This is an optimization exercise on Yosys and OpenROAD, whose aim is small area and a short achievable clock period, not a production implementation.
At most, simulation tests tie the RTL to the original design; equivalence was not proved.
Not every run is shown, and edits may drop behaviour that the tests do not exercise.
For runs 14 to 16, only the layout was checked, not whether the RTL still works.
Power is estimated from default activity; no workload was simulated.

## flow/design.v in outline (module list and top-level ports)
// module VKSA_256: 4617 lines
// module VKSA_256_top: 19 lines
module VKSA_256_top (in_clk, in_A, in_B, in_CI, out_S, out_CO);
  // ...
==> flow/run.sh <==
#!/bin/bash
# synth_recipe.tcl (not shown) runs the flow's synth.tcl, then flattens the netlist and writes it again
# the make line also repeats each setting of config.mk as NAME=value (left out here)
make -C /OpenROAD-flow-scripts/flow DESIGN_CONFIG=/design/flow/config.mk WORK_HOME=/design/flow/orfs CLKGATE_MAP_FILE= SYNTH_SCRIPT=/design/flow/synth_recipe.tcl finish
==> flow/config.mk <==
export PLATFORM = sky130hd
export DESIGN_NAME = VKSA_256_top
export DESIGN_NICKNAME = VKSA_256_top
export VERILOG_FILES = /design/flow/design.v
export SDC_FILE = /design/flow/constraint.sdc
export NUM_CORES = 4
export LEC_CHECK = 0
export CAP_MARGIN = 20
export CORE_MARGIN = 2
export CORE_UTILIZATION = 40
export SLEW_MARGIN = 20
==> flow/constraint.sdc <==
create_clock -name core_clock -period 5.5 [get_ports {in_clk}]
set_input_delay 1.1000 -clock core_clock [delete_from_list [all_inputs] [get_ports {in_clk}]]
set_output_delay 1.1000 -clock core_clock [all_outputs]
set_load 0.01 [all_outputs]
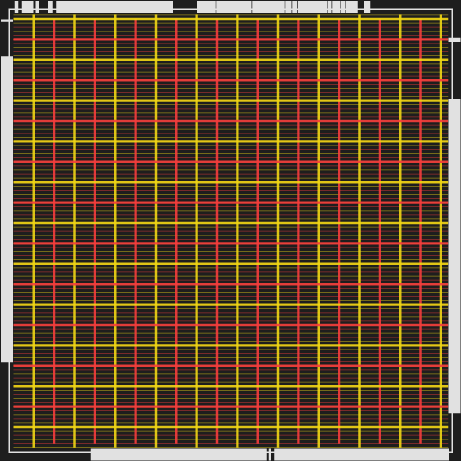
*PDN straps and rails, run 1*
Drawn at 1.5 px/um. Pins as bars on the die edge.
net	colour
VDD	red
VSS	yellow
met4 straps	21
met1 rails	107

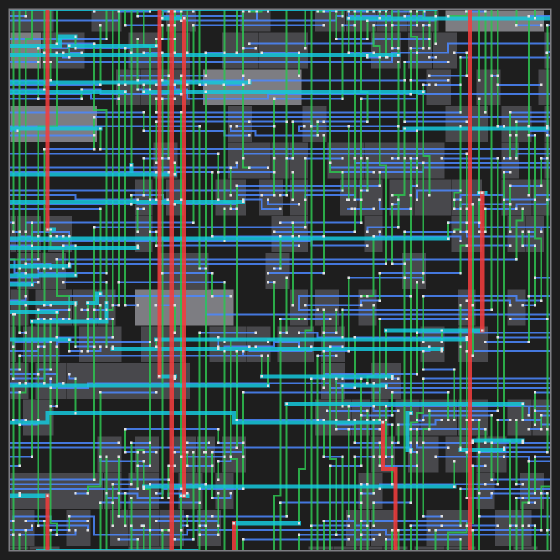
*Close-up of the layout, run 1*
Window x 201 to 241, y 201 to 241 um. Cells in grey, sequential cells in the stronger grey; small squares are vias.
layer	colour
M3	cyan
M4	red
M1	blue
M2	green
most frequent	o21ai_0 (20), nand4_1 (15)
sequential cells in the window	4
cells with their middle in the window	119

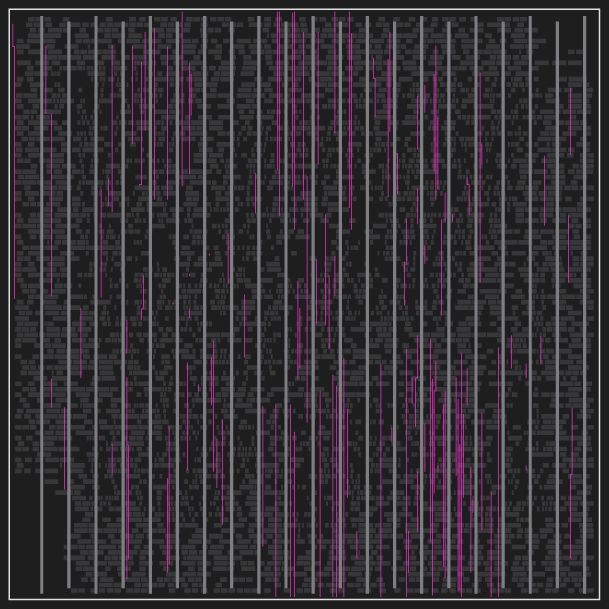
*Signal wires on met4, run 1*
Drawn at 2 px/um. Supply wires on this layer in grey.
nets with wire on the layer	96
wire length on this layer	5970 um

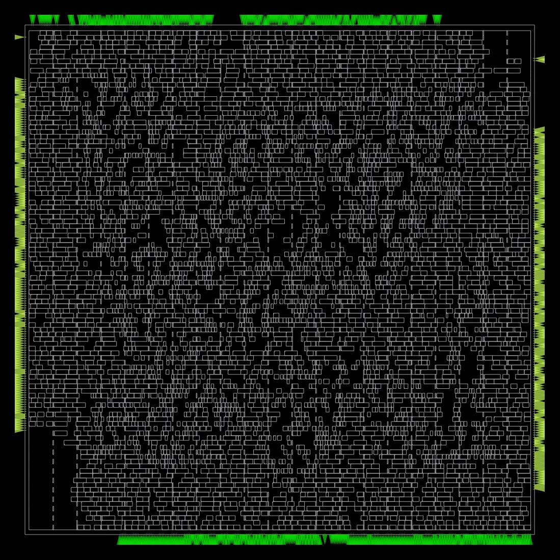
*Cell outlines without signal wires, run 1*
tapcell count: 1080
Seq cells: 770
Rows: 106
core footprint: 0.0836 mm^2
Seq area share: 34.0%

==> results.yml, run 1 <==
run_status:
  status: "no timing/DRC/antenna violations"
cells_and_area:
  post_route_cells_drive_above_1_share_pct: 4.73
  fin_area_mm2: 0.0454
  area_growth_syn_to_layout_pct: 34.5
detailed_routing:
  route.met3.wl_um: 12600
  met2_wirelength_um: 70600
  wl_met1_um: 61000
  viasPerCell: 5.66
  drt_iter0_drc: 2978
worst_setup_path:
  path_cells: "ha_1 -> nand2_1 -> nor2_1 -> nand2_1 -> nor4_2 -> nand2_1 -> o211a_1 -> nand4b_1 -> o21ai_1 -> nand3_1 -> o211ai_1 -> buf_4 -> a21boi_1 -> o21a_1 -> o41ai_2 -> xnor2_1"
  critPathKind: "reg2reg"
  path_max_fanout: 8
  slowest_stage: "nor4_2"
  critical_path_buf_inv_count: 1
yosys:
  async_flop_share_pct: 0
  synth_warnings: 4355
  syn_avg_cell_area_um2: 9.04
  synth-simple-area-share_pct: 13.9
  muxShareOfSynthArea_pct: 0
  synth-edff-count: 0
  yosys_register_bits: 770
  synth_area_mm2: 0.0337
  synth_top_family_by_area: "compound AO/OA/AOI/OAI gates"
  synthFlopType: "dfxtp_1"
  synth-compound-area-share_pct: 21.8
  synth_cell_type_count: 78
  synth_nets: 4500
job:
  cap_viol_max_count: 0
power:
  power_frac_comb_pct: 26.2
  clkPwrFrac_pct: 34.2
  cellLeakagePower_nw: 18.3
  switching_share_pct: 31.2
  power_density_mw_per_mm2: 364
timing:
  finalCriticalPeriod_ns: 5.29
  slew_violations: 0
  fmax_ghz: 0.189
  fin_skew_ns: 0.0314
  fin_ws_ns: 0.205
placement:
  gp_congestion: 0.982
  postPlaceCellArea_mm2: 0.0426
  dpl_worst_slack_ns: 0.0368
  dp_hpwl_um: 127000
clocking:
  clock_latency_ns: 0.65
  cts_tree: "built"
  clock-root-buffer: "clkbuf_16"
  cts_made_buffers: 84
grt:
  grt_pass1_wl_um: 213000
  grt_max_degree: 16
  grt_pass1_vias: 31600
hold_path:
  hold_path_class: "reg2reg"
die:
  dieArea_mm2: 0.0866
  ios: 771
  die_y_um: 294
  start_util_pct: 40.4
==> run 1: worst reg2reg max path, delay by kind of cell (launching register included) <==
kind,cells,cell delay [ns]
AO/OA/AOI/OAI,6,1.86
buffers and inverters,1,0.17
adder cells (fa/ha/maj),1,0.49
XOR/XNOR,1,0.21
AND/OR/NAND/NOR,7,2.13
flip-flops,1,0.32
==> run 1: through the flow <==
stage	power [mW]	TNS, ns	hold slack [ns]
2_1_floorplan	8.49	0	0.554
3_5_place_dp	10.9	0	0.617
5_1_grt	17.1	0	0.662
6_report	16.5	0	0.625
3_3_place_gp	10.9	-0.00169	0.587
4_1_cts	16.5	0	0.633
==> run 1: final cells by class <==
type	count	area, um^2	share of cell area (%)
multi-input combinational	2739	17500	38.5
sequential	770	15400	34.0
timing repair buffer	811	8020	17.7
clock buffer	111	2280	5.03
tap	1080	1350	2.98
clock inverter	42	432	0.952
inverter	91	342	0.753
antenna	18	45.0	0.0993
==> run 1: synth_stat cells, types with 27 or more instances <==
cell type,instances,area share [%]
a21boi_0,29,0.65
nor3_1,59,0.88
a31oi_1,30,0.56
a21o_1,103,2.3
nand4_1,154,2.9
o21bai_1,92,2.0
dfxtp_1,770,46
nor4_1,27,0.50
xor2_1,100,2.6
nor2_1,282,3.1
a21oi_1,483,7.2
nand2_1,367,4.1
nand3_1,33,0.49
o21a_1,33,0.73
xnor2_1,155,4.0
ha_1,256,9.5
clkbuf_1,123,1.4
o21ai_0,278,4.1
inv_1,91,1.0
==> run 1: cell families (layout without fill, tap and decap cells) <==
| group | count (synthesis) | count (layout) |
|---|---|---|
| AOI/OAI and AO/OA | 1209 | 1209 |
| and+or+nand+nor | 1018 | 1018 |
| DFF | 770 | 770 |
| adders and majority gates | 257 | 257 |
| xor gates and xnor gates | 255 | 255 |
| buffers and inverters | 220 | 1055 |
| other | 0 | 18 |
==> run 1: what timing repair did <==
item	in CTS	in global routing
gates resized for setup	1	1
pin swaps	0	1
setup buffers	0	2
setup endpoints to repair	1	3
==> run 1: power groups by stage <==
stage               Clock (mW)  Combinational [mW]  Sequential [mW]
finish                    5.65                4.33             6.54
global route              5.94                4.56             6.57
CTS                       5.72                4.27             6.54
detailed placement           0                4.24             6.65
global placement             0                4.27             6.64
floorplan                    0                1.74             6.75
==> run 1: metal layers <==
metal	global-route usage, %	up-vias
li1	-	14900
met2	55.8	1445
met5	0	-
met4	12.8	14
met1	41.7	15400
met3	7.71	264
--- run 2: outline of the changes from run 1 ---
flow/design.v: 4636 -> 2358 lines; modules unchanged: 0
  ksa_inv: new, 5 lines
  ksa_nand2: new, 5 lines
  ksa_nor2: new, 5 lines
  ksa_nand3: new, 5 lines
  ksa_nand4: new, 5 lines
  ksa_and2: new, 5 lines
  ksa_and3: new, 5 lines
  ksa_xor2: new, 5 lines
  ksa_xnor2: new, 5 lines
  ksa_aoi21: new, 5 lines
  ksa_a21boi: new, 5 lines
  ksa_oai21: new, 5 lines
  ksa_fa: new, 7 lines
  ksa_ha: new, 6 lines
  VKSA_blocks: new, 519 lines
  VKSA_256: edited, 4617 -> 1745 lines
  VKSA_256_top: edited, 19 -> 21 lines
==> module ksa_oai21 as of run 2 <==
module ksa_oai21 (np, nc, ng, y);
  input np, nc, ng;
  output y;
  assign y = ~((np | nc) & ng);
endmodule
==> module ksa_xor2 as of run 2 <==
module ksa_xor2 (a, b, y);
  input a, b;
  output y;
  assign y = a ^ b;
endmodule
==> module ksa_fa as of run 2 <==
module ksa_fa (a, b, ci, s, co);
  input a, b, ci;
  output s, co;
  wire na = ~a, nb = ~b, nc = ~ci;
  assign s = ~(na ^ nb ^ nc);
  assign co = ~((na & nb) | (na & nc) | (nb & nc));
endmodule
==> module ksa_inv as of run 2 <==
module ksa_inv (a, y);
  input a;
  output y;
  assign y = ~a;
endmodule
==> module ksa_a21boi as of run 2 <==
module ksa_a21boi (p, c, ng, y);
  input p, c, ng;
  output y;
  assign y = ~((p & c) | ~ng);
endmodule
==> module VKSA_256_top as of run 2 <==
module VKSA_256_top (in_clk, in_A, in_B, in_CI, out_S, out_CO);
  input in_clk;
  input [255:0] in_A, in_B;
  input in_CI;
  output reg [255:0] out_S;
  output reg out_CO;
  wire [255:0] w_bs;
  wire [64:0] w_bg;
  reg [255:0] r_bs;
  reg [64:0] r_bg;
  wire [255:0] w_S;
  wire w_CO;
  VKSA_blocks U0 (.in_A(in_A), .in_B(in_B), .in_CI(in_CI), .out_BS(w_bs), .out_BG(w_bg));
  always @(posedge in_clk) begin
    r_bs <= w_bs;
    r_bg <= w_bg;
    out_S <= w_S;
    out_CO <= w_CO;
  end
  VKSA_256 U1 (.in_BS(r_bs), .in_BG(r_bg), .out_S(w_S), .out_CO(w_CO));
endmodule
==> module ksa_nand3 as of run 2 <==
module ksa_nand3 (a, b, c, y);
  input a, b, c;
  output y;
  assign y = ~(a & b & c);
endmodule
==> module ksa_and3 as of run 2 <==
module ksa_and3 (a, b, c, y);
  input a, b, c;
  output y;
  assign y = a & b & c;
endmodule
==> module ksa_ha as of run 2 <==
module ksa_ha (a, b, s, co);
  input a, b;
  output s, co;
  assign s = a ^ b;
  assign co = a & b;
endmodule
==> module ksa_aoi21 as of run 2 <==
module ksa_aoi21 (p, c, g, y);
  input p, c, g;
  output y;
  assign y = ~((p & c) | g);
endmodule
==> module ksa_nand2 as of run 2 <==
module ksa_nand2 (a, b, y);
  input a, b;
  output y;
  assign y = ~(a & b);
endmodule
==> module ksa_xnor2 as of run 2 <==
module ksa_xnor2 (a, b, y);
  input a, b;
  output y;
  assign y = ~(a ^ b);
endmodule
==> module ksa_nor2 as of run 2 <==
module ksa_nor2 (a, b, y);
  input a, b;
  output y;
  assign y = ~(a | b);
endmodule
==> module ksa_and2 as of run 2 <==
module ksa_and2 (a, b, y);
  input a, b;
  output y;
  assign y = a & b;
endmodule
==> module ksa_nand4 as of run 2 <==
module ksa_nand4 (a, b, c, d, y);
  input a, b, c, d;
  output y;
  assign y = ~(a & b & c & d);
endmodule
==> flow/flow/run.sh (new file) <==
#!/bin/bash
# Standard synthesis and layout, but with plain buffers on the ports
# (buffer_ports would otherwise pick clkdlybuf4s50_1, a slow delay cell).
set -euo pipefail
bash standard.sh synth > synth.log 2>&1
bash standard.sh "BUFFER_PORTS_ARGS=-buffer_cell ${PORT_BUF:-sky130_fd_sc_hd__buf_1}" finish > layout.log 2>&1
==> flow/standard.sh (new file) <==
#!/bin/bash
# synth_recipe.tcl (not shown) runs the flow's synth.tcl, then flattens the netlist and writes it again
# the make line also repeats each setting of config.mk as NAME=value (left out here)
make -C /OpenROAD-flow-scripts/flow DESIGN_CONFIG=/design/flow/config.mk WORK_HOME=/design/flow/orfs CLKGATE_MAP_FILE= SYNTH_SCRIPT=/design/flow/synth_recipe.tcl "${@:-finish}"
--- a/flow/config.mk
+++ b/flow/config.mk
@@ -9,3 +9,5 @@
 export CORE_MARGIN = 2
 export CORE_UTILIZATION = 40
+export SETUP_SLACK_MARGIN = 3.2
 export SLEW_MARGIN = 20
+export SYNTH_HIERARCHICAL = 1
removed: flow/run.sh
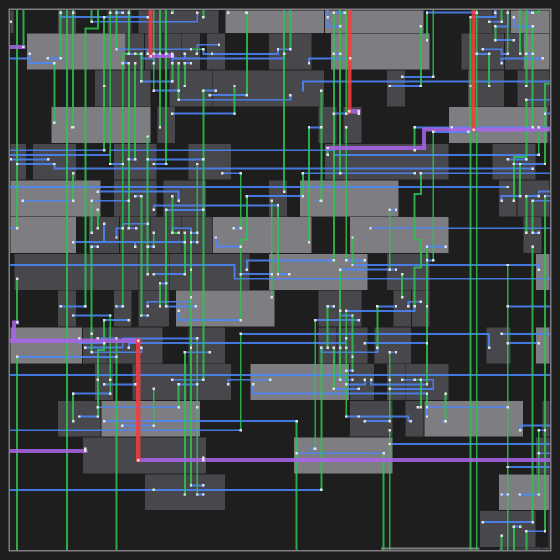
*Close-up of the layout, run 2*
Window x 163 to 203, y 163 to 203 um. Cells in grey, sequential cells in the stronger grey; small squares are vias.
layer	colour
M2	green
M3	purple
M4	red
M1	blue
most frequent	dfxtp_1 (19), xor2_1 (10), buf_1 (9)
cells with their middle in the window	85
sequential cells in the window	19

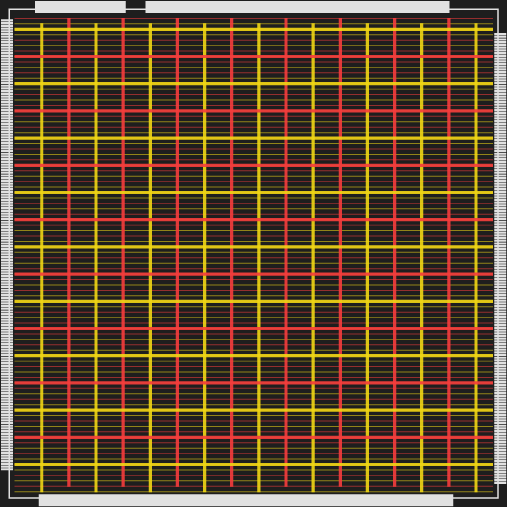
*PDN straps and rails, run 2*
Drawn at 2 px/um. Pins as bars on the die edge.
net	colour
VDD	red
VSS	yellow
rows	87
met4 straps	17

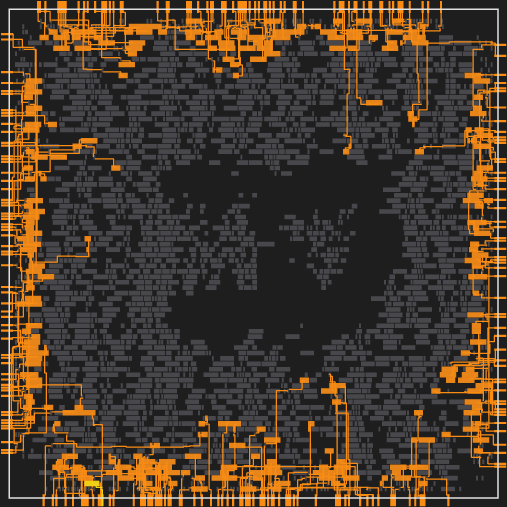
*Port wiring, run 2*
Drawn at 2 px/um.
port	colour	bits	direction	edge	end cells	buffers	wire
in_B	orange	256	input	74 bottom, 71 top, 59 left, 52 right	320	256	7320 um
in_CI	yellow	1	input	bottom	1	1	9.50 um
IO buf count: 770
Top Ports: 771

==> run 2 against run 1 <==
Compared with the run above:
- area after synthesis decreased by 32%
- routed wire length decreased by 50%
- sequential power decreased by 14%
- combinational power decreased by 37%
- sequential share of layout area increased by 2.9 points
- core utilization increased by 1.8 points
- die area decreased by 32%
==> results.yml, run 2 <==
clocking:
  clockBufferDepth: 3
  clock-root-buffer: "clkbuf_16"
  cts_tree: "built"
  cts_sinks: 578
  clock_latency_ns: 0.60
  cts_made_buffers: 58
yosys:
  synth_warnings: 7
  yosysTopAreaCell: "dfxtp_1"
  async_flop_share_pct: 0
  synth.most_common_cell: "dfxtp_1"
  syn_inst: 2023
  synth-edff-count: 0
  synth_top_area_share_pct: 50.4
  synthFlopType: "dfxtp_1"
  syn_avg_cell_area_um2: 11.3
  ys_seq_area_share_pct: 50.4
  yosys_register_bits: 578
  synth_common_cells: "578 x dfxtp_1, 265 x nand2_1, 233 x xor2_1"
  synth_area_mm2: 0.0230
  synth_cell_type_count: 16
  synth_nets: 2729
  synth_area_leaders: "dfxtp_1 50%, fa_1 11%, xor2_1 8.9%"
detailed_routing:
  drc: 0
  viasPerCell: 4.71
  routed_wl_um: 74900
  drt_iter0_drc: 485
  ant_nets: 0
  wire_per_inst_um: 20.0
  drt-pass1-iter-count: 4
  vias: 17600
grt:
  track_usage_pct: 23.9
  grt_pass1_wl_um: 106000
  met1_usage_pct: 26.8
  grt_use_met3_pct: 5.39
  grt_max_degree: 15
  grt_overflow_total: 0
  antenna_found_initial: 2
  grt.busiest_layer: "met2"
  grt_util_met2_pct: 45.2
  grt_pass1_vias: 18100
worst_setup_path:
  startpoint_type: "flip-flop"
  critical_path_buf_inv_count: 3
  slowest_delay_ns: 0.37
  worstPathArrival_ns: 2.82
  rr_worst_depth: 12
  cp_data_required_time_ns: 6.01
  end_kind: "flip-flop"
  slowest_stage: "dfxtp_2"
  path_max_fanout: 6
  path_cells: "nand4_1 -> buf_4 -> nor2_4 -> nand2_2 -> nor2_4 -> nand2_2 -> o21ai_4 -> buf_12 -> inv_1 -> o21ai_4 -> nand2_1 -> xnor2_1"
  r2r_setup_slack_ns: 3.18
  critPathTopFamily: "simple AND/OR/NAND/NOR gates"
  critPathKind: "reg2reg"
  path_depth: 12
die:
  start_util_pct: 40.6
  fp-row-count: 87
  die_y_um: 244
  core_area_mm2: 0.0566
  fp.dieW_um: 244
  dieArea_mm2: 0.0593
job:
  cap_viol_max_count: 0
timing:
  period_share_pct: 42.1
  fin_skew_ns: 0.0165
  slew_violations: 0
  hold_slack_ns: 0.326
  rsz0062_at_grt: "yes"
  finalCriticalPeriod_ns: 2.32
  fmax_ghz: 0.432
  tightest_slew_ns: 0.573
  fin_tns_setup_ns: 0
  final_hold_viol_count: 0
  setup-violations-final: 0
  slew-limit-headroom_pct: 61.5
cells_and_area:
  final_common_cell: "buf_1"
  layout_common_cells: "745 x buf_1, 471 x dfxtp_1, 232 x xor2_1"
  post_route_cells_drive_above_1_share_pct: 27.2
  fin_area_mm2: 0.0317
  finalCoreUtilization_pct: 56.1
  area_growth_syn_to_layout_pct: 38.2
  final_nets: 3646
  finalNonFillerCells: 3742
power:
  power_frac_comb_pct: 21.8
  power_frac_seq_pct: 45.1
  p_int_mw: 8.66
  switching_share_pct: 30.2
  clkPwrFrac_pct: 33.0
  cellLeakagePower_nw: 12.3
  power_density_mw_per_mm2: 391
  power_switching_mw: 3.75
placement:
  dp_hpwl_um: 62500
  dp.cells: 3546
  gp_congestion: 1.02
  postPlaceCellArea_mm2: 0.0271
run_status:
  status: "no timing/DRC/antenna violations"
hold_path:
  whs_path_depth: 0
  hold_path_class: "reg2reg"
run 2: cell types whose count changed in the layout (fill, tap and decap cells not counted), sizes merged, moves of 144 or more:
| cell | previous run | this run |
|---|---|---|
| buf | 41 | 849 |
| clkdlybuf4s50 | 770 | 0 |
| a21oi | 486 | 76 |
| dfxtp | 770 | 578 |
| ha | 256 | 64 |
| o21ai | 288 | 117 |
| nor2 | 282 | 138 |
run 2: cells by family (layout without fill, tap and decap cells):
kind of cell	after synthesis	in the layout	synth area share [%]
other	0	2	0
AO/OA/AOI/OAI	257	257	8.59
adder cells (fa/ha/maj)	192	192	14.7
flip-flops	578	578	50.4
AND/OR/NAND/NOR	571	571	11.1
buffers and inverters	44	1005	0.768
XOR/XNOR	381	381	14.5
run 2: repair_timing:
item | CTS | global route
hold buffers | 0 | 0
setup endpoints to repair | 198 | 156
buffers inserted | 24 | 66
gates cloned | 0 | 0
pin swaps | 46 | 164
resized for setup | 211 | 302
run 2: layout make-up:
| class | count | area (um^2) |
|---|---|---|
| clock buffers | 78 | 1690 |
| clock inverters | 26 | 320 |
| fillers | 4966 | 24900 |
| inverters | 41 | 156 |
| diodes | 2 | 5.00 |
| well taps | 756 | 946 |
| repair buffers | 860 | 3680 |
| multi-input cells | 1401 | 13200 |
| flip-flops and latches | 578 | 11700 |
run 2: through the flow:
stage	total power [mW]	setup slack, ns
final	12.4	3.18
after global routing	13.0	3.06
after CTS	12.3	3.14
after detailed placement	8.07	2.40
after global placement	8.04	2.50
after floorplan	6.79	3.21
run 2: power by group through the flow:
| stage | registers, mW | logic, mW | clock network, mW |
|---|---|---|---|
| global placement | 5.61 | 2.44 | 0 |
| finish | 5.60 | 2.71 | 4.10 |
| CTS | 5.57 | 2.58 | 4.18 |
| global route | 5.69 | 2.92 | 4.35 |
| detailed placement | 5.63 | 2.44 | 0 |
| floorplan | 5.76 | 1.03 | 0 |
run 2: metal layers:
layer	vias up	share of wire, %
met2	553	53
met3	112	6.2
met1	8475	38
met4	0	2.6
met5	-	0
li1	8488	-
--- run 3 (diff from run 2) ---
--- a/flow/config.mk
+++ b/flow/config.mk
@@ -8,6 +8,6 @@
 export CAP_MARGIN = 20
 export CORE_MARGIN = 2
 export CORE_UTILIZATION = 40
-export SETUP_SLACK_MARGIN = 3.2
+export SETUP_SLACK_MARGIN = 2.9
 export SLEW_MARGIN = 20
 export SYNTH_HIERARCHICAL = 1
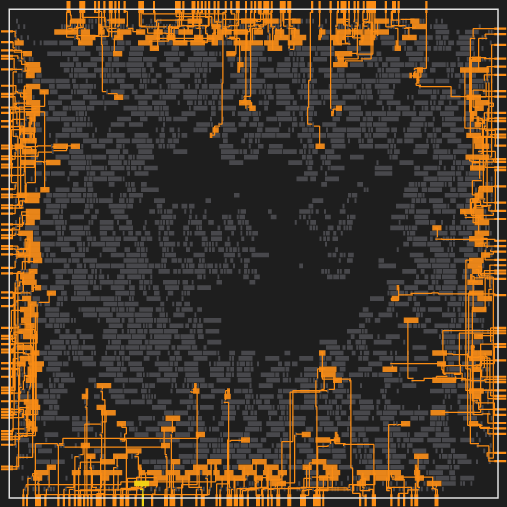
*Port wiring, run 3*
Drawn at 2 px/um.
port	colour	bits	direction	edge	end cells	buffers	wire
in_B	orange	256	input	75 bottom, 68 top, 62 left, 51 right	320	256	8060 um
in_CI	yellow	1	input	bottom	1	1	7.70 um

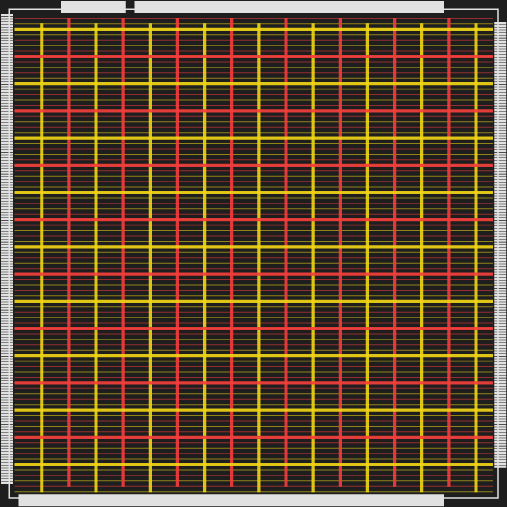
*PDN straps and rails, run 3*
Drawn at 2 px/um. Pins as bars on the die edge.
net	colour
VDD	red
VSS	yellow
signal pins	771
met5 straps	17
met4 straps	17
met1 rails	88
Die Height: 244 um
worst vdd ir: 0.237 mV
core footprint: 0.0566 mm^2
Die Width: 244 um

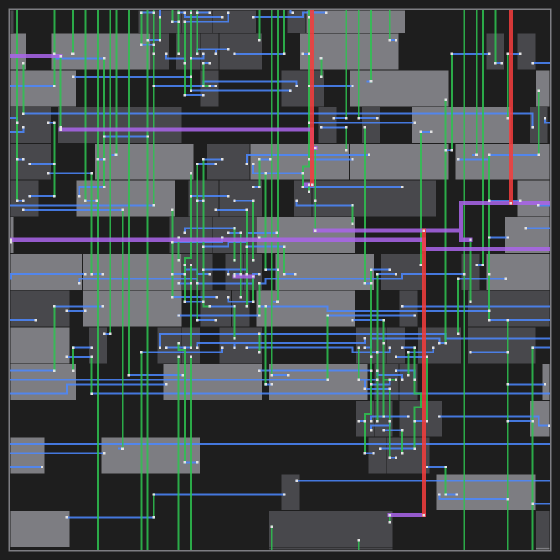
*Close-up of the layout, run 3*
Window x 163 to 203, y 163 to 203 um. Cells in grey, sequential cells in the stronger grey; small squares are vias.
layer	colour
M1	blue
M2	green
M3	purple
M4	red
sequential cells in the window	25
most frequent	dfxtp_1 (25), buf_1 (10), xor2_1 (9)
cells with their middle in the window	77

==> run 3 against run 2 <==
Compared with the run above:
- sequential power decreased by 0.7%
- register-to-register slack worse by 0.20 ns
- hold slack better by 0.0013 ns
- worst setup slack got worse by 0.20 ns
- clock power about the same
- fmax down 7.9%
- power fell by 2.4%
- first-iteration DRC count increased by 19%
- clock-buffer cell count up 6
- global-route usage grew 0.16 points
- sequential cell count unchanged
- still clean
- die area did not move
==> results.yml, run 3 <==
detailed_routing:
  wire_per_inst_um: 20.1
  drt-pass1-iter-count: 5
  drc: 0
  ant_nets: 0
  routed_wl_um: 73900
  viasPerCell: 4.68
  vias: 17200
power:
  switching_share_pct: 30.0
  power_frac_comb_pct: 20.2
  clkPwrFrac_pct: 33.9
  power_frac_seq_pct: 45.9
  cellLeakagePower_nw: 11.6
  power_density_mw_per_mm2: 410
timing:
  finalCriticalPeriod_ns: 2.52
  setup-violations-final: 0
  tightest_slew_ns: 0.558
  slew_violations: 0
  rsz0062_at_grt: "yes"
yosys:
  synth_area_mm2: 0.0230
  synth.most_common_cell: "dfxtp_1"
  ys_seq_area_share_pct: 50.4
  synth-edff-count: 0
  synth_warnings: 7
  yosysTopAreaCell: "dfxtp_1"
  async_flop_share_pct: 0
  synth_nets: 2729
  yosys_register_bits: 578
  synth_area_leaders: "dfxtp_1 50%, fa_1 11%, xor2_1 8.9%"
cells_and_area:
  post_route_cells_drive_above_1_share_pct: 12.3
  final_common_cell: "buf_1"
  fin_area_mm2: 0.0295
  area_growth_syn_to_layout_pct: 28.7
  final_nets: 3578
  finalCoreUtilization_pct: 52.2
  layout_common_cells: "770 x buf_1, 576 x dfxtp_1, 265 x nand2_1"
worst_setup_path:
  end_kind: "flip-flop"
  critPathKind: "reg2reg"
  path_max_fanout: 5
  cp_data_required_time_ns: 5.99
  rr_worst_depth: 10
  startpoint_type: "flip-flop"
  r2r_setup_slack_ns: 2.98
  worstPathArrival_ns: 3.01
hold_path:
  whs_path_depth: 0
  hold_path_class: "reg2reg"
run_status:
  status: "no timing/DRC/antenna violations"
clocking:
  cts_made_buffers: 58
  clockBufferDepth: 3
  cts_tree: "built"
  hold_buffers: 0
  cts_sinks: 578
  clock-root-buffer: "clkbuf_16"
placement:
  dp_hpwl_um: 63700
  io_buffers: 770
die:
  start_util_pct: 40.6
  ios: 771
grt:
  grt_overflow_total: 0
  grt_max_degree: 15
  antenna_found_initial: 3
  track_usage_pct: 24.1
  grt_pass1_vias: 17800
job:
  cap_viol_max_count: 0
==> run 3: cell counts after synthesis <==
Identical to the previous run, type by type.
==> run 3: area by class of cell <==
class / count / area (um^2)
diodes: 2 / 5.00
clock buffers: 84 / 1770
clock inverters: 25 / 272
fillers: 5191 / 27100
inverters: 41 / 154
multi-input cells: 1401 / 11700
flip-flops and latches: 578 / 11600
well taps: 756 / 946
repair buffers: 792 / 3070
==> run 3: power by group through the flow <==
stage / sequential [mW] / combinational (mW) / clock (mW)
after floorplan: 5.76 / 0.996 / 0
after global placement: 5.61 / 2.38 / 0
after detailed placement: 5.63 / 2.39 / 0
after CTS: 5.56 / 2.45 / 4.18
after global routing: 5.65 / 2.66 / 4.36
final: 5.56 / 2.45 / 4.11
==> run 3: kinds of logic (layout without fill, tap and decap cells) <==
group	after synthesis	after routing	synth area share, %
buffers and inverters	44	942	0.768
AO/OA/AOI/OAI	257	257	8.59
AND/OR/NAND/NOR	571	571	11.1
other	0	2	0
adder cells (fa/ha/maj)	192	192	14.7
flip-flops	578	578	50.4
XOR/XNOR	381	381	14.5
==> run 3: worst max-delay path, cell delays in order (launching register included) <==
cell and delay, ns:
dfxtp_1 0.39, nand4_1 0.25, nor2_4 0.27, nand2_1 0.15, nor2_2 0.21, nand2_1 0.19
nor2_1 0.25, a21oi_4 0.13, o21ai_1 0.31, nand2_1 0.11, xnor2_1 0.13
==> run 3: timing repair <==
| item | CTS | global route |
|---|---|---|
| endpoints found under the hold margin | 0 | 0 |
| buffers inserted | 3 | 19 |
| resized for setup | 49 | 81 |
| pin swaps | 3 | 16 |
| endpoints found under the setup margin | 145 | 94 |
==> run 3: stage by stage <==
stage | std cells | setup WS (ns)
2_1_floorplan | 2023 | 2.91
3_3_place_gp | 3546 | 2.15
3_5_place_dp | 3546 | 2.02
4_1_cts | 3658 | 2.86
5_1_grt | 3678 | 2.81
6_report | 3679 | 2.98
==> run 3: per-layer routing <==
metal | vias to the layer above | GRT usage [%] | routed length (um) | part of all wire (%)
met5 | - | 0 | 0 | 0
met4 | 0 | 6.78 | 1880 | 2.5
met3 | 89 | 4.73 | 4110 | 5.6
met2 | 523 | 45.2 | 39100 | 53
met1 | 8250 | 27.5 | 28900 | 39
li1 | 8354 | - | - | -
--- run 4 (diff from run 3) ---
--- a/flow/config.mk
+++ b/flow/config.mk
@@ -8,6 +8,7 @@
 export CAP_MARGIN = 20
 export CORE_MARGIN = 2
 export CORE_UTILIZATION = 40
-export SETUP_SLACK_MARGIN = 2.9
+export CTS_BUF_LIST = sky130_fd_sc_hd__clkbuf_8
+export SETUP_SLACK_MARGIN = 3.3
 export SLEW_MARGIN = 20
 export SYNTH_HIERARCHICAL = 1
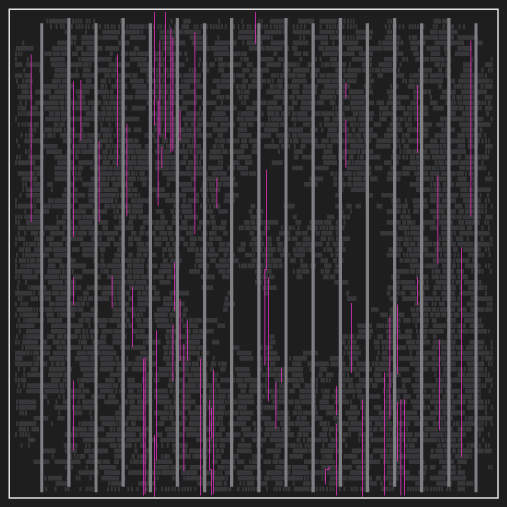
*Signal wires on met4, run 4*
Drawn at 2 px/um. Supply wires on this layer in grey.
share of all routed wire	3.2%
main direction	vertical
nets with wire on the layer	43
longest straight run	105 um
wire length on this layer	2470 um

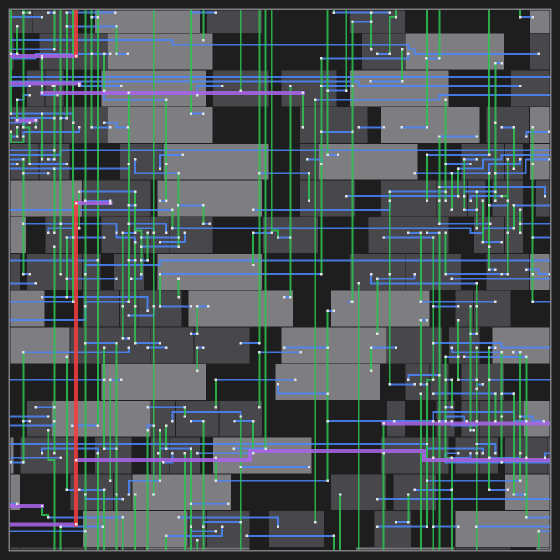
*Close-up of the layout, run 4*
Window x 163 to 203, y 163 to 203 um. Cells in grey, sequential cells in the stronger grey; small squares are vias.
layer	colour
M4	red
M3	purple
M1	blue
M2	green
cells with their middle in the window	104
sequential cells in the window	24
most frequent	dfxtp_2 (13), buf_6 (12)

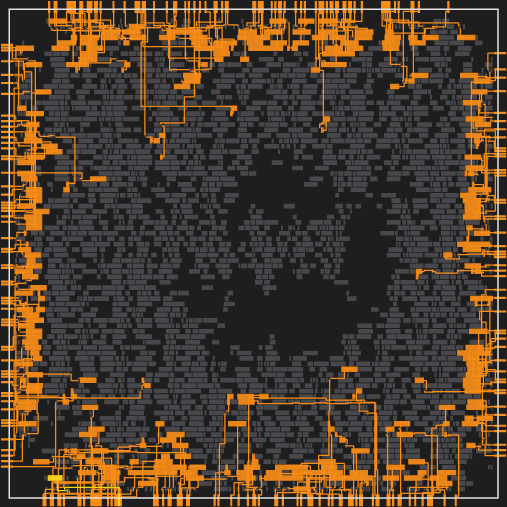
*Port wiring, run 4*
Drawn at 2 px/um.
port	colour	bits	direction	edge	end cells	buffers	wire
in_B	orange	256	input	76 top, 75 bottom, 58 left, 47 right	320	256	8040 um
in_CI	yellow	1	input	bottom	1	1	44.6 um

==> run 4 against run 3 <==
Compared with the run above:
- sequential share of layout area down 4.7 points
- fmax grew 10%
- sequential power grew 4.0%
- synthesized cell count is the same
- routed wire length grew 5.0%
- clock-buffer cell count up 35
- clock skew up 0.014 ns
- non-clock buffer count increased by 112
- core utilization rose by 9.4 points
- combinational power up 42%
- power increased by 6.3%
- global-route usage increased by 1.1 points
- highest routed layer unchanged
==> results.yml, run 4 <==
run_status:
  status: "no timing/DRC/antenna violations"
timing:
  setup-violations-final: 0
  fin_skew_ns: 0.0349
  finalCriticalPeriod_ns: 2.29
  fmax_ghz: 0.437
  final_hold_viol_count: 0
  rsz0062_at_grt: "yes"
  period_share_pct: 41.6
  fin_tns_setup_ns: 0
  slew-limit-headroom_pct: 72.6
yosys:
  ys_seq_area_share_pct: 50.4
  synth_top_area_share_pct: 50.4
  yosysTopAreaCell: "dfxtp_1"
  syn_inst: 2023
  synth_cell_type_count: 16
  synth.most_common_cell: "dfxtp_1"
  synth_common_cells: "578 x dfxtp_1, 265 x nand2_1, 233 x xor2_1"
  syn_avg_cell_area_um2: 11.3
  synthFlopType: "dfxtp_1"
  async_flop_share_pct: 0
  synth_area_mm2: 0.0230
detailed_routing:
  wire_per_inst_um: 20.2
  drt-pass1-iter-count: 5
  drt_iter0_drc: 599
  viasPerCell: 4.69
  ant_nets: 0
  vias: 18000
  drc: 0
die:
  core_area_mm2: 0.0566
  fp.dieW_um: 244
  ios: 771
  dieArea_mm2: 0.0593
cells_and_area:
  post_route_cells_drive_above_1_share_pct: 46.6
  finalNonFillerCells: 3846
  final_nets: 3725
  finalCoreUtilization_pct: 61.6
  area_growth_syn_to_layout_pct: 52.0
  layout_common_cells: "513 x buf_1, 318 x dfxtp_2, 244 x buf_6"
placement:
  io_buffers: 770
  gp_congestion: 0.955
  dp_hpwl_um: 63800
  dp.cells: 3546
power:
  cellLeakagePower_nw: 13.8
  power_mw: 12.9
  ir_worst_vdd_mv: 0.210
worst_setup_path:
  critPathKind: "reg2reg"
  r2r_setup_slack_ns: 3.21
  path_max_fanout: 4
  end_kind: "flip-flop"
  startpoint_type: "flip-flop"
  rr_worst_depth: 12
grt:
  grt_overflow_total: 0
  antenna_found_initial: 4
  grt_max_degree: 13
job:
  cap_viol_max_count: 0
clocking:
  clock-root-buffer: "clkbuf_8"
  hold_buffers: 0
  clock_latency_ns: 0.69
  cts_sinks: 578
  cts_made_buffers: 93
hold_path:
  hold_path_class: "reg2reg"
  whs_path_depth: 0
[run 4: cell counts after synthesis]
No cell type changed its count.
[run 4: cells by family after synthesis]
kind of cell / share of synthesized area [%]
xor gates and xnor gates: 14.5
and+or+nand+nor: 11.1
adders and majority gates: 14.7
DFF: 50.4
AOI/OAI and AO/OA: 8.59
buffers and inverters: 0.768
[run 4: report_power, final]
group	internal, mW	switching [mW]
clock	1.98	1.65
combinational	1.81	1.66
sequential	5.18	0.601
total	8.97	3.91
[run 4: cell type report]
cell class / instances / area, um^2
inverter: 41 / 159
clock buffer: 119 / 1640
antenna: 4 / 10.0
clock inverter: 43 / 224
fill: 4562 / 21700
timing repair buffer: 904 / 5790
tap: 756 / 946
sequential: 578 / 12000
multi-input combinational: 1401 / 14100
[run 4: worst max-delay path, stage by stage, from the launching register on]
cell	delay [ns]
dfxtp_1	0.34
nand4_1	0.24
o21ai_2	0.32
a21oi_2	0.10
o21ai_2	0.20
buf_4	0.16
a21oi_4	0.06
o21ai_4	0.12
buf_12	0.15
inv_4	0.03
o21ai_4	0.16
nand2_1	0.10
xnor2_1	0.20
[run 4: layer usage]
metal  part of all wire [%]  GRT usage (%)
met5                      0              0
met4                    3.2           8.57
met3                    5.4           5.68
met2                     54           47.5
met1                     38           27.5
[run 4: per-stage QoR]
stage	setup slack, ns	instance area [um^2]	hold slack [ns]
floorplan	3.26	24100	0.392
global placement	2.55	27900	0.313
detailed placement	2.43	27900	0.317
CTS	3.17	33400	0.330
global route	3.13	34900	0.337
finish	3.21	34900	0.331
[run 4: repair_timing]
| item | CTS | global route |
|---|---|---|
| pin swaps | 99 | 149 |
| gates resized for setup | 1064 | 290 |
| setup endpoints to repair | 465 | 426 |
| buffers inserted | 61 | 73 |
| hold endpoints to repair | 0 | 0 |
--- run 5 (diff from run 4) ---
--- a/flow/config.mk
+++ b/flow/config.mk
@@ -8,7 +8,7 @@
 export CAP_MARGIN = 20
 export CORE_MARGIN = 2
 export CORE_UTILIZATION = 40
-export CTS_BUF_LIST = sky130_fd_sc_hd__clkbuf_8
-export SETUP_SLACK_MARGIN = 3.3
+export SETUP_SLACK_MARGIN = 3.1
 export SLEW_MARGIN = 20
 export SYNTH_HIERARCHICAL = 1
+export TNS_END_PERCENT = 5
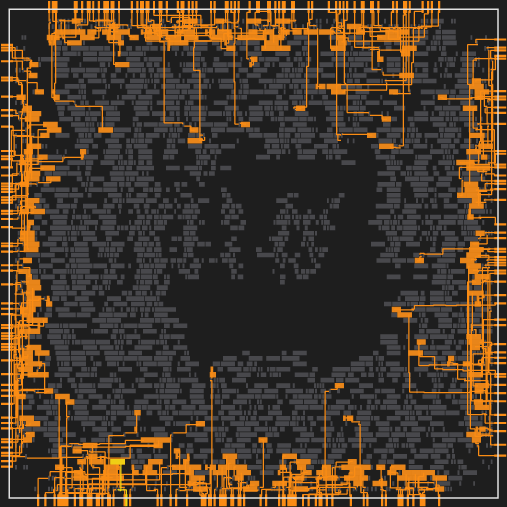
*Port wiring, run 5*
Drawn at 2 px/um.
port	colour	bits	direction	edge	end cells	buffers	wire
in_B	orange	256	input	74 bottom, 73 top, 59 left, 50 right	320	256	8220 um
in_CI	yellow	1	input	bottom	1	1	22.1 um

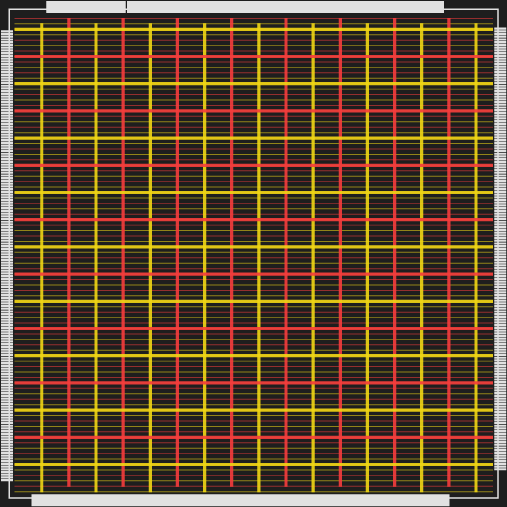
*PDN straps and rails, run 5*
Drawn at 2 px/um. Pins as bars on the die edge.
net	colour
VSS	yellow
VDD	red
signal pins	771
met5 straps	17
met4 straps	17

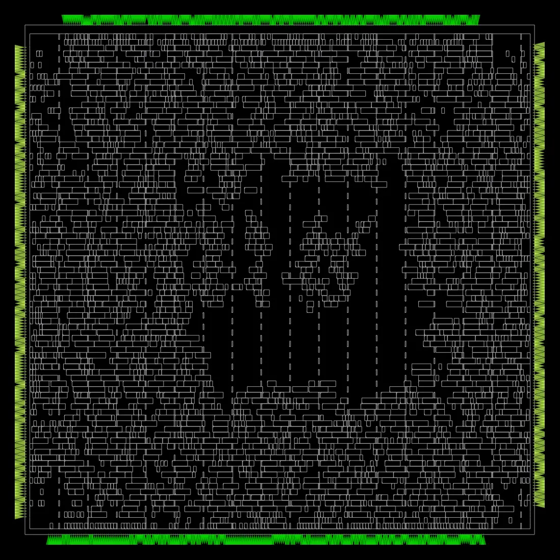
*Cell outlines without signal wires, run 5*
fillcell total: 5148
final non-filler cell total: 3710
Seq cells: 578
Seq area share: 38.4%

==> run 5 against run 4 <==
Compared with the run above:
- synthesized cell count did not move
- via count fell by 4.0%
- sequential power fell by 3.6%
- clock power rose by 8.8%
- routed wire length fell by 5.4%
- power fell by 6.6%
- non-clock buffer count fell by 82
- largest power group unchanged
==> results.yml, run 5 <==
run_status:
  status: "no timing/DRC/antenna violations"
placement:
  gp_congestion: 1.06
  io_buffers: 770
  dp_hpwl_um: 62700
worst_setup_path:
  end_kind: "flip-flop"
  slowest_delay_ns: 0.39
  critical_path_buf_inv_count: 1
  startpoint_type: "flip-flop"
  critPathKind: "reg2reg"
  path_cells: "nand4_1 -> o21ai_2 -> a21oi_2 -> o21ai_1 -> a21oi_2 -> o21ai_2 -> a21oi_4 -> buf_12 -> o21ai_2 -> nand2_1 -> xnor2_1"
  path_depth: 11
  path_common_cell: "o21ai_2"
  cp_data_required_time_ns: 6.02
yosys:
  synth-edff-count: 0
  syn_inst: 2023
  synth_top_area_share_pct: 50.4
  yosysTopAreaCell: "dfxtp_1"
  synth_cell_type_count: 16
  synth-compound-area-share_pct: 8.59
  synth_xor_xnor_area_share_pct: 14.5
  muxShareOfSynthArea_pct: 0
  synth.most_common_cell: "dfxtp_1"
  synthAdderAreaFrac_pct: 14.7
  synth-simple-area-share_pct: 11.1
job:
  cap_viol_max_count: 0
timing:
  tightest_slew_ns: 0.536
  fin_skew_ns: 0.0257
  final_hold_viol_count: 0
  hold_slack_ns: 0.328
  rsz0062_at_grt: "yes"
  period_share_pct: 43.9
  fin_tns_setup_ns: 0
  slew-limit-headroom_pct: 64.3
detailed_routing:
  drc: 0
  ant_nets: 0
  routed_wl_um: 73400
  viasPerCell: 4.67
  drt-pass1-iter-count: 5
grt:
  antenna_found_initial: 5
  grt_overflow_total: 0
  grt_pass1_vias: 17700
  grt_max_degree: 15
clocking:
  cts_made_buffers: 58
  cts_sinks: 578
  hold_buffers: 0
  clockBufferDepth: 3
  cts_tree: "built"
hold_path:
  whs_path_depth: 0
  hold_path_class: "reg2reg"
die:
  fp-row-count: 87
  ios: 771
cells_and_area:
  final_nets: 3608
power:
  power_density_mw_per_mm2: 399
-- run 5: routing by layer --
layer	vias up	share of wire [%]	GRT usage [%]
met4	0	3.8	8.86
met3	129	6.2	5.49
li1	8428	-	-
met1	8209	38	26.2
met5	-	0	0
met2	557	52	43.6
-- run 5: layout make-up --
class                      count  area, um^2
fill                        5148       26400
multi-input combinational   1401       12200
sequential                   578       11600
timing repair buffer         822        3290
clock buffer                  88        1730
tap                          756         946
clock inverter                20         211
inverter                      41         154
antenna                        4        10.0
-- run 5: cell families after synthesis --
logic type | Yosys count
AOI/OAI and AO/OA | 257
xor gates and xnor gates | 381
adders and majority gates | 192
buffers and inverters | 44
DFF | 578
and+or+nand+nor | 571
-- run 5: timing repair --
action                                  in CTS  in global routing
gates resized for setup                     80                176
pin swaps                                   10                 70
setup buffers                               12                 40
endpoints found under the setup margin     177                133
hold endpoints to repair                     0                  0
-- run 5: where the power goes --
| group | leakage (nW) | switching, mW | internal [mW] |
|---|---|---|---|
| Combinational | 5.94 | 1.52 | 0.987 |
| Clock | 0.952 | 1.61 | 2.35 |
| Sequential | 4.88 | 0.513 | 5.06 |
| Total | 11.8 | 3.64 | 8.39 |
-- run 5: stage by stage --
step,std cells,power [mW],area [um^2],setup WS (ns)
global placement,3546,7.97,26800,2.37
global route,3710,12.6,30200,2.97
finish,3710,12.0,30200,3.09
CTS,3666,12.0,29200,2.99
detailed placement,3546,8.00,26800,2.22
floorplan,2023,6.76,23000,3.05
--- run 6 (diff from run 5) ---
--- a/flow/config.mk
+++ b/flow/config.mk
@@ -8,7 +8,7 @@
 export CAP_MARGIN = 20
 export CORE_MARGIN = 2
 export CORE_UTILIZATION = 40
-export SETUP_SLACK_MARGIN = 3.1
+export SETUP_SLACK_MARGIN = 3.25
 export SLEW_MARGIN = 20
 export SYNTH_HIERARCHICAL = 1
 export TNS_END_PERCENT = 5
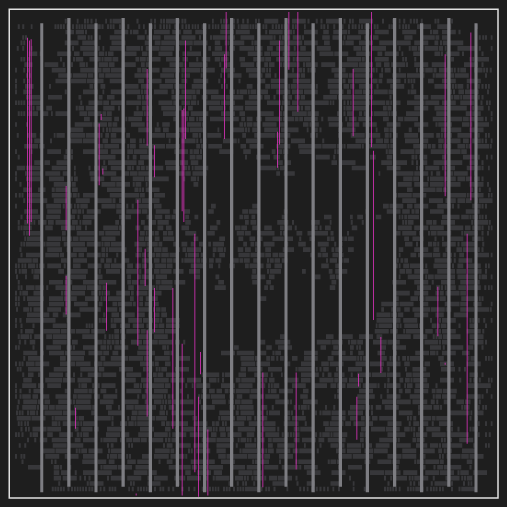
*Signal wires on met4, run 6*
Drawn at 2 px/um. Supply wires on this layer in grey.
main direction	vertical
share of all routed wire	2.6%

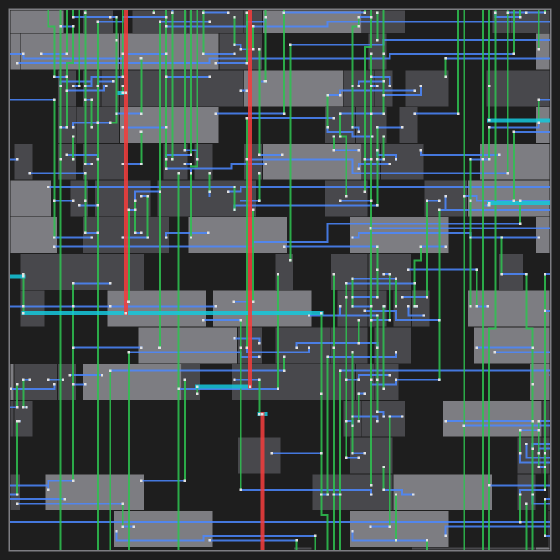
*Close-up of the layout, run 6*
Window x 163 to 203, y 163 to 203 um. Cells in grey, sequential cells in the stronger grey; small squares are vias.
layer	colour
M2	green
M4	red
M1	blue
M3	cyan
sequential cells in the window	22
cells with their middle in the window	87
most frequent	dfxtp_1 (22), xor2_1 (10)

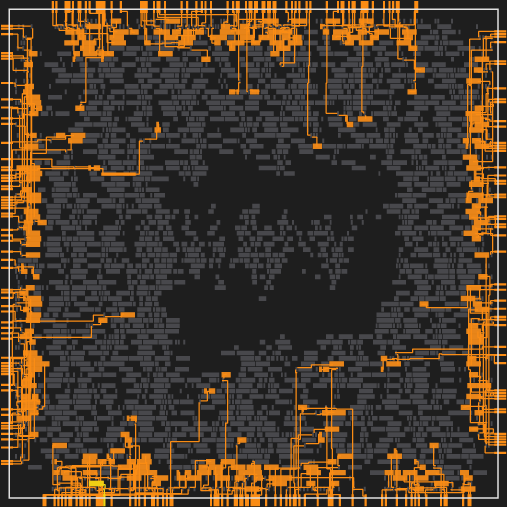
*Port wiring, run 6*
Drawn at 2 px/um.
port	colour	bits	direction	edge	end cells	buffers	wire
in_B	orange	256	input	76 bottom, 71 top, 60 left, 49 right	320	256	7780 um
in_CI	yellow	1	input	bottom	1	1	8.50 um

==> run 6 against run 5 <==
Compared with the run above:
- area after synthesis unchanged
- still clean
- sequential cell count stayed put
- critical path type unchanged
- die area unchanged
- critical endpoint is now out_S[230]
- power rose by 0.51%
==> results.yml, run 6 <==
worst_setup_path:
  critPathKind: "reg2reg"
  r2r_setup_slack_ns: 3.20
  worstPathArrival_ns: 2.82
  rr_worst_depth: 11
  cp_data_required_time_ns: 6.02
  startpoint_type: "flip-flop"
  end_kind: "flip-flop"
  path_max_fanout: 5
cells_and_area:
  area_growth_syn_to_layout_pct: 34.3
  final_nets: 3631
  post_route_cells_drive_above_1_share_pct: 20.0
  layout_common_cells: "768 x buf_1, 513 x dfxtp_1, 233 x xor2_1"
  final_common_cell: "buf_1"
timing:
  rsz0062_at_grt: "yes"
  setup-violations-final: 0
  fin_skew_ns: 0.0177
  slew-limit-headroom_pct: 69.4
  final_hold_viol_count: 0
  hold_slack_ns: 0.329
  period_share_pct: 41.9
  tightest_slew_ns: 0.458
  finalCriticalPeriod_ns: 2.30
  fmax_ghz: 0.434
  fin_tns_setup_ns: 0
  slew_violations: 0
detailed_routing:
  drc: 0
  viasPerCell: 4.67
  vias: 17400
  wire_per_inst_um: 20.0
  drt-pass1-iter-count: 5
  drt_iter0_drc: 634
  ant_nets: 0
  routed_wl_um: 74500
grt:
  grt_overflow_total: 0
  grt_pass1_wl_um: 108000
  track_usage_pct: 24.2
  grt.busiest_layer: "met2"
  grt_pass1_vias: 18300
  antenna_found_initial: 6
  grt_max_degree: 16
  met1_usage_pct: 27.6
  grt_util_met2_pct: 45.2
yosys:
  async_flop_share_pct: 0
  syn_inst: 2023
  synth_warnings: 7
  yosysTopAreaCell: "dfxtp_1"
  synth_cell_type_count: 16
  synth_area_leaders: "dfxtp_1 50%, fa_1 11%, xor2_1 8.9%"
  synth.most_common_cell: "dfxtp_1"
  synth-edff-count: 0
  ys_seq_area_share_pct: 50.4
  synth_top_area_share_pct: 50.4
  synth_common_cells: "578 x dfxtp_1, 265 x nand2_1, 233 x xor2_1"
  syn_avg_cell_area_um2: 11.3
  yosys_register_bits: 578
  synthFlopType: "dfxtp_1"
placement:
  dp_hpwl_um: 62800
  gp_congestion: 1.04
clocking:
  cts_tree: "built"
  clock_latency_ns: 0.61
  hold_buffers: 0
  clock-root-buffer: "clkbuf_16"
  cts_sinks: 578
  clockBufferDepth: 3
  cts_made_buffers: 58
die:
  start_util_pct: 40.6
  ios: 771
  fp.dieW_um: 244
  fp-row-count: 87
  core_area_mm2: 0.0566
  die_y_um: 244
run_status:
  status: "no timing/DRC/antenna violations"
hold_path:
  whs_path_depth: 0
  hold_path_class: "reg2reg"
job:
  cap_viol_max_count: 0
power:
  ir_worst_vdd_mv: 0.267
  power_density_mw_per_mm2: 392
[run 6: cell counts after synthesis]
No cell type changed its count.
[run 6: through the flow]
stage,std cells,instance area (um^2),total power [mW],worst slack (ns),util [%]
floorplan,2023,23000,6.76,3.14,-
global placement,3546,26800,7.99,2.51,47.4
detailed placement,3546,26800,8.02,2.44,47.4
CTS,3689,29900,12.1,3.18,52.9
global route,3727,30800,12.7,3.10,54.4
finish,3729,30800,12.1,3.20,54.5
[run 6: per-layer routing]
layer | vias to the layer above | routed length [um]
li1 | 8467 | -
met1 | 8307 | 28900
met2 | 530 | 39200
met3 | 101 | 4370
met4 | 8 | 1950
met5 | - | 58
[run 6: logic make-up (layout without fill, tap and decap cells)]
group                      Yosys count  in the layout  synth area share, %
AOI/OAI and AO/OA                  257            257                 8.59
xor gates and xnor gates           381            381                 14.5
adders and majority gates          192            192                 14.7
buffers and inverters               44            991                0.768
DFF                                578            578                 50.4
other                                0              3                    0
and+or+nand+nor                    571            571                 11.1
[run 6: what timing repair did]
action                                  CTS  global route
hold endpoints to repair                  0             0
cloned                                    0             0
buffers inserted                         38            37
resized for setup                       228           167
pin swaps                                65           123
endpoints found under the setup margin  276           272
[run 6: area by class of cell]
class                      instances  area (um^2)
tap                              756          946
inverter                          41          156
antenna                            3         7.51
fill                            5059        25800
sequential                       578        11700
timing repair buffer             845         3510
multi-input combinational       1401        12600
clock inverter                    24          245
clock buffer                      81         1670
[run 6: power by group]
group          leakage [nW]  internal [mW]  switching, mW
sequential             4.88           5.07          0.527
combinational          6.25           1.04           1.55
clock                 0.956           2.30           1.61
total                  12.1           8.41           3.69
[run 6: worst max-delay path, stage by stage (launching register included)]
cell     delay [ns]
dfxtp_4        0.36
nand4_1        0.16
buf_4          0.19
nor2_4         0.12
a21oi_4        0.10
o21ai_4        0.25
inv_2          0.09
o21ai_4        0.29
a21oi_4        0.15
o21ai_4        0.21
nand2_1        0.09
xnor2_1        0.18
==> run 7: too many edits to list; what changed since run 6 <==
flow/design.v: 2358 -> 2096 lines; modules unchanged: 16
  VKSA_256: edited, 1745 -> 1483 lines
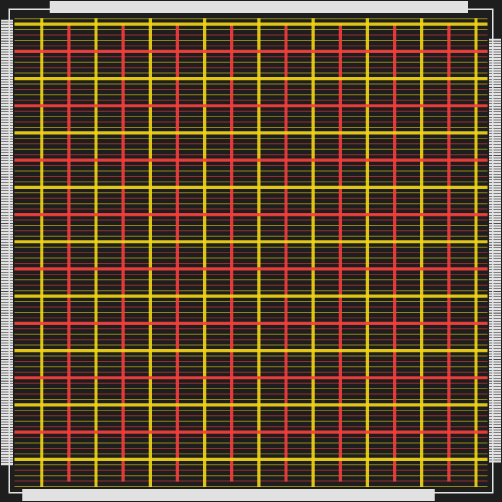
*PDN straps and rails, run 7*
Drawn at 2 px/um. Pins as bars on the die edge.
net	colour
VSS	yellow
VDD	red
met1 rails	87
rows	86
met5 straps	17

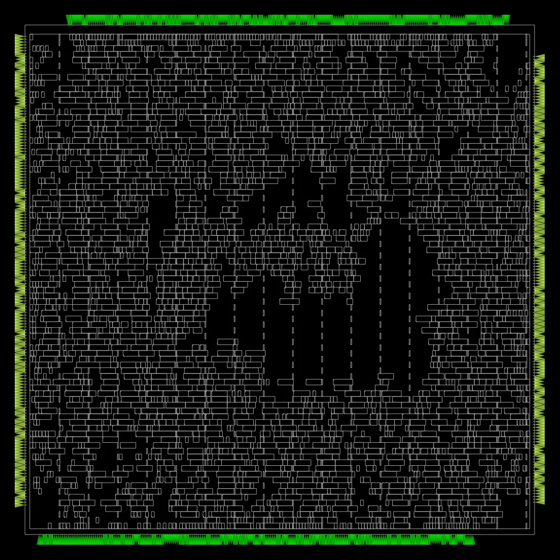
*Cell outlines without signal wires, run 7*
Util after Layout: 55.4%
Rows: 86
Seq area share: 38.1%

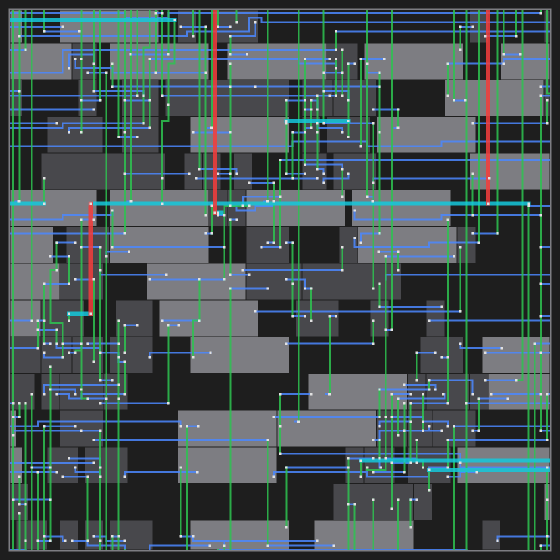
*Close-up of the layout, run 7*
Window x 161 to 201, y 161 to 201 um. Cells in grey, sequential cells in the stronger grey; small squares are vias.
layer	colour
M3	cyan
M1	blue
M4	red
M2	green
cells with their middle in the window	91
most frequent	dfxtp_1 (28), buf_1 (13), xnor2_1 (12)
sequential cells in the window	28

==> run 7 against run 6 <==
Compared with the run above:
- sequential power about the same
- sequential share of layout area increased by 0.27 points
- via count decreased by 1.5%
- clock-buffer cell count decreased by 3
- critical path type unchanged
- critical endpoint is now out_S[251]
==> results.yml, run 7 <==
yosys:
  syn_inst: 1892
  synth_cell_type_count: 14
  synthFlopType: "dfxtp_1"
  synth_common_cells: "578 x dfxtp_1, 211 x xnor2_1, 181 x nand2_1"
  synth_area_leaders: "dfxtp_1 52%, fa_1 11%, xnor2_1 8.2%"
  synthAdderAreaFrac_pct: 15.0
  yosys_register_bits: 578
  synth_top_family_by_area: "adder cells"
  syn_avg_cell_area_um2: 11.9
  ys_seq_area_share_pct: 51.5
  synth-simple-area-share_pct: 9.19
  synth.most_common_cell: "dfxtp_1"
grt:
  antenna_found_initial: 2
  track_usage_pct: 24.8
  grt_overflow_total: 0
  grt_max_degree: 15
hold_path:
  hold_path_class: "reg2reg"
cells_and_area:
  final_nets: 3521
  final_common_cell: "buf_1"
  post_route_cells_drive_above_1_share_pct: 21.6
worst_setup_path:
  slowest_stage: "dfxtp_4"
  end_kind: "flip-flop"
  path_common_cell: "o21ai_4"
  startpoint_type: "flip-flop"
  worstPathArrival_ns: 2.85
  path_cells: "nand4_1 -> nor2_4 -> buf_6 -> a21oi_2 -> o21ai_4 -> a21oi_4 -> o21ai_4 -> a21oi_4 -> o21ai_4 -> buf_4 -> xor2_1"
  cp_data_required_time_ns: 5.97
power:
  clkPwrFrac_pct: 32.7
  p_int_mw: 8.52
  power_frac_comb_pct: 21.5
  power_frac_seq_pct: 45.8
  cellLeakagePower_nw: 11.6
die:
  dieArea_mm2: 0.0581
  start_util_pct: 40.6
  die_y_um: 241
  ios: 771
  core_area_mm2: 0.0553
placement:
  gp_congestion: 1.06
timing:
  tightest_slew_ns: 0.523
  rsz0062_at_grt: "yes"
  slew_violations: 0
  setup-violations-final: 0
  finalCriticalPeriod_ns: 2.38
job:
  cap_viol_max_count: 0
detailed_routing:
  drt-pass1-iter-count: 5
  vias: 17200
run_status:
  status: "no timing/DRC/antenna violations"
clocking:
  clockBufferDepth: 3
  cts_made_buffers: 56
[run 7: cells by family (layout without fill, tap and decap cells)]
kind of cell / count (synthesis) / count (layout)
flops: 578 / 578
compound gates: 257 / 257
other cells: 0 / 2
buf+inv: 39 / 1010
simple gates: 445 / 445
xor+xnor: 381 / 381
fa+ha+maj: 192 / 192
[run 7: power groups by stage]
stage                     Clock, mW  Sequential [mW]  Combinational [mW]
after CTS                      4.07             5.59                2.53
after global placement            0             5.63                2.37
after floorplan                   0             5.78               0.977
after global routing           4.25             5.70                2.83
final                          4.00             5.61                2.63
after detailed placement          0             5.65                2.37
[run 7: through the flow]
stage	util, %	instance area [um^2]
floorplan	-	22500
global placement	47.6	26300
global route	55.4	30600
CTS	53.4	29500
detailed placement	47.6	26300
finish	55.4	30600
[run 7: layout make-up]
type | instances | area [um^2]
clock buffer | 78 | 1660
multi-input combinational | 1275 | 12200
inverter | 36 | 143
timing repair buffer | 868 | 3710
tap | 748 | 936
antenna | 2 | 5.00
fill | 4859 | 24700
clock inverter | 28 | 313
sequential | 578 | 11700
[run 7: repair_timing]
action	CTS	global route
setup buffers	37	61
gates resized for setup	255	154
pin swaps	76	132
setup endpoints to repair	304	291
[run 7: critical path, delay by kind of cell (launching register included)]
family / cells / cell delay (ns)
flops: 1 / 0.35
buf+inv: 2 / 0.28
compound gates: 6 / 1.18
xor+xnor: 1 / 0.15
simple gates: 2 / 0.29
[run 7: routing by layer]
| metal | up-vias | part of all wire [%] | GRT usage [%] |
|---|---|---|---|
| met5 | - | 0.014 | 0 |
| met4 | 2 | 3.2 | 7.65 |
| met1 | 8234 | 38 | 27.8 |
| met3 | 115 | 6.1 | 5.49 |
| met2 | 566 | 52 | 46.5 |
| li1 | 8241 | - | - |
--- run 8 (diff from run 7) ---
--- a/flow/config.mk
+++ b/flow/config.mk
@@ -8,6 +8,8 @@
 export CAP_MARGIN = 20
 export CORE_MARGIN = 2
 export CORE_UTILIZATION = 40
+export CTS_CLUSTER_DIAMETER = 150
+export CTS_CLUSTER_SIZE = 30
 export SETUP_SLACK_MARGIN = 3.25
 export SLEW_MARGIN = 20
 export SYNTH_HIERARCHICAL = 1
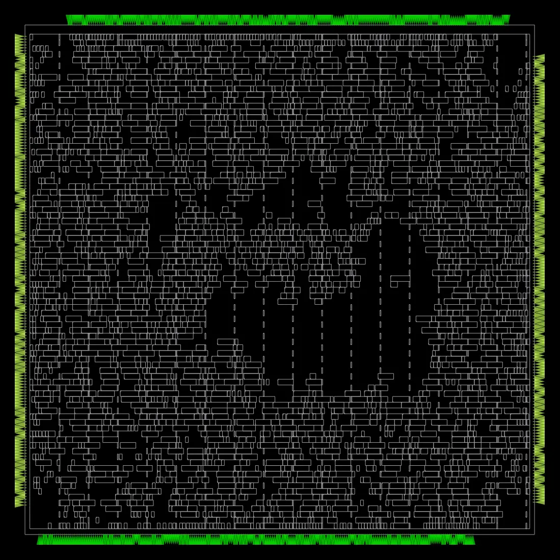
*Cell outlines without signal wires, run 8*
final non-filler cell total: 3529
Seq area share: 40.1%
tapcell count: 748
fillcell total: 4980

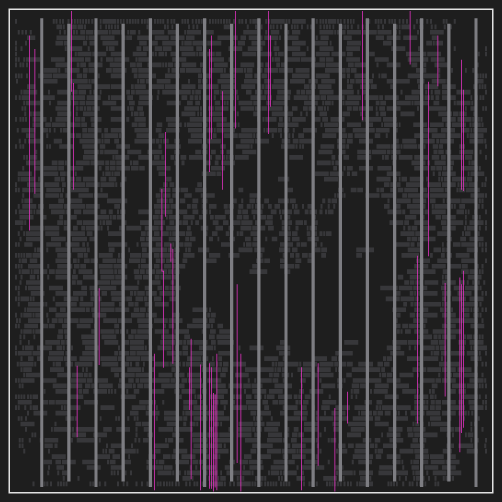
*Signal wires on met4, run 8*
Drawn at 2 px/um. Supply wires on this layer in grey.
wire length on this layer	2370 um
share of all routed wire	3.2%
nets with wire on the layer	35
main direction	vertical

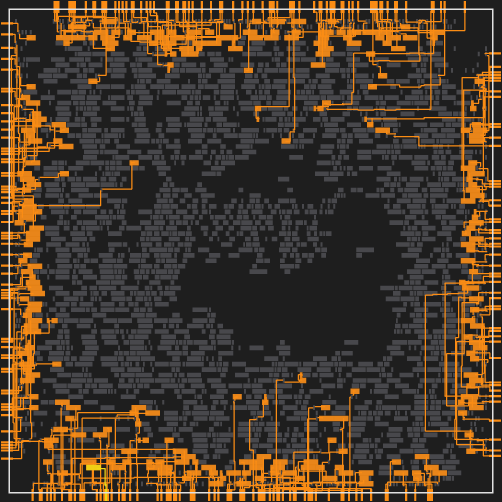
*Port wiring, run 8*
Drawn at 2 px/um.
port	colour	bits	direction	edge	end cells	buffers	wire
in_CI	yellow	1	input	bottom	1	1	17.6 um
in_B	orange	256	input	75 bottom, 75 top, 59 left, 47 right	320	256	7880 um

==> run 8 against run 7 <==
Compared with the run above:
- still clean
- cell count decreased by 2.3%
- die area unchanged
- fmax decreased by 0.82%
- via count decreased by 1.6%
- routed wire length decreased by 1.7%
- core utilization decreased by 2.7 points
- cell area decreased by 4.9%
- combinational power about the same
- clock power decreased by about 50%
- clock skew increased by 0.014 ns
- clock-buffer cell count decreased by 55
- critical path type unchanged
==> results.yml, run 8 <==
clocking:
  clockBufferDepth: 3
  cts_tree: "built"
  hold_buffers: 0
  clock-root-buffer: "clkbuf_16"
  cts_made_buffers: 23
die:
  dieArea_mm2: 0.0581
  fp.dieW_um: 241
  start_util_pct: 40.6
  fp-row-count: 86
  core_area_mm2: 0.0553
  die_y_um: 241
  ios: 771
timing:
  fin_tns_setup_ns: 0
  rsz0062_at_grt: "yes"
  tightest_slew_ns: 0.485
  fin_ws_ns: 3.10
  fmax_ghz: 0.417
  period_share_pct: 43.6
  finalCriticalPeriod_ns: 2.40
  fin_skew_ns: 0.0327
  slew_violations: 0
yosys:
  synth_cell_type_count: 14
  synth_top_area_share_pct: 51.5
  yosys_register_bits: 578
  synthFlopType: "dfxtp_1"
  syn_avg_cell_area_um2: 11.9
  synth-edff-count: 0
  yosysTopAreaCell: "dfxtp_1"
  synth_area_leaders: "dfxtp_1 52%, fa_1 11%, xnor2_1 8.2%"
  synth_nets: 2598
  synth_area_mm2: 0.0225
  syn_inst: 1892
  async_flop_share_pct: 0
cells_and_area:
  layout_common_cells: "768 x buf_1, 494 x dfxtp_1, 210 x xnor2_1"
  final_common_cell: "buf_1"
  area_growth_syn_to_layout_pct: 29.8
  post_route_cells_drive_above_1_share_pct: 19.6
  final_nets: 3486
detailed_routing:
  viasPerCell: 4.78
  routed_wl_um: 74600
  wire_per_inst_um: 21.1
  drt_iter0_drc: 628
  drt-pass1-iter-count: 5
worst_setup_path:
  cp_data_required_time_ns: 5.97
  path_max_fanout: 4
  critPathKind: "reg2reg"
  startpoint_type: "flip-flop"
  end_kind: "flip-flop"
  rr_worst_depth: 10
grt:
  antenna_found_initial: 2
  grt_pass1_vias: 17300
  grt_pass1_wl_um: 104000
  track_usage_pct: 24.4
run_status:
  status: "no timing/DRC/antenna violations"
placement:
  dp_hpwl_um: 63500
  gp_congestion: 1.06
  dpl_worst_slack_ns: 2.42
  io_buffers: 770
power:
  power_density_mw_per_mm2: 350
hold_path:
  hold_path_class: "reg2reg"
job:
  cap_viol_max_count: 0
==> run 8: cell counts after synthesis <==
Identical to the previous run, type by type.
==> run 8: power by group <==
part | leakage, nW | internal [mW] | switching [mW]
clock | 0.299 | 0.771 | 1.25
sequential | 4.88 | 5.07 | 0.527
combinational | 5.66 | 1.04 | 1.56
total | 10.8 | 6.88 | 3.34
==> run 8: through the flow <==
stage               instances  total power [mW]  hold slack [ns]  cell area [um^2]  util [%]
finish                   3529              10.2            0.337             29100      52.7
global route             3529              10.7            0.347             29100      52.7
detailed placement       3407              8.03            0.315             26300      47.6
global placement         3407              8.00            0.311             26300      47.6
CTS                      3476              10.2            0.337             28300      51.2
floorplan                1892              6.75            0.392             22500         -
==> run 8: cell type report <==
cell class / instances / area (um^2) / share of cell area, %
Multi-Input combinational cell: 1275 / 12100 / 41.4
Timing Repair Buffer: 866 / 3690 / 12.7
Clock buffer: 23 / 576 / 1.97
Sequential cell: 578 / 11700 / 40.1
Clock inverter: 2 / 38.8 / 0.133
Inverter: 36 / 138 / 0.472
Tap cell: 748 / 936 / 3.21
Antenna cell: 1 / 2.50 / 0.00858
==> run 8: routing by layer <==
| layer | track usage (%) | wire [um] |
|---|---|---|
| met1 | 27.7 | 28900 |
| met2 | 46.0 | 39300 |
| met3 | 4.66 | 4040 |
| met4 | 7.09 | 2370 |
| met5 | 0 | 11 |
==> run 8: what timing repair did <==
action                                  4_1_cts  5_1_grt
endpoints found under the setup margin      280      290
pin swaps                                    98      106
resized for setup                           285      112
buffers inserted                             44       52
==> run 8: critical path, cell delays in order (launching register included) <==
cell and delay [ns]:
dfxtp_2 0.36, nand4_1 0.23, o21ai_2 0.34, a21oi_4 0.12
o21ai_4 0.22, a21oi_4 0.09, o21ai_4 0.28, inv_1 0.10
o21ai_2 0.23, nand4_1 0.15, xnor2_1 0.15
==> run 8: cells by family after synthesis <==
kind of cell / synth area share [%]
compound gates: 8.78
xor+xnor: 14.9
fa+ha+maj: 15.0
buf+inv: 0.702
flops: 51.5
simple gates: 9.19
--- run 9 (diff from run 8) ---
--- a/flow/config.mk
+++ b/flow/config.mk
@@ -6,10 +6,10 @@
 export NUM_CORES = 4
 export LEC_CHECK = 0
 export CAP_MARGIN = 20
-export CORE_MARGIN = 2
-export CORE_UTILIZATION = 40
+export CORE_AREA = 17 17 227 227
 export CTS_CLUSTER_DIAMETER = 150
 export CTS_CLUSTER_SIZE = 30
+export DIE_AREA = 0 0 244 244
 export SETUP_SLACK_MARGIN = 3.25
 export SLEW_MARGIN = 20
 export SYNTH_HIERARCHICAL = 1
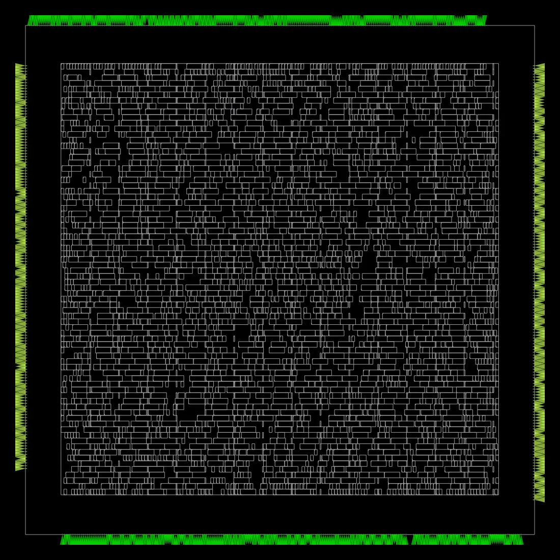
*Cell outlines without signal wires, run 9*
Util after Layout: 65.5%
Seq area share: 41.2%
core footprint: 0.0434 mm^2
Rows: 76

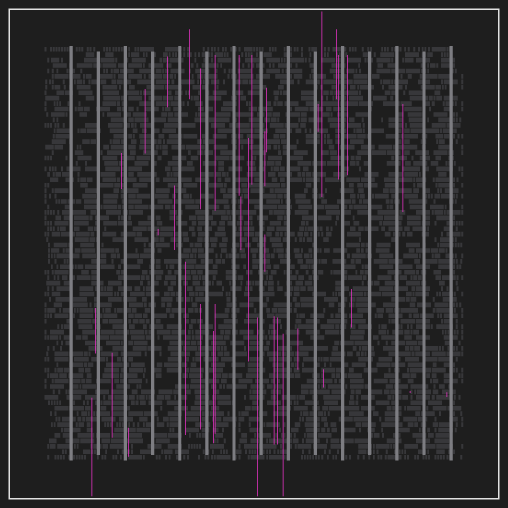
*Signal wires on met4, run 9*
Drawn at 2 px/um. Supply wires on this layer in grey.
wire length on this layer	1700 um
main direction	vertical
Routed WL: 82400 um
DR vias: 16700

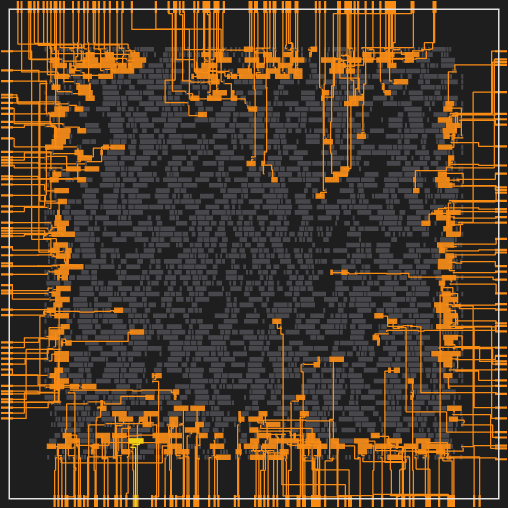
*Port wiring, run 9*
Drawn at 2 px/um.
port	colour	bits	direction	edge	end cells	buffers	wire
in_B	orange	256	input	80 top, 78 bottom, 52 left, 46 right	320	256	11700 um
in_CI	yellow	1	input	bottom	1	1	32.2 um

==> run 9 against run 8 <==
Compared with the run above:
- worst setup slack improved by 0.051 ns
- cell area is 2.6% lower
- global-route usage rose by 1.1 points
- routed wire length up 10%
- critical path type unchanged
==> results.yml, run 9 <==
yosys:
  synthFlopType: "dfxtp_1"
  synth_cell_type_count: 14
  syn_inst: 1892
  async_flop_share_pct: 0
  synth_top_area_share_pct: 51.5
  synth-edff-count: 0
  synth_nets: 2598
  synth_area_leaders: "dfxtp_1 52%, fa_1 11%, xnor2_1 8.2%"
  synth.most_common_cell: "dfxtp_1"
  yosysTopAreaCell: "dfxtp_1"
  ys_seq_area_share_pct: 51.5
  synth_warnings: 7
  yosys_register_bits: 578
  syn_avg_cell_area_um2: 11.9
  synth_area_mm2: 0.0225
  synth_common_cells: "578 x dfxtp_1, 211 x xnor2_1, 181 x nand2_1"
power:
  clkPwrFrac_pct: 19.7
  switching_share_pct: 32.9
  p_int_mw: 6.84
  power_frac_comb_pct: 24.8
  cellLeakagePower_nw: 10.6
  power_frac_seq_pct: 55.5
  ir_worst_vdd_mv: 0.185
  power_density_mw_per_mm2: 359
  power_switching_mw: 3.35
job:
  cap_viol_max_count: 0
timing:
  period_share_pct: 42.6
  final_hold_viol_count: 0
  rsz0062_at_grt: "yes"
  tightest_slew_ns: 0.414
  setup-violations-final: 0
  fin_tns_setup_ns: 0
  fin_skew_ns: 0.0357
  hold_slack_ns: 0.335
  slew-limit-headroom_pct: 72.2
  slew_violations: 0
  fmax_ghz: 0.426
  fin_ws_ns: 3.15
  finalCriticalPeriod_ns: 2.35
cells_and_area:
  post_route_cells_drive_above_1_share_pct: 17.8
  final_nets: 3449
  final_common_cell: "buf_1"
  fin_area_mm2: 0.0284
  finalNonFillerCells: 3329
  layout_common_cells: "764 x buf_1, 498 x dfxtp_1, 211 x xnor2_1"
  area_growth_syn_to_layout_pct: 26.4
die:
  start_util_pct: 51.8
  ios: 771
  fp.dieW_um: 244
  dieArea_mm2: 0.0595
  die_y_um: 244
grt:
  grt_pass1_wl_um: 116000
  antenna_found_initial: 5
  grt_pass1_vias: 17400
  track_usage_pct: 25.5
  grt_overflow_total: 0
  grt_max_degree: 31
worst_setup_path:
  path_max_fanout: 4
  worstPathArrival_ns: 2.82
  r2r_setup_slack_ns: 3.15
  rr_worst_depth: 10
  cp_data_required_time_ns: 5.97
  startpoint_type: "flip-flop"
  end_kind: "flip-flop"
  critPathKind: "reg2reg"
detailed_routing:
  drt_iter0_drc: 765
  drc: 0
  viasPerCell: 5.03
  wl_met1_um: 31300
  ant_nets: 0
  drt-pass1-iter-count: 5
  met2_wirelength_um: 44600
  route.met3.wl_um: 4800
  wire_per_inst_um: 24.7
  top_layer: "met5"
run_status:
  status: "no timing/DRC/antenna violations"
placement:
  postPlaceCellArea_mm2: 0.0261
  io_buffers: 770
  gp_congestion: 0.926
  dpl_worst_slack_ns: 2.48
  dp.cells: 3244
  dp_hpwl_um: 72700
clocking:
  cts_made_buffers: 23
  clock_latency_ns: 0.58
  clockBufferDepth: 3
  clkTransAtPathRegs_ns: 0.11
  cts_sinks: 578
  clock-root-buffer: "clkbuf_16"
  cts_max_level: 1
  hold_buffers: 0
  cts_tree: "built"
hold_path:
  whs_path_depth: 0
  hold_path_class: "reg2reg"
## run 9: cell counts after synthesis
Identical to the previous run, type by type.
## run 9: cell families (layout without fill, tap and decap cells)
group                    count (synthesis)  after routing  share of synthesized area, %
flip-flops                             578            578                          51.5
AND/OR/NAND/NOR                        445            445                          9.19
XOR/XNOR                               381            381                          14.9
AO/OA/AOI/OAI                          257            257                          8.78
adder cells (fa/ha/maj)                192            192                          15.0
buffers and inverters                   39            889                         0.702
other                                    0              2                             0
## run 9: timing repair
| item | CTS | global route |
|---|---|---|
| setup endpoints to repair | 292 | 286 |
| setup buffers | 24 | 35 |
| gates resized for setup | 185 | 175 |
| pin swaps | 42 | 95 |
## run 9: per-layer routing
| metal | up-vias | global-route usage (%) |
|---|---|---|
| li1 | 8060 | - |
| met1 | 8105 | 28.4 |
| met2 | 481 | 48.9 |
| met3 | 82 | 5.76 |
| met4 | 6 | 5.31 |
| met5 | - | 0 |
## run 9: final cells by class
class                           instances  area, um^2
Tap cell                              585         732
Multi-Input combinational cell       1275       11900
Inverter                               36         144
Clock inverter                          1        30.0
Clock buffer                           23         576
Timing Repair Buffer                  829        3360
Sequential cell                       578       11700
Antenna cell                            2        5.00
Fill cell                            3701       15000
## run 9: power by group through the flow
stage / registers, mW / logic (mW) / clock network, mW
after floorplan: 5.78 / 0.977 / 0
final: 5.66 / 2.53 / 2.00
after global placement: 5.70 / 2.37 / 0
after global routing: 5.75 / 2.73 / 2.20
after detailed placement: 5.72 / 2.38 / 0
after CTS: 5.64 / 2.49 / 2.04
## run 9: stage by stage
stage	power [mW]	utilization (%)
global placement	8.07	60.2
detailed placement	8.10	60.2
floorplan	6.75	-
global route	10.7	65.5
CTS	10.2	63.6
finish	10.2	65.5
## run 9: critical path: stages (launching register included)
cell	delay, ns
dfxtp_1	0.37
nand4_1	0.27
o21ai_4	0.30
a21oi_2	0.12
o21ai_2	0.23
a21oi_2	0.12
o21ai_1	0.24
a21oi_4	0.08
o21ai_2	0.22
nand4_1	0.14
xnor2_1	0.15
--- run 10 (diff from run 9) ---
--- a/flow/config.mk
+++ b/flow/config.mk
@@ -7,8 +7,6 @@
 export LEC_CHECK = 0
 export CAP_MARGIN = 20
 export CORE_AREA = 17 17 227 227
-export CTS_CLUSTER_DIAMETER = 150
-export CTS_CLUSTER_SIZE = 30
 export DIE_AREA = 0 0 244 244
 export SETUP_SLACK_MARGIN = 3.25
 export SLEW_MARGIN = 20
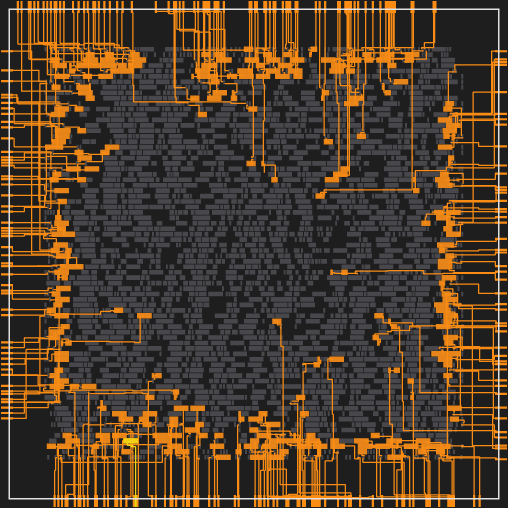
*Port wiring, run 10*
Drawn at 2 px/um.
port	colour	bits	direction	edge	end cells	buffers	wire
in_B	orange	256	input	80 top, 78 bottom, 52 left, 46 right	320	256	11700 um
in_CI	yellow	1	input	bottom	1	1	35.3 um

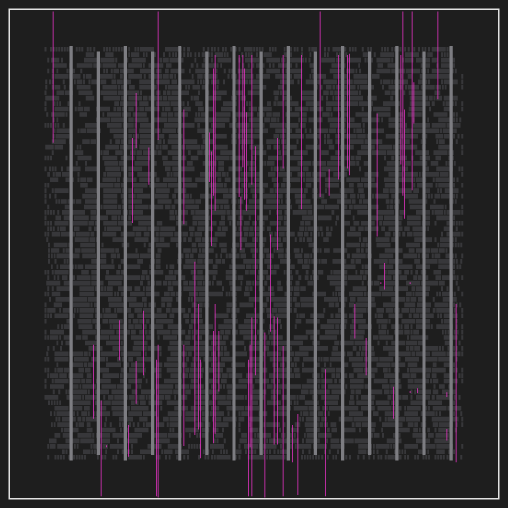
*Signal wires on met4, run 10*
Drawn at 2 px/um. Supply wires on this layer in grey.
share of all routed wire	4.0%
nets with wire on the layer	58
wire length on this layer	3350 um
longest straight run	114 um

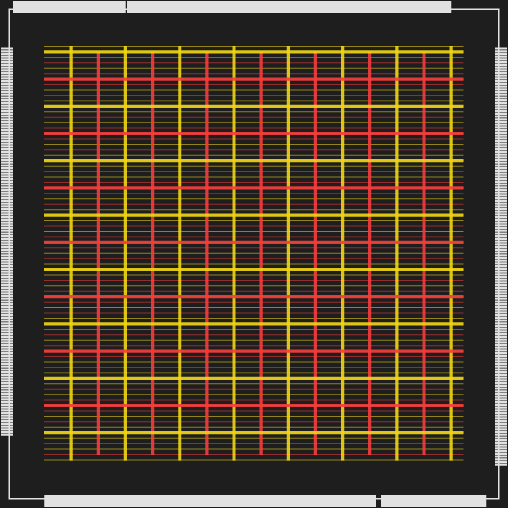
*PDN straps and rails, run 10*
Drawn at 2 px/um. Pins as bars on the die edge.
net	colour
VSS	yellow
VDD	red
rows	76
met5 straps	15
met4 straps	15
signal pins	771
met1 rails	77

==> run 10 against run 9 <==
Compared with the run above:
- still clean
- global-route usage up 0.48 points
- non-clock buffer count rose by 10
- clock skew down 0.016 ns
- first-iteration DRC count is 6.9% higher
- sequential cell count stayed put
- cell area increased by 4.4%
- sequential share of layout area decreased by 1.9 points
- area after synthesis unchanged
- largest power group unchanged
==> results.yml, run 10 <==
run_status:
  status: "no timing/DRC/antenna violations"
yosys:
  synth.most_common_cell: "dfxtp_1"
  syn_inst: 1892
  yosysTopAreaCell: "dfxtp_1"
  synth_area_mm2: 0.0225
  synth_warnings: 7
  yosys_register_bits: 578
  synth_cell_type_count: 14
  async_flop_share_pct: 0
  synth_top_area_share_pct: 51.5
  ys_seq_area_share_pct: 51.5
  synth_common_cells: "578 x dfxtp_1, 211 x xnor2_1, 181 x nand2_1"
  synth_nets: 2598
  synthFlopType: "dfxtp_1"
  syn_avg_cell_area_um2: 11.9
  synth_area_leaders: "dfxtp_1 52%, fa_1 11%, xnor2_1 8.2%"
  synth-edff-count: 0
die:
  dieArea_mm2: 0.0595
  fp-row-count: 76
  core_area_mm2: 0.0434
  ios: 771
  die_y_um: 244
  fp.dieW_um: 244
  start_util_pct: 51.8
clocking:
  cts_made_buffers: 56
  clock_latency_ns: 0.59
  clockBufferDepth: 3
  cts_tree: "built"
  clkTransAtPathRegs_ns: 0.06
  cts_max_level: 2
  hold_buffers: 0
  cts_sinks: 578
  clock-root-buffer: "clkbuf_16"
placement:
  dpl_worst_slack_ns: 2.48
  io_buffers: 770
  postPlaceCellArea_mm2: 0.0261
  dp_hpwl_um: 72700
  gp_congestion: 0.926
timing:
  fin_tns_setup_ns: 0
  fmax_ghz: 0.422
  slew-limit-headroom_pct: 71.8
  tightest_slew_ns: 0.422
  slew_violations: 0
  rsz0062_at_grt: "yes"
  setup-violations-final: 0
  fin_ws_ns: 3.13
  fin_skew_ns: 0.0195
  final_hold_viol_count: 0
  finalCriticalPeriod_ns: 2.37
  hold_slack_ns: 0.330
cells_and_area:
  area_growth_syn_to_layout_pct: 32.0
  seqCellArea_mm2: 0.0116
  finalCoreUtilization_pct: 68.4
  post_route_cells_drive_above_1_share_pct: 19.0
  final_common_cell: "buf_1"
  layout_common_cells: "764 x buf_1, 529 x dfxtp_1, 211 x xnor2_1"
  finalNonFillerCells: 3421
  fin_area_mm2: 0.0296
  fill_cells: 3559
  multi_input_area_mm2: 0.0118
worst_setup_path:
  path_common_cell: "o21ai_4"
  r2r_setup_slack_ns: 3.13
  startpoint_type: "flip-flop"
  path_cells: "nand4_1 -> o21ai_4 -> buf_12 -> clkinvlp_4 -> o21ai_4 -> inv_2 -> o21ai_4 -> a21oi_4 -> o21ai_2 -> nand4_1 -> xnor2_1"
  critPathTopFamily: "compound AO/OA/AOI/OAI gates"
  slowest_stage: "dfxtp_1"
  critPathKind: "reg2reg"
  end_kind: "flip-flop"
  slowest_delay_ns: 0.35
  critical_path_buf_inv_count: 3
  cp_data_required_time_ns: 5.97
  path_depth: 11
  path_max_fanout: 7
  rr_worst_depth: 11
grt:
  grt_overflow_total: 0
  track_usage_pct: 26.0
  antenna_found_initial: 12
  grt_pass1_wl_um: 117000
  grt_pass1_vias: 17700
  grt_max_degree: 15
detailed_routing:
  vias: 17100
  drt-pass1-iter-count: 5
  drc: 0
  viasPerCell: 5.00
  wire_per_inst_um: 24.5
  ant_nets: 0
  drt_iter0_drc: 818
  routed_wl_um: 83800
power:
  cellLeakagePower_nw: 11.2
  ir_worst_vdd_mv: 0.255
  power_mw: 12.0
  power_density_mw_per_mm2: 404
job:
  cap_viol_max_count: 0
hold_path:
  hold_path_class: "reg2reg"
  whs_path_depth: 0
## run 10: cell count changes in the layout (fill, tap and decap cells not counted), moves of 4 or more
cell	before	now
nand2_4	7	2
clkbuf_1	0	10
clkbuf_8	0	18
dfxtp_2	72	44
nor2_2	16	22
clkbuf_16	23	57
nand2_2	18	25
buf_4	57	67
dfxtp_1	498	529
nor2_4	47	43
clkinv_2	0	12
diode_2	2	6
## run 10: cells by family after synthesis
family | after synthesis | share of synthesized area (%)
AOI/OAI and AO/OA | 257 | 8.78
xor gates and xnor gates | 381 | 14.9
adders and majority gates | 192 | 15.0
buffers and inverters | 39 | 0.702
DFF | 578 | 51.5
and+or+nand+nor | 445 | 9.19
## run 10: where the power goes
part	internal, mW	leakage, nW	switching, mW
Sequential	5.07	4.88	0.599
Clock	2.19	0.915	1.57
Combinational	1.01	5.37	1.53
## run 10: layout make-up
class                   instances  share of cell area (%)
repair buffers                839                    11.6
clock buffers                  85                    5.77
inverters                      36                   0.469
clock inverters                17                   0.422
flip-flops and latches        578                    39.3
diodes                          6                  0.0507
well taps                     585                    2.47
multi-input cells            1275                    40.0
## run 10: timing repair
action,4_1_cts,5_1_grt
gates resized for setup,169,151
setup buffers,25,44
endpoints found under the setup margin,323,318
pin swaps,45,91
## run 10: layer usage
| metal | up-vias | share of wire [%] | wire (um) | global-route usage, % |
|---|---|---|---|---|
| met2 | 577 | 52 | 43500 | 47.1 |
| li1 | 8184 | - | - | - |
| met3 | 151 | 7.2 | 6020 | 8.01 |
| met4 | 10 | 4.0 | 3350 | 10.1 |
| met1 | 8172 | 37 | 30900 | 28.0 |
| met5 | - | 0.089 | 75 | 0 |
--- run 11 (diff from run 10) ---
--- a/flow/config.mk
+++ b/flow/config.mk
@@ -7,6 +7,8 @@
 export LEC_CHECK = 0
 export CAP_MARGIN = 20
 export CORE_AREA = 17 17 227 227
+export CTS_CLUSTER_DIAMETER = 120
+export CTS_CLUSTER_SIZE = 24
 export DIE_AREA = 0 0 244 244
 export SETUP_SLACK_MARGIN = 3.25
 export SLEW_MARGIN = 20
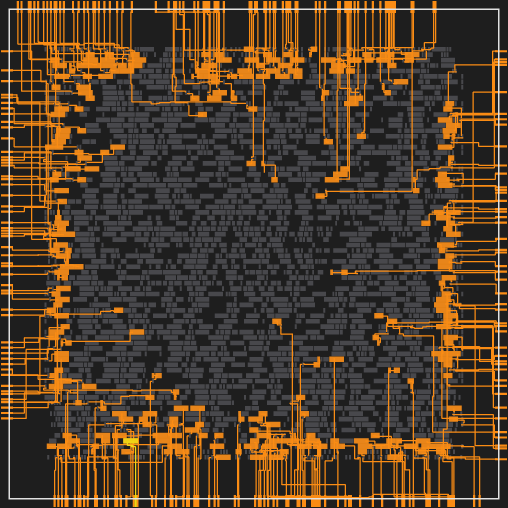
*Port wiring, run 11*
Drawn at 2 px/um.
port	colour	bits	direction	edge	end cells	buffers	wire
in_B	orange	256	input	80 top, 78 bottom, 52 left, 46 right	320	256	11700 um
in_CI	yellow	1	input	bottom	1	1	35.3 um

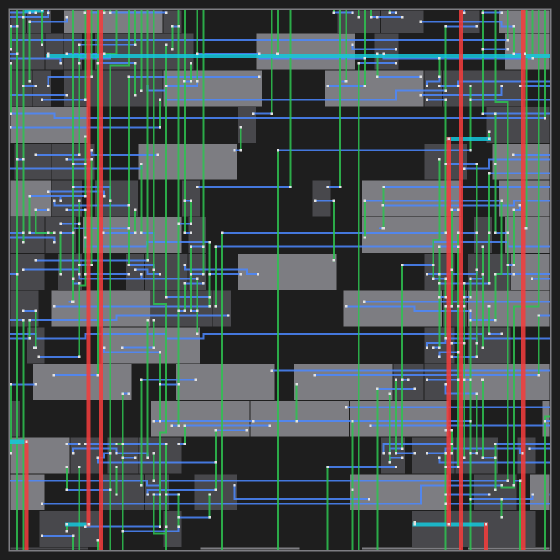
*Close-up of the layout, run 11*
Window x 163 to 203, y 163 to 203 um. Cells in grey, sequential cells in the stronger grey; small squares are vias.
layer	colour
M1	blue
M3	cyan
M4	red
M2	green
sequential cells in the window	26
cells with their middle in the window	83
most frequent	dfxtp_1 (26), xnor2_1 (12), buf_1 (10)

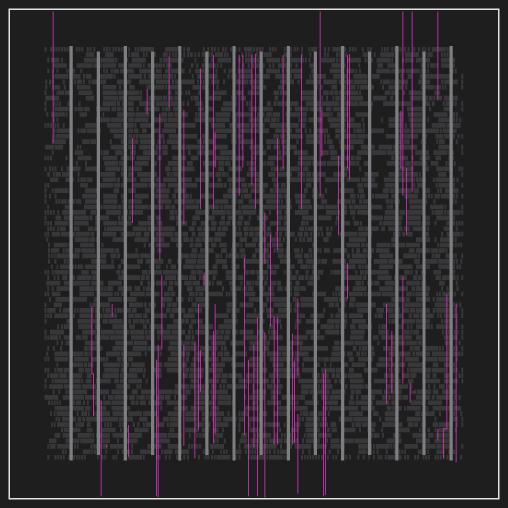
*Signal wires on met4, run 11*
Drawn at 2 px/um. Supply wires on this layer in grey.
wire length on this layer	3280 um
share of all routed wire	4.0%
longest straight run	91.8 um
main direction	vertical
DR vias: 16800
Routed WL: 82700 um

==> run 11 against run 10 <==
Compared with the run above:
- worst setup slack improved by 0.037 ns
- clock-buffer cell count fell by 56
- largest cell class unchanged
- area after synthesis did not move
- combinational power about the same
- largest power group unchanged
- via count down 2.0%
- non-clock buffer count is 17 lower
==> results.yml, run 11 <==
placement:
  gp_congestion: 0.926
  postPlaceCellArea_mm2: 0.0261
  dp_hpwl_um: 72700
  io_buffers: 770
yosys:
  synth.most_common_cell: "dfxtp_1"
  synth_cell_type_count: 14
  synth_nets: 2598
  synth_warnings: 7
  yosysTopAreaCell: "dfxtp_1"
  synth_common_cells: "578 x dfxtp_1, 211 x xnor2_1, 181 x nand2_1"
  synth_area_leaders: "dfxtp_1 52%, fa_1 11%, xnor2_1 8.2%"
  async_flop_share_pct: 0
  synth_top_area_share_pct: 51.5
  synthFlopType: "dfxtp_1"
  synth_area_mm2: 0.0225
  syn_inst: 1892
  syn_avg_cell_area_um2: 11.9
  yosys_register_bits: 578
  ys_seq_area_share_pct: 51.5
  synth-edff-count: 0
clocking:
  cts_made_buffers: 28
  clock_latency_ns: 0.59
  clkTransAtPathRegs_ns: 0.10
  cts_tree: "built"
  cts_sinks: 578
  cts_max_level: 1
  clock-root-buffer: "clkbuf_16"
worst_setup_path:
  cp_data_required_time_ns: 5.99
  startpoint_type: "flip-flop"
  r2r_setup_slack_ns: 3.17
  worstPathArrival_ns: 2.82
  end_kind: "flip-flop"
  path_max_fanout: 5
  rr_worst_depth: 11
  critPathKind: "reg2reg"
timing:
  final_hold_viol_count: 0
  rsz0062_at_grt: "yes"
  finalCriticalPeriod_ns: 2.33
  period_share_pct: 42.4
  fin_tns_setup_ns: 0
  tightest_slew_ns: 0.420
  setup-violations-final: 0
  fin_skew_ns: 0.0275
  slew_violations: 0
power:
  clock_power_mw: 2.22
  power_frac_comb_pct: 24.3
  switching_share_pct: 32.6
  power_switching_mw: 3.39
  ir_worst_vdd_mv: 0.262
  seq_power_mw: 5.66
  power.group.top: "registers"
  p_int_mw: 7.01
  power_density_mw_per_mm2: 365
  clkPwrFrac_pct: 21.3
  cellLeakagePower_nw: 10.6
  comb-power_mw: 2.53
die:
  dieArea_mm2: 0.0595
  fp.dieW_um: 244
  ios: 771
  core_area_mm2: 0.0434
  die_y_um: 244
  fp-row-count: 76
  start_util_pct: 51.8
detailed_routing:
  viasPerCell: 5.03
  drc: 0
  ant_nets: 0
  drt_iter0_drc: 817
  wire_per_inst_um: 24.8
  drt-pass1-iter-count: 5
cells_and_area:
  area_growth_syn_to_layout_pct: 26.8
  layout_common_cells: "764 x buf_1, 513 x dfxtp_1, 211 x xnor2_1"
  fill_cells: 3679
  final_common_cell: "buf_1"
  post_route_cells_drive_above_1_share_pct: 17.3
  final_nets: 3447
  fin_area_mm2: 0.0285
grt:
  grt_use_met3_pct: 6.81
  grt_util_met2_pct: 47.0
  met1_usage_pct: 28.0
  track_usage_pct: 25.6
  grt_max_degree: 25
  grt_overflow_total: 0
  grt_pass1_vias: 17500
  grt.busiest_layer: "met2"
  antenna_found_initial: 12
hold_path:
  hold_path_class: "reg2reg"
  whs_path_depth: 0
run_status:
  status: "no timing/DRC/antenna violations"
job:
  cap_viol_max_count: 0
==> run 11: cell count changes in the layout (fill, tap and decap cells not counted), sizes merged, moves of 2 or more <==
cell / before / now
buf: 839 / 822
clkbuf: 85 / 29
clkinv: 13 / 1
clkinvlp: 3 / 1
diode: 6 / 8
==> run 11: worst max-delay path: stages (launching register included) <==
cell     delay [ns]
dfxtp_2        0.37
nand4_1        0.23
nor2_4         0.25
nand2_2        0.15
nor2_4         0.18
nand2_1        0.13
o21ai_4        0.30
a21oi_4        0.13
buf_4          0.14
inv_1          0.09
nand4_1        0.11
xnor2_1        0.14
==> run 11: kinds of logic (layout without fill, tap and decap cells) <==
| logic type | Yosys count | count (layout) | share of synthesized area [%] |
|---|---|---|---|
| AOI/OAI and AO/OA | 257 | 257 | 8.78 |
| xor gates and xnor gates | 381 | 381 | 14.9 |
| adders and majority gates | 192 | 192 | 15.0 |
| buffers and inverters | 39 | 888 | 0.702 |
| DFF | 578 | 578 | 51.5 |
| other | 0 | 8 | 0 |
| and+or+nand+nor | 445 | 445 | 9.19 |
==> run 11: cell type report <==
type / instances / area, um^2 / share of cell area [%]
Multi-Input combinational cell: 1275 / 11900 / 41.7
Sequential cell: 578 / 11700 / 40.9
Timing Repair Buffer: 822 / 3300 / 11.6
Tap cell: 585 / 732 / 2.57
Clock buffer: 29 / 726 / 2.55
Inverter: 36 / 139 / 0.487
Clock inverter: 1 / 30.0 / 0.105
Antenna cell: 8 / 20.0 / 0.0703
==> run 11: through the flow <==
| step | utilization, % | hold WS, ns | power, mW | std cells | setup WS [ns] |
|---|---|---|---|---|---|
| 6_report | 65.7 | 0.337 | 10.4 | 3334 | 3.17 |
| 5_1_grt | 65.7 | 0.350 | 10.9 | 3333 | 3.05 |
| 2_1_floorplan | - | 0.392 | 6.75 | 1892 | 3.14 |
| 3_5_place_dp | 60.2 | 0.315 | 8.10 | 3244 | 2.48 |
| 3_3_place_gp | 60.2 | 0.310 | 8.07 | 3244 | 2.64 |
| 4_1_cts | 63.9 | 0.337 | 10.4 | 3299 | 3.15 |
==> run 11: layer usage <==
metal	routed length (um)	vias to the layer above	share of wire, %
met5	52	-	0.063
met4	3280	8	4.0
met3	5280	139	6.4
met2	43200	550	52
met1	30900	7993	37
li1	-	8070	-
==> run 11: timing repair <==
action	CTS	global route
gates resized for setup	171	169
pin swaps	39	82
hold buffers	0	0
setup buffers	25	27
endpoints found under the setup margin	322	324
--- run 12 (diff from run 11) ---
==> flow/flow/run.sh (replaced) <==
#!/bin/bash
# Standard synthesis and layout, with plain buffers on the ports (buffer_ports
# would otherwise pick clkdlybuf4s50_1, a slow delay cell): minimum-size
# buffers on the inputs, and larger ones on the outputs, which drive the
# output load.
set -euo pipefail
bash standard.sh synth > synth.log 2>&1
bash standard.sh "BUFFER_PORTS_ARGS=-buffer_cell sky130_fd_sc_hd__buf_1" \
  "POST_GLOBAL_PLACE_TCL=$PWD/flow/outbuf.tcl" \
  "OUT_BUF_CELL=${OUT_BUF_CELL:-sky130_fd_sc_hd__buf_4}" finish > layout.log 2>&1
==> flow/flow/outbuf.tcl (new file) <==
# Upsize the output-port buffers that buffer_ports inserted (all outputs get
# the cell named in OUT_BUF_CELL); the input-port buffers stay minimum size.
set block [ord::get_db_block]
set n 0
foreach bterm [$block getBTerms] {
  if {[$bterm getIoType] ne "OUTPUT"} { continue }
  set net [$bterm getNet]
  foreach iterm [$net getITerms] {
    if {[$iterm isOutputSignal]} {
      set inst [$iterm getInst]
      if {[string match "*buf*" [[$inst getMaster] getName]]} {
        replace_cell $inst $::env(OUT_BUF_CELL)
        incr n
      }
    }
  }
}
puts "outbuf.tcl: resized $n output buffers to $::env(OUT_BUF_CELL)"
==> run 12 against run 11 <==
Compared with the run above:
- the flow now stops in 3_3_place_gp
- area after synthesis unchanged
- synthesized cell count did not move
==> results.yml, run 12 <==
yosys:
  synth_nets: 2598
  synth_cell_type_count: 14
  synthFlopType: "dfxtp_1"
  synth_area_leaders: "dfxtp_1 52%, fa_1 11%, xnor2_1 8.2%"
  synth.most_common_cell: "dfxtp_1"
  yosysTopAreaCell: "dfxtp_1"
  synth_area_mm2: 0.0225
  synth-edff-count: 0
  yosys_register_bits: 578
  async_flop_share_pct: 0
  ys_seq_area_share_pct: 51.5
  synth_common_cells: "578 x dfxtp_1, 211 x xnor2_1, 181 x nand2_1"
  synth_warnings: 7
  syn_inst: 1892
  synth_top_area_share_pct: 51.5
  syn_avg_cell_area_um2: 11.9
placement:
  io_buffers: 770
die:
  start_util_pct: 51.8
  fp.dieW_um: 244
  die_y_um: 244
  fp-row-count: 76
  ios: 771
run_status:
  lastStage: "3_3_place_gp"
  status: "did not finish"
  stop_error: "[ERROR STA-0124] instance type 'odb__dbInst' is not an instance."
==> run 12: cells by family after synthesis <==
kind of cell	count (synthesis)	share of synthesized area, %
adders and majority gates	192	15.0
xor gates and xnor gates	381	14.9
and+or+nand+nor	445	9.19
AOI/OAI and AO/OA	257	8.78
DFF	578	51.5
buffers and inverters	39	0.702
--- run 13 (diff from run 12) ---
--- a/flow/flow/run.sh
+++ b/flow/flow/run.sh
@@ -7,4 +7,4 @@
 bash standard.sh synth > synth.log 2>&1
 bash standard.sh "BUFFER_PORTS_ARGS=-buffer_cell sky130_fd_sc_hd__buf_1" \
   "POST_GLOBAL_PLACE_TCL=$PWD/flow/outbuf.tcl" \
-  "OUT_BUF_CELL=${OUT_BUF_CELL:-sky130_fd_sc_hd__buf_4}" finish > layout.log 2>&1
+  "OUT_BUF_CELL=${OUT_BUF_CELL:-sky130_fd_sc_hd__buf_2}" finish > layout.log 2>&1
==> run 13 against run 12 <==
Compared with the run above:
- area after synthesis unchanged
- synthesized cell count unchanged
- the run again fails in 3_3_place_gp
==> results.yml, run 13 <==
run_status:
  status: "did not finish"
  lastStage: "3_3_place_gp"
  stop_error: "[ERROR STA-0124] instance type 'odb__dbInst' is not an instance."
die:
  die_y_um: 244
  fp-row-count: 76
  ios: 771
  start_util_pct: 51.8
  fp.dieW_um: 244
yosys:
  synth-edff-count: 0
  syn_inst: 1892
  synth_area_leaders: "dfxtp_1 52%, fa_1 11%, xnor2_1 8.2%"
  syn_avg_cell_area_um2: 11.9
  synth_nets: 2598
  synth_warnings: 7
  synth_common_cells: "578 x dfxtp_1, 211 x xnor2_1, 181 x nand2_1"
  synth_area_mm2: 0.0225
  synth_cell_type_count: 14
  async_flop_share_pct: 0
  synth_top_area_share_pct: 51.5
  synth.most_common_cell: "dfxtp_1"
  yosysTopAreaCell: "dfxtp_1"
  synthFlopType: "dfxtp_1"
  yosys_register_bits: 578
  ys_seq_area_share_pct: 51.5
placement:
  io_buffers: 770
==> run 13: cell counts after synthesis <==
Identical to the previous run, type by type.
==> run 13: cell families after synthesis <==
group | synth area share (%)
and+or+nand+nor | 9.19
AOI/OAI and AO/OA | 8.78
buffers and inverters | 0.702
adders and majority gates | 15.0
xor gates and xnor gates | 14.9
DFF | 51.5
--- run 14: outline of the changes from run 13 ---
flow/design.v: 2096 -> 2190 lines; modules unchanged: 16
  VKSA_256: edited, 1483 -> 1577 lines
--- a/flow/flow/outbuf.tcl
+++ b/flow/flow/outbuf.tcl
@@ -10,5 +10,5 @@
       set inst [$iterm getInst]
       if {[string match "*buf*" [[$inst getMaster] getName]]} {
-        replace_cell $inst $::env(OUT_BUF_CELL)
+        replace_cell [get_cells [$inst getName]] [get_lib_cells $::env(OUT_BUF_CELL)]
         incr n
       }
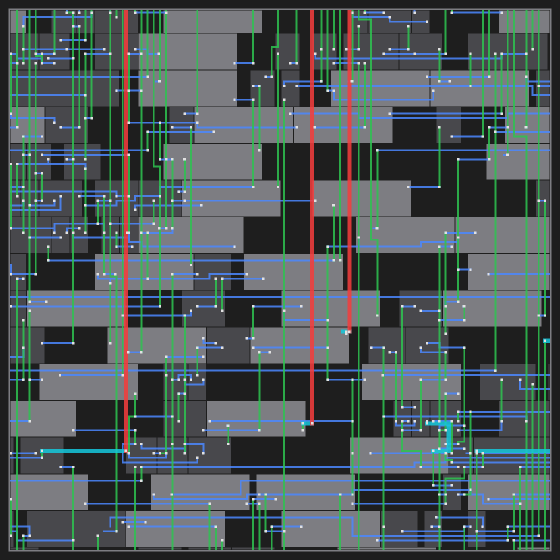
*Close-up of the layout, run 14*
Window x 163 to 203, y 163 to 203 um. Cells in grey, sequential cells in the stronger grey; small squares are vias.
layer	colour
M2	green
M3	cyan
M4	red
M1	blue
most frequent	dfxtp_1 (33), xor2_1 (10), nor2_1 (7)
sequential cells in the window	34
cells with their middle in the window	93

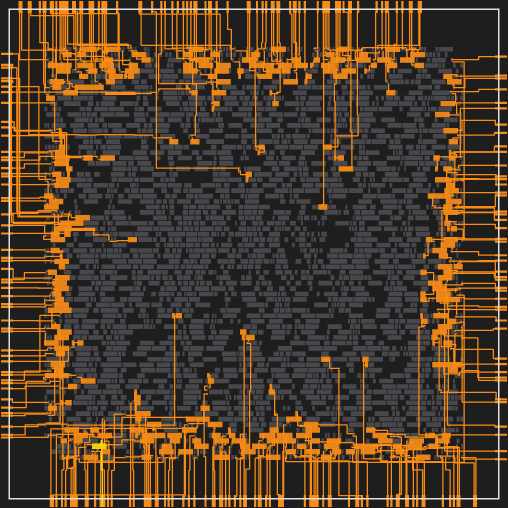
*Port wiring, run 14*
Drawn at 2 px/um.
port	colour	bits	direction	edge	end cells	buffers	wire
in_B	orange	256	input	80 bottom, 80 top, 51 left, 45 right	320	256	11500 um
in_CI	yellow	1	input	bottom	1	1	32.5 um

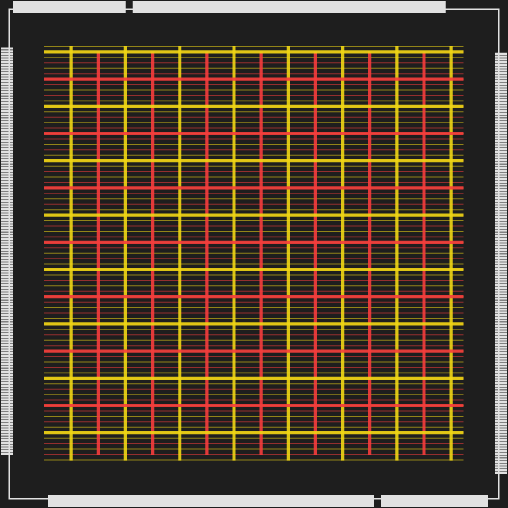
*PDN straps and rails, run 14*
Drawn at 2 px/um. Pins as bars on the die edge.
net	colour
VDD	red
VSS	yellow
met4 straps	15
rows	76
met5 straps	15
worst vdd ir: 0.262 mV
Die Height: 244 um
Die Width: 244 um

==> run 14 against run 13 <==
Compared with the run above:
- area after synthesis is 0.55% higher
- now clean on timing, DRC and antenna
- synthesized cell count increased by 2.5%
==> results.yml, run 14 <==
hold_path:
  hold_path_class: "reg2reg"
  whs_path_depth: 0
yosys:
  synthAdderAreaFrac_pct: 14.9
  synthFlopType: "dfxtp_1"
  muxShareOfSynthArea_pct: 0
  synth-compound-area-share_pct: 8.73
  synth_cell_type_count: 14
  syn_inst: 1939
  synth.most_common_cell: "dfxtp_1"
placement:
  io_buffers: 770
  dp.cells: 3291
die:
  core_area_mm2: 0.0434
  dieArea_mm2: 0.0595
  fp-row-count: 76
worst_setup_path:
  path_max_fanout: 5
  rr_worst_depth: 11
cells_and_area:
  fin_area_mm2: 0.0293
  area_growth_syn_to_layout_pct: 29.9
  post_route_cells_drive_above_1_share_pct: 28.0
  multi_input_area_mm2: 0.0121
timing:
  slew_violations: 0
  tightest_slew_ns: 0.463
  fmax_ghz: 0.433
  finalCriticalPeriod_ns: 2.31
  rsz0062_at_grt: "yes"
  final_hold_viol_count: 0
power:
  switching_share_pct: 32.3
  power_density_mw_per_mm2: 360
  p_int_mw: 7.16
  power_mw: 10.6
  cellLeakagePower_nw: 11.8
clocking:
  clkTransAtPathRegs_ns: 0.09
  cts_tree: "built"
  cts_sinks: 578
detailed_routing:
  viasPerCell: 4.99
  met2_wirelength_um: 43300
grt:
  grt_pass1_vias: 17800
  antenna_found_initial: 10
  grt_max_degree: 25
run_status:
  status: "no timing/DRC/antenna violations"
[run 14: logic make-up after synthesis]
logic type               count (synthesis)
adder cells (fa/ha/maj)                192
AND/OR/NAND/NOR                        487
XOR/XNOR                               381
AO/OA/AOI/OAI                          257
flip-flops                             578
buffers and inverters                   44
[run 14: power groups by stage]
stage	Sequential [mW]	Combinational (mW)	Clock (mW)
3_5_place_dp	5.70	2.50	0
2_1_floorplan	5.78	0.962	0
4_1_cts	5.63	2.62	2.27
6_report	5.66	2.69	2.23
3_3_place_gp	5.70	2.36	0
5_1_grt	5.74	2.89	2.43
[run 14: timing repair]
item,4_1_cts,5_1_grt
endpoints found under the setup margin,219,193
resized for setup,199,189
buffers inserted,27,53
hold buffers,0,0
pin swaps,57,130
cloned,0,0
[run 14: final cells by class]
| class | count | area share [%] |
|---|---|---|
| Timing Repair Buffer | 850 | 13.1 |
| Clock buffer | 29 | 2.47 |
| Inverter | 41 | 0.542 |
| Sequential cell | 578 | 39.9 |
| Multi-Input combinational cell | 1317 | 41.4 |
| Tap cell | 585 | 2.49 |
| Clock inverter | 1 | 0.102 |
| Antenna cell | 8 | 0.0682 |
[run 14: critical path: stages (launching register included)]
cell and delay, ns:
dfxtp_2 0.36, nand4_1 0.23, nor2_2 0.24, nand2_2 0.15, nor2_2 0.16, buf_4 0.14, a21oi_4 0.07, o21ai_4 0.22
a21oi_4 0.14, o21ai_4 0.19, nand4_1 0.13, xnor2_1 0.15
[run 14: layer usage]
metal | up-vias | GRT usage, %
li1 | 8201 | -
met1 | 8146 | 27.6
met2 | 535 | 47.4
met3 | 116 | 7.22
met4 | 4 | 8.58
met5 | - | 0
--- run 15 (diff from run 14) ---
--- a/flow/flow/run.sh
+++ b/flow/flow/run.sh
@@ -7,4 +7,4 @@
 bash standard.sh synth > synth.log 2>&1
 bash standard.sh "BUFFER_PORTS_ARGS=-buffer_cell sky130_fd_sc_hd__buf_1" \
   "POST_GLOBAL_PLACE_TCL=$PWD/flow/outbuf.tcl" \
-  "OUT_BUF_CELL=${OUT_BUF_CELL:-sky130_fd_sc_hd__buf_2}" finish > layout.log 2>&1
+  "OUT_BUF_CELL=${OUT_BUF_CELL:-sky130_fd_sc_hd__buf_4}" finish > layout.log 2>&1
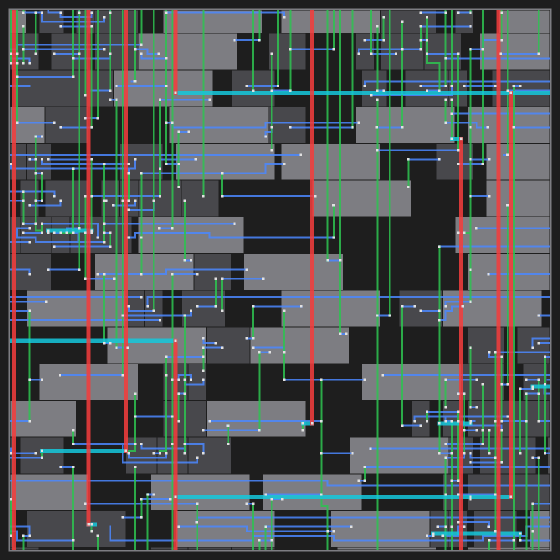
*Close-up of the layout, run 15*
Window x 163 to 203, y 163 to 203 um. Cells in grey, sequential cells in the stronger grey; small squares are vias.
layer	colour
M3	cyan
M1	blue
M2	green
M4	red
sequential cells in the window	34
most frequent	dfxtp_1 (33), xor2_1 (12), buf_4 (8)
cells with their middle in the window	97

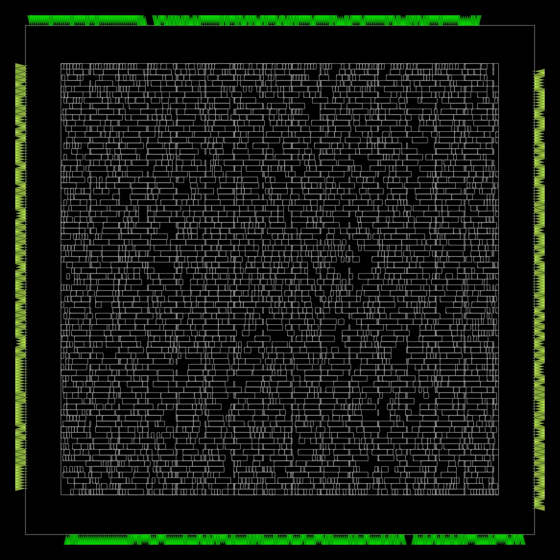
*Cell outlines without signal wires, run 15*
Util after Layout: 69.7%
final non-filler cell total: 3424

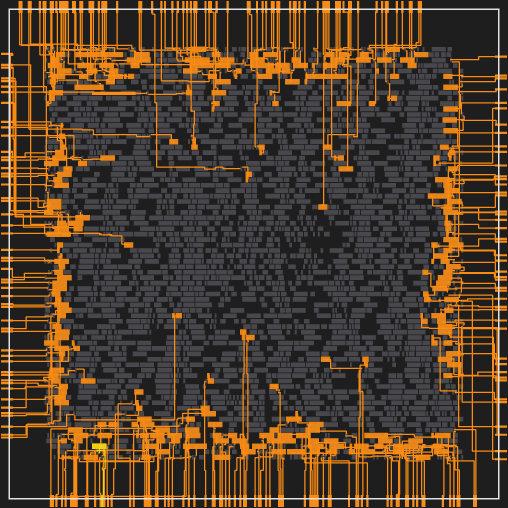
*Port wiring, run 15*
Drawn at 2 px/um.
port	colour	bits	direction	edge	end cells	buffers	wire
in_CI	yellow	1	input	bottom	1	1	34.7 um
in_B	orange	256	input	80 bottom, 80 top, 51 left, 45 right	320	256	11600 um

==> run 15 against run 14 <==
Compared with the run above:
- critical path depth fell by 10
- cell area rose by 3.0%
- power is 3.0% higher
- routed wire length increased by 0.92%
==> results.yml, run 15 <==
grt:
  grt_pass1_vias: 17900
  antenna_found_initial: 11
  grt_pass1_wl_um: 116000
  grt_max_degree: 25
  grt_overflow_total: 0
  track_usage_pct: 25.7
yosys:
  syn_inst: 1939
  yosys_register_bits: 578
  synth_warnings: 7
  ys_seq_area_share_pct: 51.2
  synth.most_common_cell: "dfxtp_1"
  synth_top_area_share_pct: 51.2
  syn_avg_cell_area_um2: 11.6
  synth_nets: 2645
  synthFlopType: "dfxtp_1"
  async_flop_share_pct: 0
  synth_cell_type_count: 14
  yosysTopAreaCell: "dfxtp_1"
  synth_area_mm2: 0.0226
power:
  ir_worst_vdd_mv: 0.248
  power_mw: 10.9
  power_density_mw_per_mm2: 361
  cellLeakagePower_nw: 12.2
cells_and_area:
  fill_cells: 3417
  seqCellArea_mm2: 0.0117
  final_nets: 3535
  layout_common_cells: "513 x buf_1, 473 x dfxtp_1, 345 x buf_4"
  post_route_cells_drive_above_1_share_pct: 28.7
  area_growth_syn_to_layout_pct: 33.7
  multi_input_area_mm2: 0.0122
worst_setup_path:
  slowest_delay_ns: 0.45
  critPathTopFamily: "flip-flops"
  path_cells: "buf_4"
  end_kind: "primary output"
  worstPathArrival_ns: 1.21
  startpoint_type: "flip-flop"
  rr_worst_depth: 10
  path_depth: 1
  slowest_stage: "dfxtp_1"
  cp_data_required_time_ns: 4.40
  r2r_setup_slack_ns: 3.21
  critical_path_buf_inv_count: 1
  critPathKind: "reg2out"
job:
  cap_viol_max_count: 0
clocking:
  clockBufferDepth: 3
  cts_made_buffers: 28
  cts_sinks: 578
  clock_latency_ns: 0.59
  clkTransAtPathRegs_ns: 0.10
  clock-root-buffer: "clkbuf_16"
  cts_max_level: 1
run_status:
  status: "no timing/DRC/antenna violations"
timing:
  finalCriticalPeriod_ns: 2.31
  fin_tns_setup_ns: 0
  setup-violations-final: 0
  fmax_ghz: 0.433
  fin_skew_ns: 0.0205
  fin_ws_ns: 3.19
  tightest_slew_ns: 0.448
  rsz0062_at_grt: "yes"
  final_hold_viol_count: 0
  hold_slack_ns: 0.337
  slew-limit-headroom_pct: 69.9
  period_share_pct: 42.0
  slew_violations: 0
detailed_routing:
  vias: 17200
  ant_nets: 0
  drt_iter0_drc: 814
  wire_per_inst_um: 24.3
  drt-pass1-iter-count: 5
  routed_wl_um: 83400
placement:
  io_buffers: 770
  dpl_worst_slack_ns: 2.49
  dp_hpwl_um: 72000
die:
  fp.dieW_um: 244
  start_util_pct: 52.1
  core_area_mm2: 0.0434
  dieArea_mm2: 0.0595
  ios: 771
  fp-row-count: 76
hold_path:
  whs_path_depth: 0
  hold_path_class: "reg2reg"
-- run 15: cell counts after synthesis --
Identical to the previous run, type by type.
-- run 15: metal layers --
metal / routed length (um) / part of all wire [%] / GRT usage [%] / vias to the layer above
li1: - / - / - / 8232
met1: 30100 / 36 / 27.3 / 8276
met2: 43700 / 52 / 47.0 / 544
met3: 6310 / 7.6 / 7.66 / 122
met4: 3250 / 3.9 / 10.2 / 2
met5: 20 / 0.024 / 0 / -
-- run 15: area by class of cell --
type	count	share of cell area, %
Tap cell	585	2.42
Inverter	41	0.518
Multi-Input combinational cell	1317	40.4
Clock buffer	29	2.40
Antenna cell	10	0.0828
Sequential cell	578	38.9
Clock inverter	1	0.0994
Timing Repair Buffer	863	15.2
-- run 15: where the power goes --
group | leakage (nW) | switching, mW | total (mW) | internal [mW]
clock | 0.369 | 1.28 | 2.23 | 0.949
sequential | 4.88 | 0.605 | 5.68 | 5.08
combinational | 6.92 | 1.57 | 2.98 | 1.41
-- run 15: cells by family after synthesis --
group / Yosys count / share of synthesized area [%]
flops: 578 / 51.2
simple gates: 487 / 9.60
xor+xnor: 381 / 14.8
compound gates: 257 / 8.73
fa+ha+maj: 192 / 14.9
buf+inv: 44 / 0.781
-- run 15: per-stage QoR --
stage / std cells / instance area, um^2
after floorplan: 1939 / 22700
after global placement: 3291 / 26300
after detailed placement: 3291 / 27200
after CTS: 3351 / 28900
after global routing: 3422 / 30200
final: 3424 / 30200
-- run 15: what timing repair did --
item,4_1_cts,5_1_grt
resized for setup,193,227
pin swaps,53,151
endpoints found under the setup margin,201,180
hold buffers,0,0
setup buffers,30,63
--- run 16 (diff from run 15) ---
==> flow/flow/run.sh (replaced) <==
#!/bin/bash
# Standard synthesis and layout, with plain minimum-size buffers on the ports
# (buffer_ports would otherwise pick clkdlybuf4s50_1, a slow delay cell), and
# power/area recovery (downsizing gates off the critical paths) after global
# routing.
set -euo pipefail
bash standard.sh synth > synth.log 2>&1
bash standard.sh "BUFFER_PORTS_ARGS=-buffer_cell sky130_fd_sc_hd__buf_1" \
  "RECOVER_POWER=${RECOVER_POWER:-100}" finish > layout.log 2>&1
removed: flow/flow/outbuf.tcl
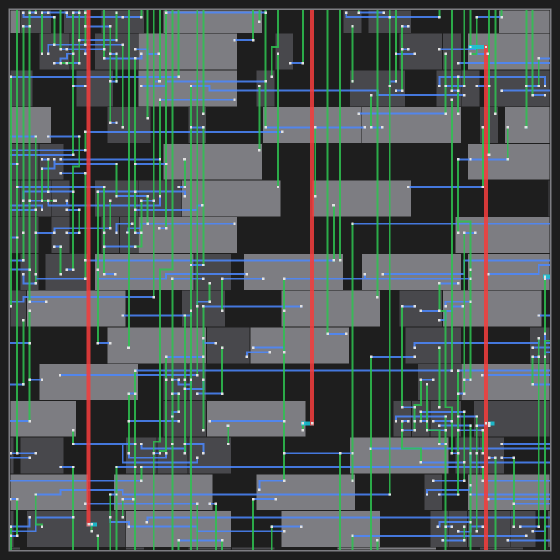
*Close-up of the layout, run 16*
Window x 163 to 203, y 163 to 203 um. Cells in grey, sequential cells in the stronger grey; small squares are vias.
layer	colour
M2	green
M3	cyan
M1	blue
M4	red
most frequent	dfxtp_1 (32), xor2_1 (10)
sequential cells in the window	33
cells with their middle in the window	92

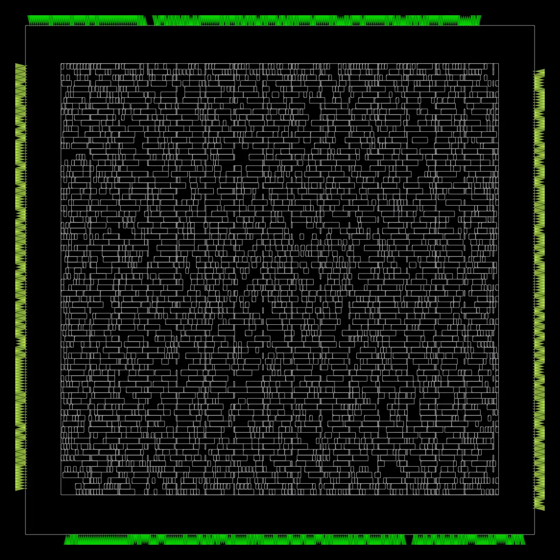
*Cell outlines without signal wires, run 16*
final non-filler cell total: 3395
fillcell total: 3758
Seq area share: 41.7%

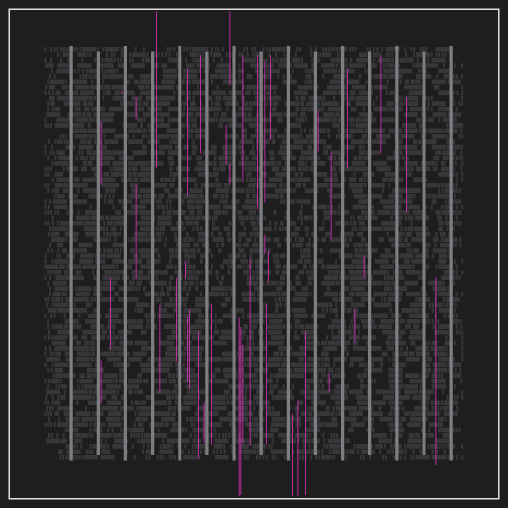
*Signal wires on met4, run 16*
Drawn at 2 px/um. Supply wires on this layer in grey.
share of all routed wire	2.3%
nets with wire on the layer	30
wire length on this layer	1900 um
main direction	vertical
DR vias: 17000
Routed WL: 83000 um

==> run 16 against run 15 <==
Compared with the run above:
- clock skew rose by 0.0064 ns
- core utilization fell by 5.2 points
- clock-buffer cell count did not move
- first-iteration DRC count fell by 0.61%
- global-route usage barely moved
- power fell by 5.7%
- via count fell by 0.87%
- critical path type is now reg2reg
- largest cell class is now flip-flops and latches
- highest routed layer unchanged
==> results.yml, run 16 <==
power:
  power_frac_seq_pct: 55.1
  clkPwrFrac_pct: 21.7
  p_int_mw: 6.92
  switching_share_pct: 32.6
  power_density_mw_per_mm2: 367
  power_frac_comb_pct: 23.2
  power_switching_mw: 3.35
  cellLeakagePower_nw: 10.8
timing:
  rsz0062_at_grt: "yes"
  hold_slack_ns: 0.341
  fin_tns_setup_ns: 0
  fmax_ghz: 0.272
  final_hold_viol_count: 0
  slew-limit-headroom_pct: 38.3
  setup-violations-final: 0
  tightest_slew_ns: 0.916
  period_share_pct: 66.9
worst_setup_path:
  path_depth: 10
  worstPathArrival_ns: 4.20
  critPathTopFamily: "compound AO/OA/AOI/OAI gates"
  path_common_cell: "o21ai_0"
  path_cells: "nand4_1 -> o21ai_0 -> a21oi_1 -> o21ai_0 -> a21oi_1 -> o21ai_0 -> a21oi_1 -> o21ai_0 -> nand4_1 -> xnor2_1"
  cp_data_required_time_ns: 6.02
  startpoint_type: "flip-flop"
  slowest_stage: "a21oi_1"
  path_max_fanout: 7
  rr_worst_depth: 10
  r2r_setup_slack_ns: 1.82
  slowest_delay_ns: 0.68
  end_kind: "flip-flop"
clocking:
  cts_sinks: 578
  clkTransAtPathRegs_ns: 0.10
  clock-root-buffer: "clkbuf_16"
  cts_max_level: 1
  clockBufferDepth: 3
  cts_tree: "built"
  cts_made_buffers: 28
  clock_latency_ns: 0.59
cells_and_area:
  final_nets: 3510
  layout_common_cells: "750 x buf_1, 512 x dfxtp_1, 233 x xor2_1"
  post_route_cells_drive_above_1_share_pct: 12.4
  area_growth_syn_to_layout_pct: 23.8
  finalCoreUtilization_pct: 64.5
  final_common_cell: "buf_1"
detailed_routing:
  drc: 0
  viasPerCell: 5.02
  wire_per_inst_um: 24.4
  ant_nets: 0
  drt-pass1-iter-count: 5
  drt_iter0_drc: 809
hold_path:
  hold_path_class: "reg2reg"
  whs_path_depth: 0
yosys:
  synthFlopType: "dfxtp_1"
  synth-edff-count: 0
  synth_top_area_share_pct: 51.2
  yosys_register_bits: 578
  syn_avg_cell_area_um2: 11.6
  synth_area_leaders: "dfxtp_1 51%, fa_1 11%, xor2_1 9.0%"
  syn_inst: 1939
  synth.most_common_cell: "dfxtp_1"
  yosysTopAreaCell: "dfxtp_1"
  synth_cell_type_count: 14
  synth_area_mm2: 0.0226
  synth_nets: 2645
  synth_warnings: 7
  ys_seq_area_share_pct: 51.2
grt:
  grt_pass1_wl_um: 117000
  track_usage_pct: 25.7
  grt_max_degree: 25
  antenna_found_initial: 7
die:
  start_util_pct: 52.1
  dieArea_mm2: 0.0595
  ios: 771
  fp.dieW_um: 244
  die_y_um: 244
  fp-row-count: 76
job:
  cap_viol_max_count: 0
placement:
  dp_hpwl_um: 72000
  io_buffers: 770
run_status:
  status: "no timing/DRC/antenna violations"
[run 16: cell counts after synthesis]
No cell type changed its count.
[run 16: area by class of cell]
type | count | area [um^2] | share of cell area (%)
well taps | 585 | 732 | 2.62
clock inverters | 1 | 30.0 | 0.107
inverters | 41 | 155 | 0.555
multi-input cells | 1317 | 11300 | 40.5
repair buffers | 838 | 3320 | 11.9
flip-flops and latches | 578 | 11700 | 41.7
clock buffers | 29 | 726 | 2.59
diodes | 6 | 15.0 | 0.0537
[run 16: per-stage QoR]
step           setup WS, ns  std cells  instance area (um^2)
6_report               1.82       3395                 28000
5_1_grt                1.67       3394                 28000
4_1_cts                3.13       3342                 27800
3_5_place_dp           2.49       3291                 26300
3_3_place_gp           2.58       3291                 26300
2_1_floorplan          3.14       1939                 22700
[run 16: logic make-up after synthesis]
kind of cell    after synthesis  synth area share, %
xor+xnor                    381                 14.8
simple gates                487                 9.60
flops                       578                 51.2
fa+ha+maj                   192                 14.9
buf+inv                      44                0.781
compound gates              257                 8.73
[run 16: power groups by stage]
stage	registers, mW	logic, mW	clock network, mW
detailed placement	5.71	2.37	0
floorplan	5.78	0.962	0
global placement	5.70	2.36	0
global route	5.74	2.60	2.43
CTS	5.64	2.48	2.27
finish	5.65	2.39	2.23
[run 16: what timing repair did]
item,in CTS,in global routing
buffers inserted,21,47
hold endpoints to repair,0,0
gates resized for setup,170,202
setup endpoints to repair,309,320
hold buffers,0,0
pin swaps,35,119
[run 16: metal layers]
metal	routed length, um	GRT usage, %
met2	44600	48.9
met1	31100	28.6
met4	1900	5.86
met3	5300	6.04
met5	13	0
[run 16: worst register-to-register path: stages, from the launching register on]
cell,delay (ns)
dfxtp_1,0.35
nand4_1,0.22
o21ai_0,0.16
a21oi_1,0.33
o21ai_0,0.23
a21oi_1,0.57
o21ai_0,0.37
a21oi_1,0.68
o21ai_0,0.35
nand4_1,0.21
xnor2_1,0.13

==> layout pictures side by side <==
Cell outlines without signal wires.
shot_01.png
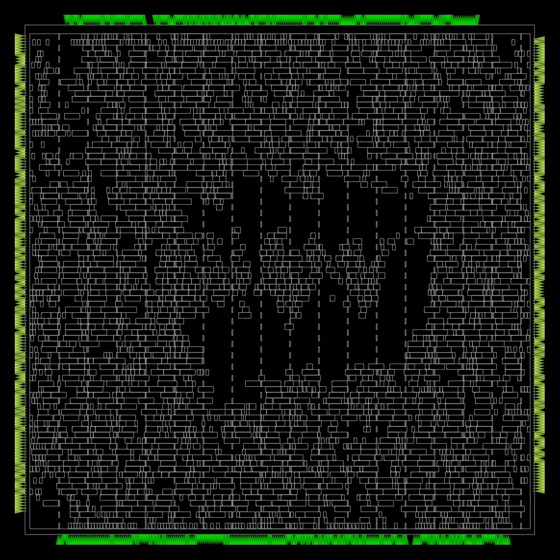
shot_02.png
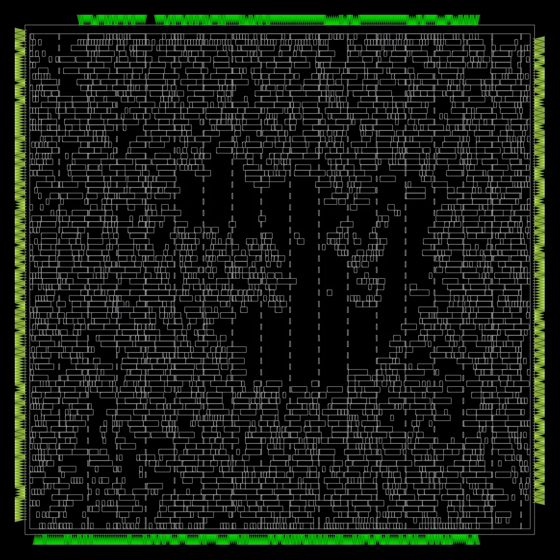
shot_03.png
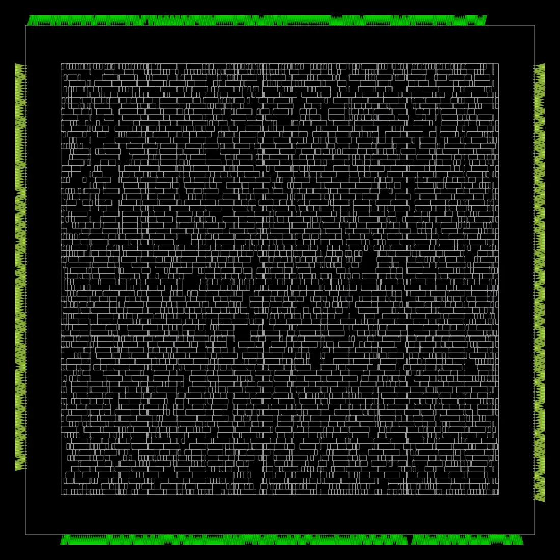
shot_03.png -> run 10
shot_01.png -> run 6
shot_02.png -> run 3
- highest utilization: shot_03.png


==> layout pictures side by side <==
Cell outlines without signal wires.
Plate I
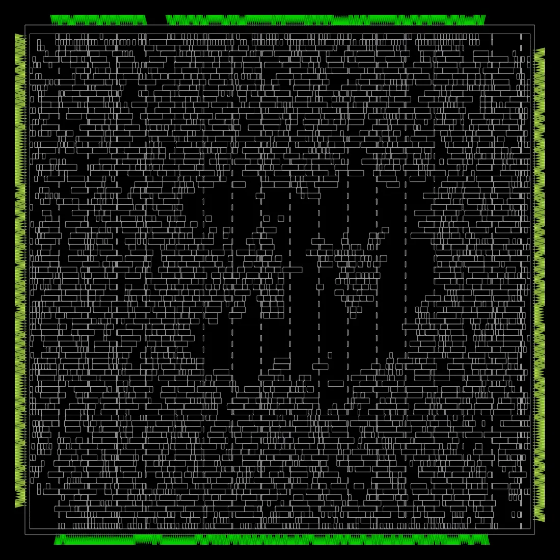
Plate II
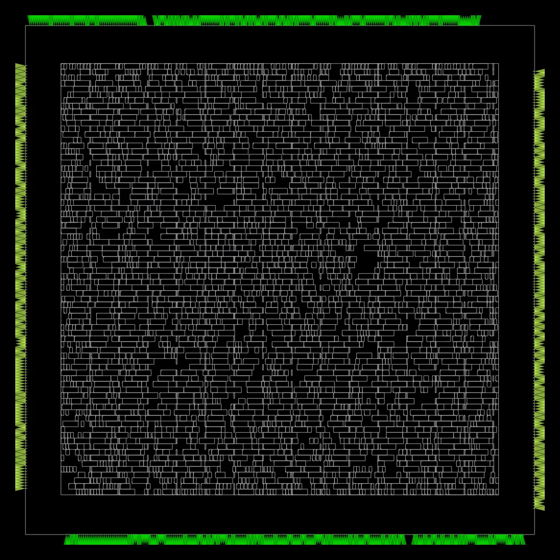
Plate III
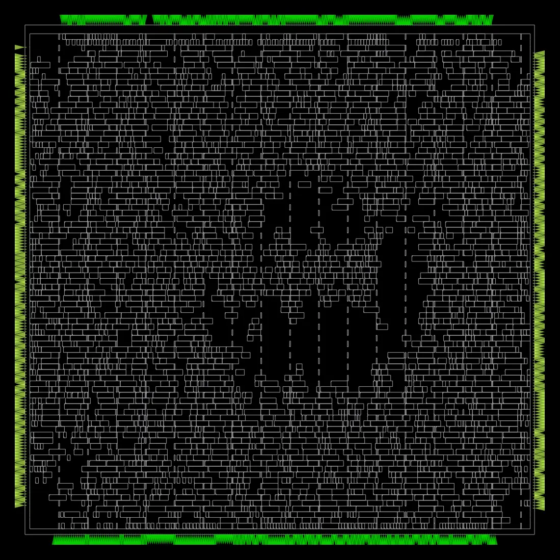
run 14 -> Plate II
run 2 -> Plate I
run 4 -> Plate III

==> separate check: timing with driven ports <==
How much do the figures lean on ideal ports? The routed layouts below were timed once more, with nothing changed but the port constraints.
Step 1 (the two cells are an assumption about what drives the block):
set clk [get_ports {in_clk}]
set_driving_cell -lib_cell sky130_fd_sc_hd__clkbuf_16 $clk
set_driving_cell -lib_cell sky130_fd_sc_hd__buf_2 [delete_from_list [all_inputs] $clk]
Step 2, shift: input delay + t, output delay - t, t = (earliest + latest rising clock arrival at the registers) / 2. This alone moves slack from input paths to output paths.
Three values: no drivers, after step 1, after step 2; two values: the first two.
run | t, ns | setup slack, ns | latest minus earliest clock arrival (ns) | slew at the worst register clock pin (ns)
run 1 | 0.715 | 0.205 / 0.205 / 0.205 | 0.032 / 0.032 | 0.07 / 0.07
run 2 | 0.659 | 3.184 / 3.182 / 2.905 | 0.017 / 0.017 | 0.06 / 0.06
run 3 | 0.655 | 2.985 / 2.985 / 2.772 | 0.021 / 0.021 | 0.07 / 0.07
run 4 | 0.733 | 3.213 / 3.169 / 2.874 | 0.038 / 0.038 | 0.07 / 0.07
run 5 | 0.661 | 3.087 / 3.087 / 2.821 | 0.025 / 0.026 | 0.06 / 0.06
run 6 | 0.662 | 3.196 / 3.155 / 2.853 | 0.018 / 0.018 | 0.06 / 0.06
run 7 | 0.651 | 3.123 / 3.123 / 2.812 | 0.019 / 0.020 | 0.07 / 0.07
run 8 | 0.637 | 3.103 / 3.103 / 2.828 | 0.033 / 0.033 | 0.11 / 0.11
run 9 | 0.621 | 3.154 / 3.117 / 2.847 | 0.037 / 0.037 | 0.12 / 0.12
run 10 | 0.643 | 3.132 / 3.110 / 2.846 | 0.020 / 0.020 | 0.07 / 0.07
run 11 | 0.632 | 3.169 / 3.120 / 2.847 | 0.028 / 0.028 | 0.10 / 0.10
run 14 | 0.646 | 3.190 / 3.152 / 2.853 | 0.028 / 0.028 | 0.10 / 0.10
run 15 | 0.641 | 3.193 / 3.133 / 2.831 | 0.025 / 0.025 | 0.10 / 0.10
run 16 | 0.639 | 1.820 / 1.820 / 1.820 | 0.027 / 0.027 | 0.10 / 0.10
After both steps every run listed still meets setup and hold. The setup slack of run 15, which loses most, moves by -0.060 ns with the drivers and by -0.362 ns with both steps.
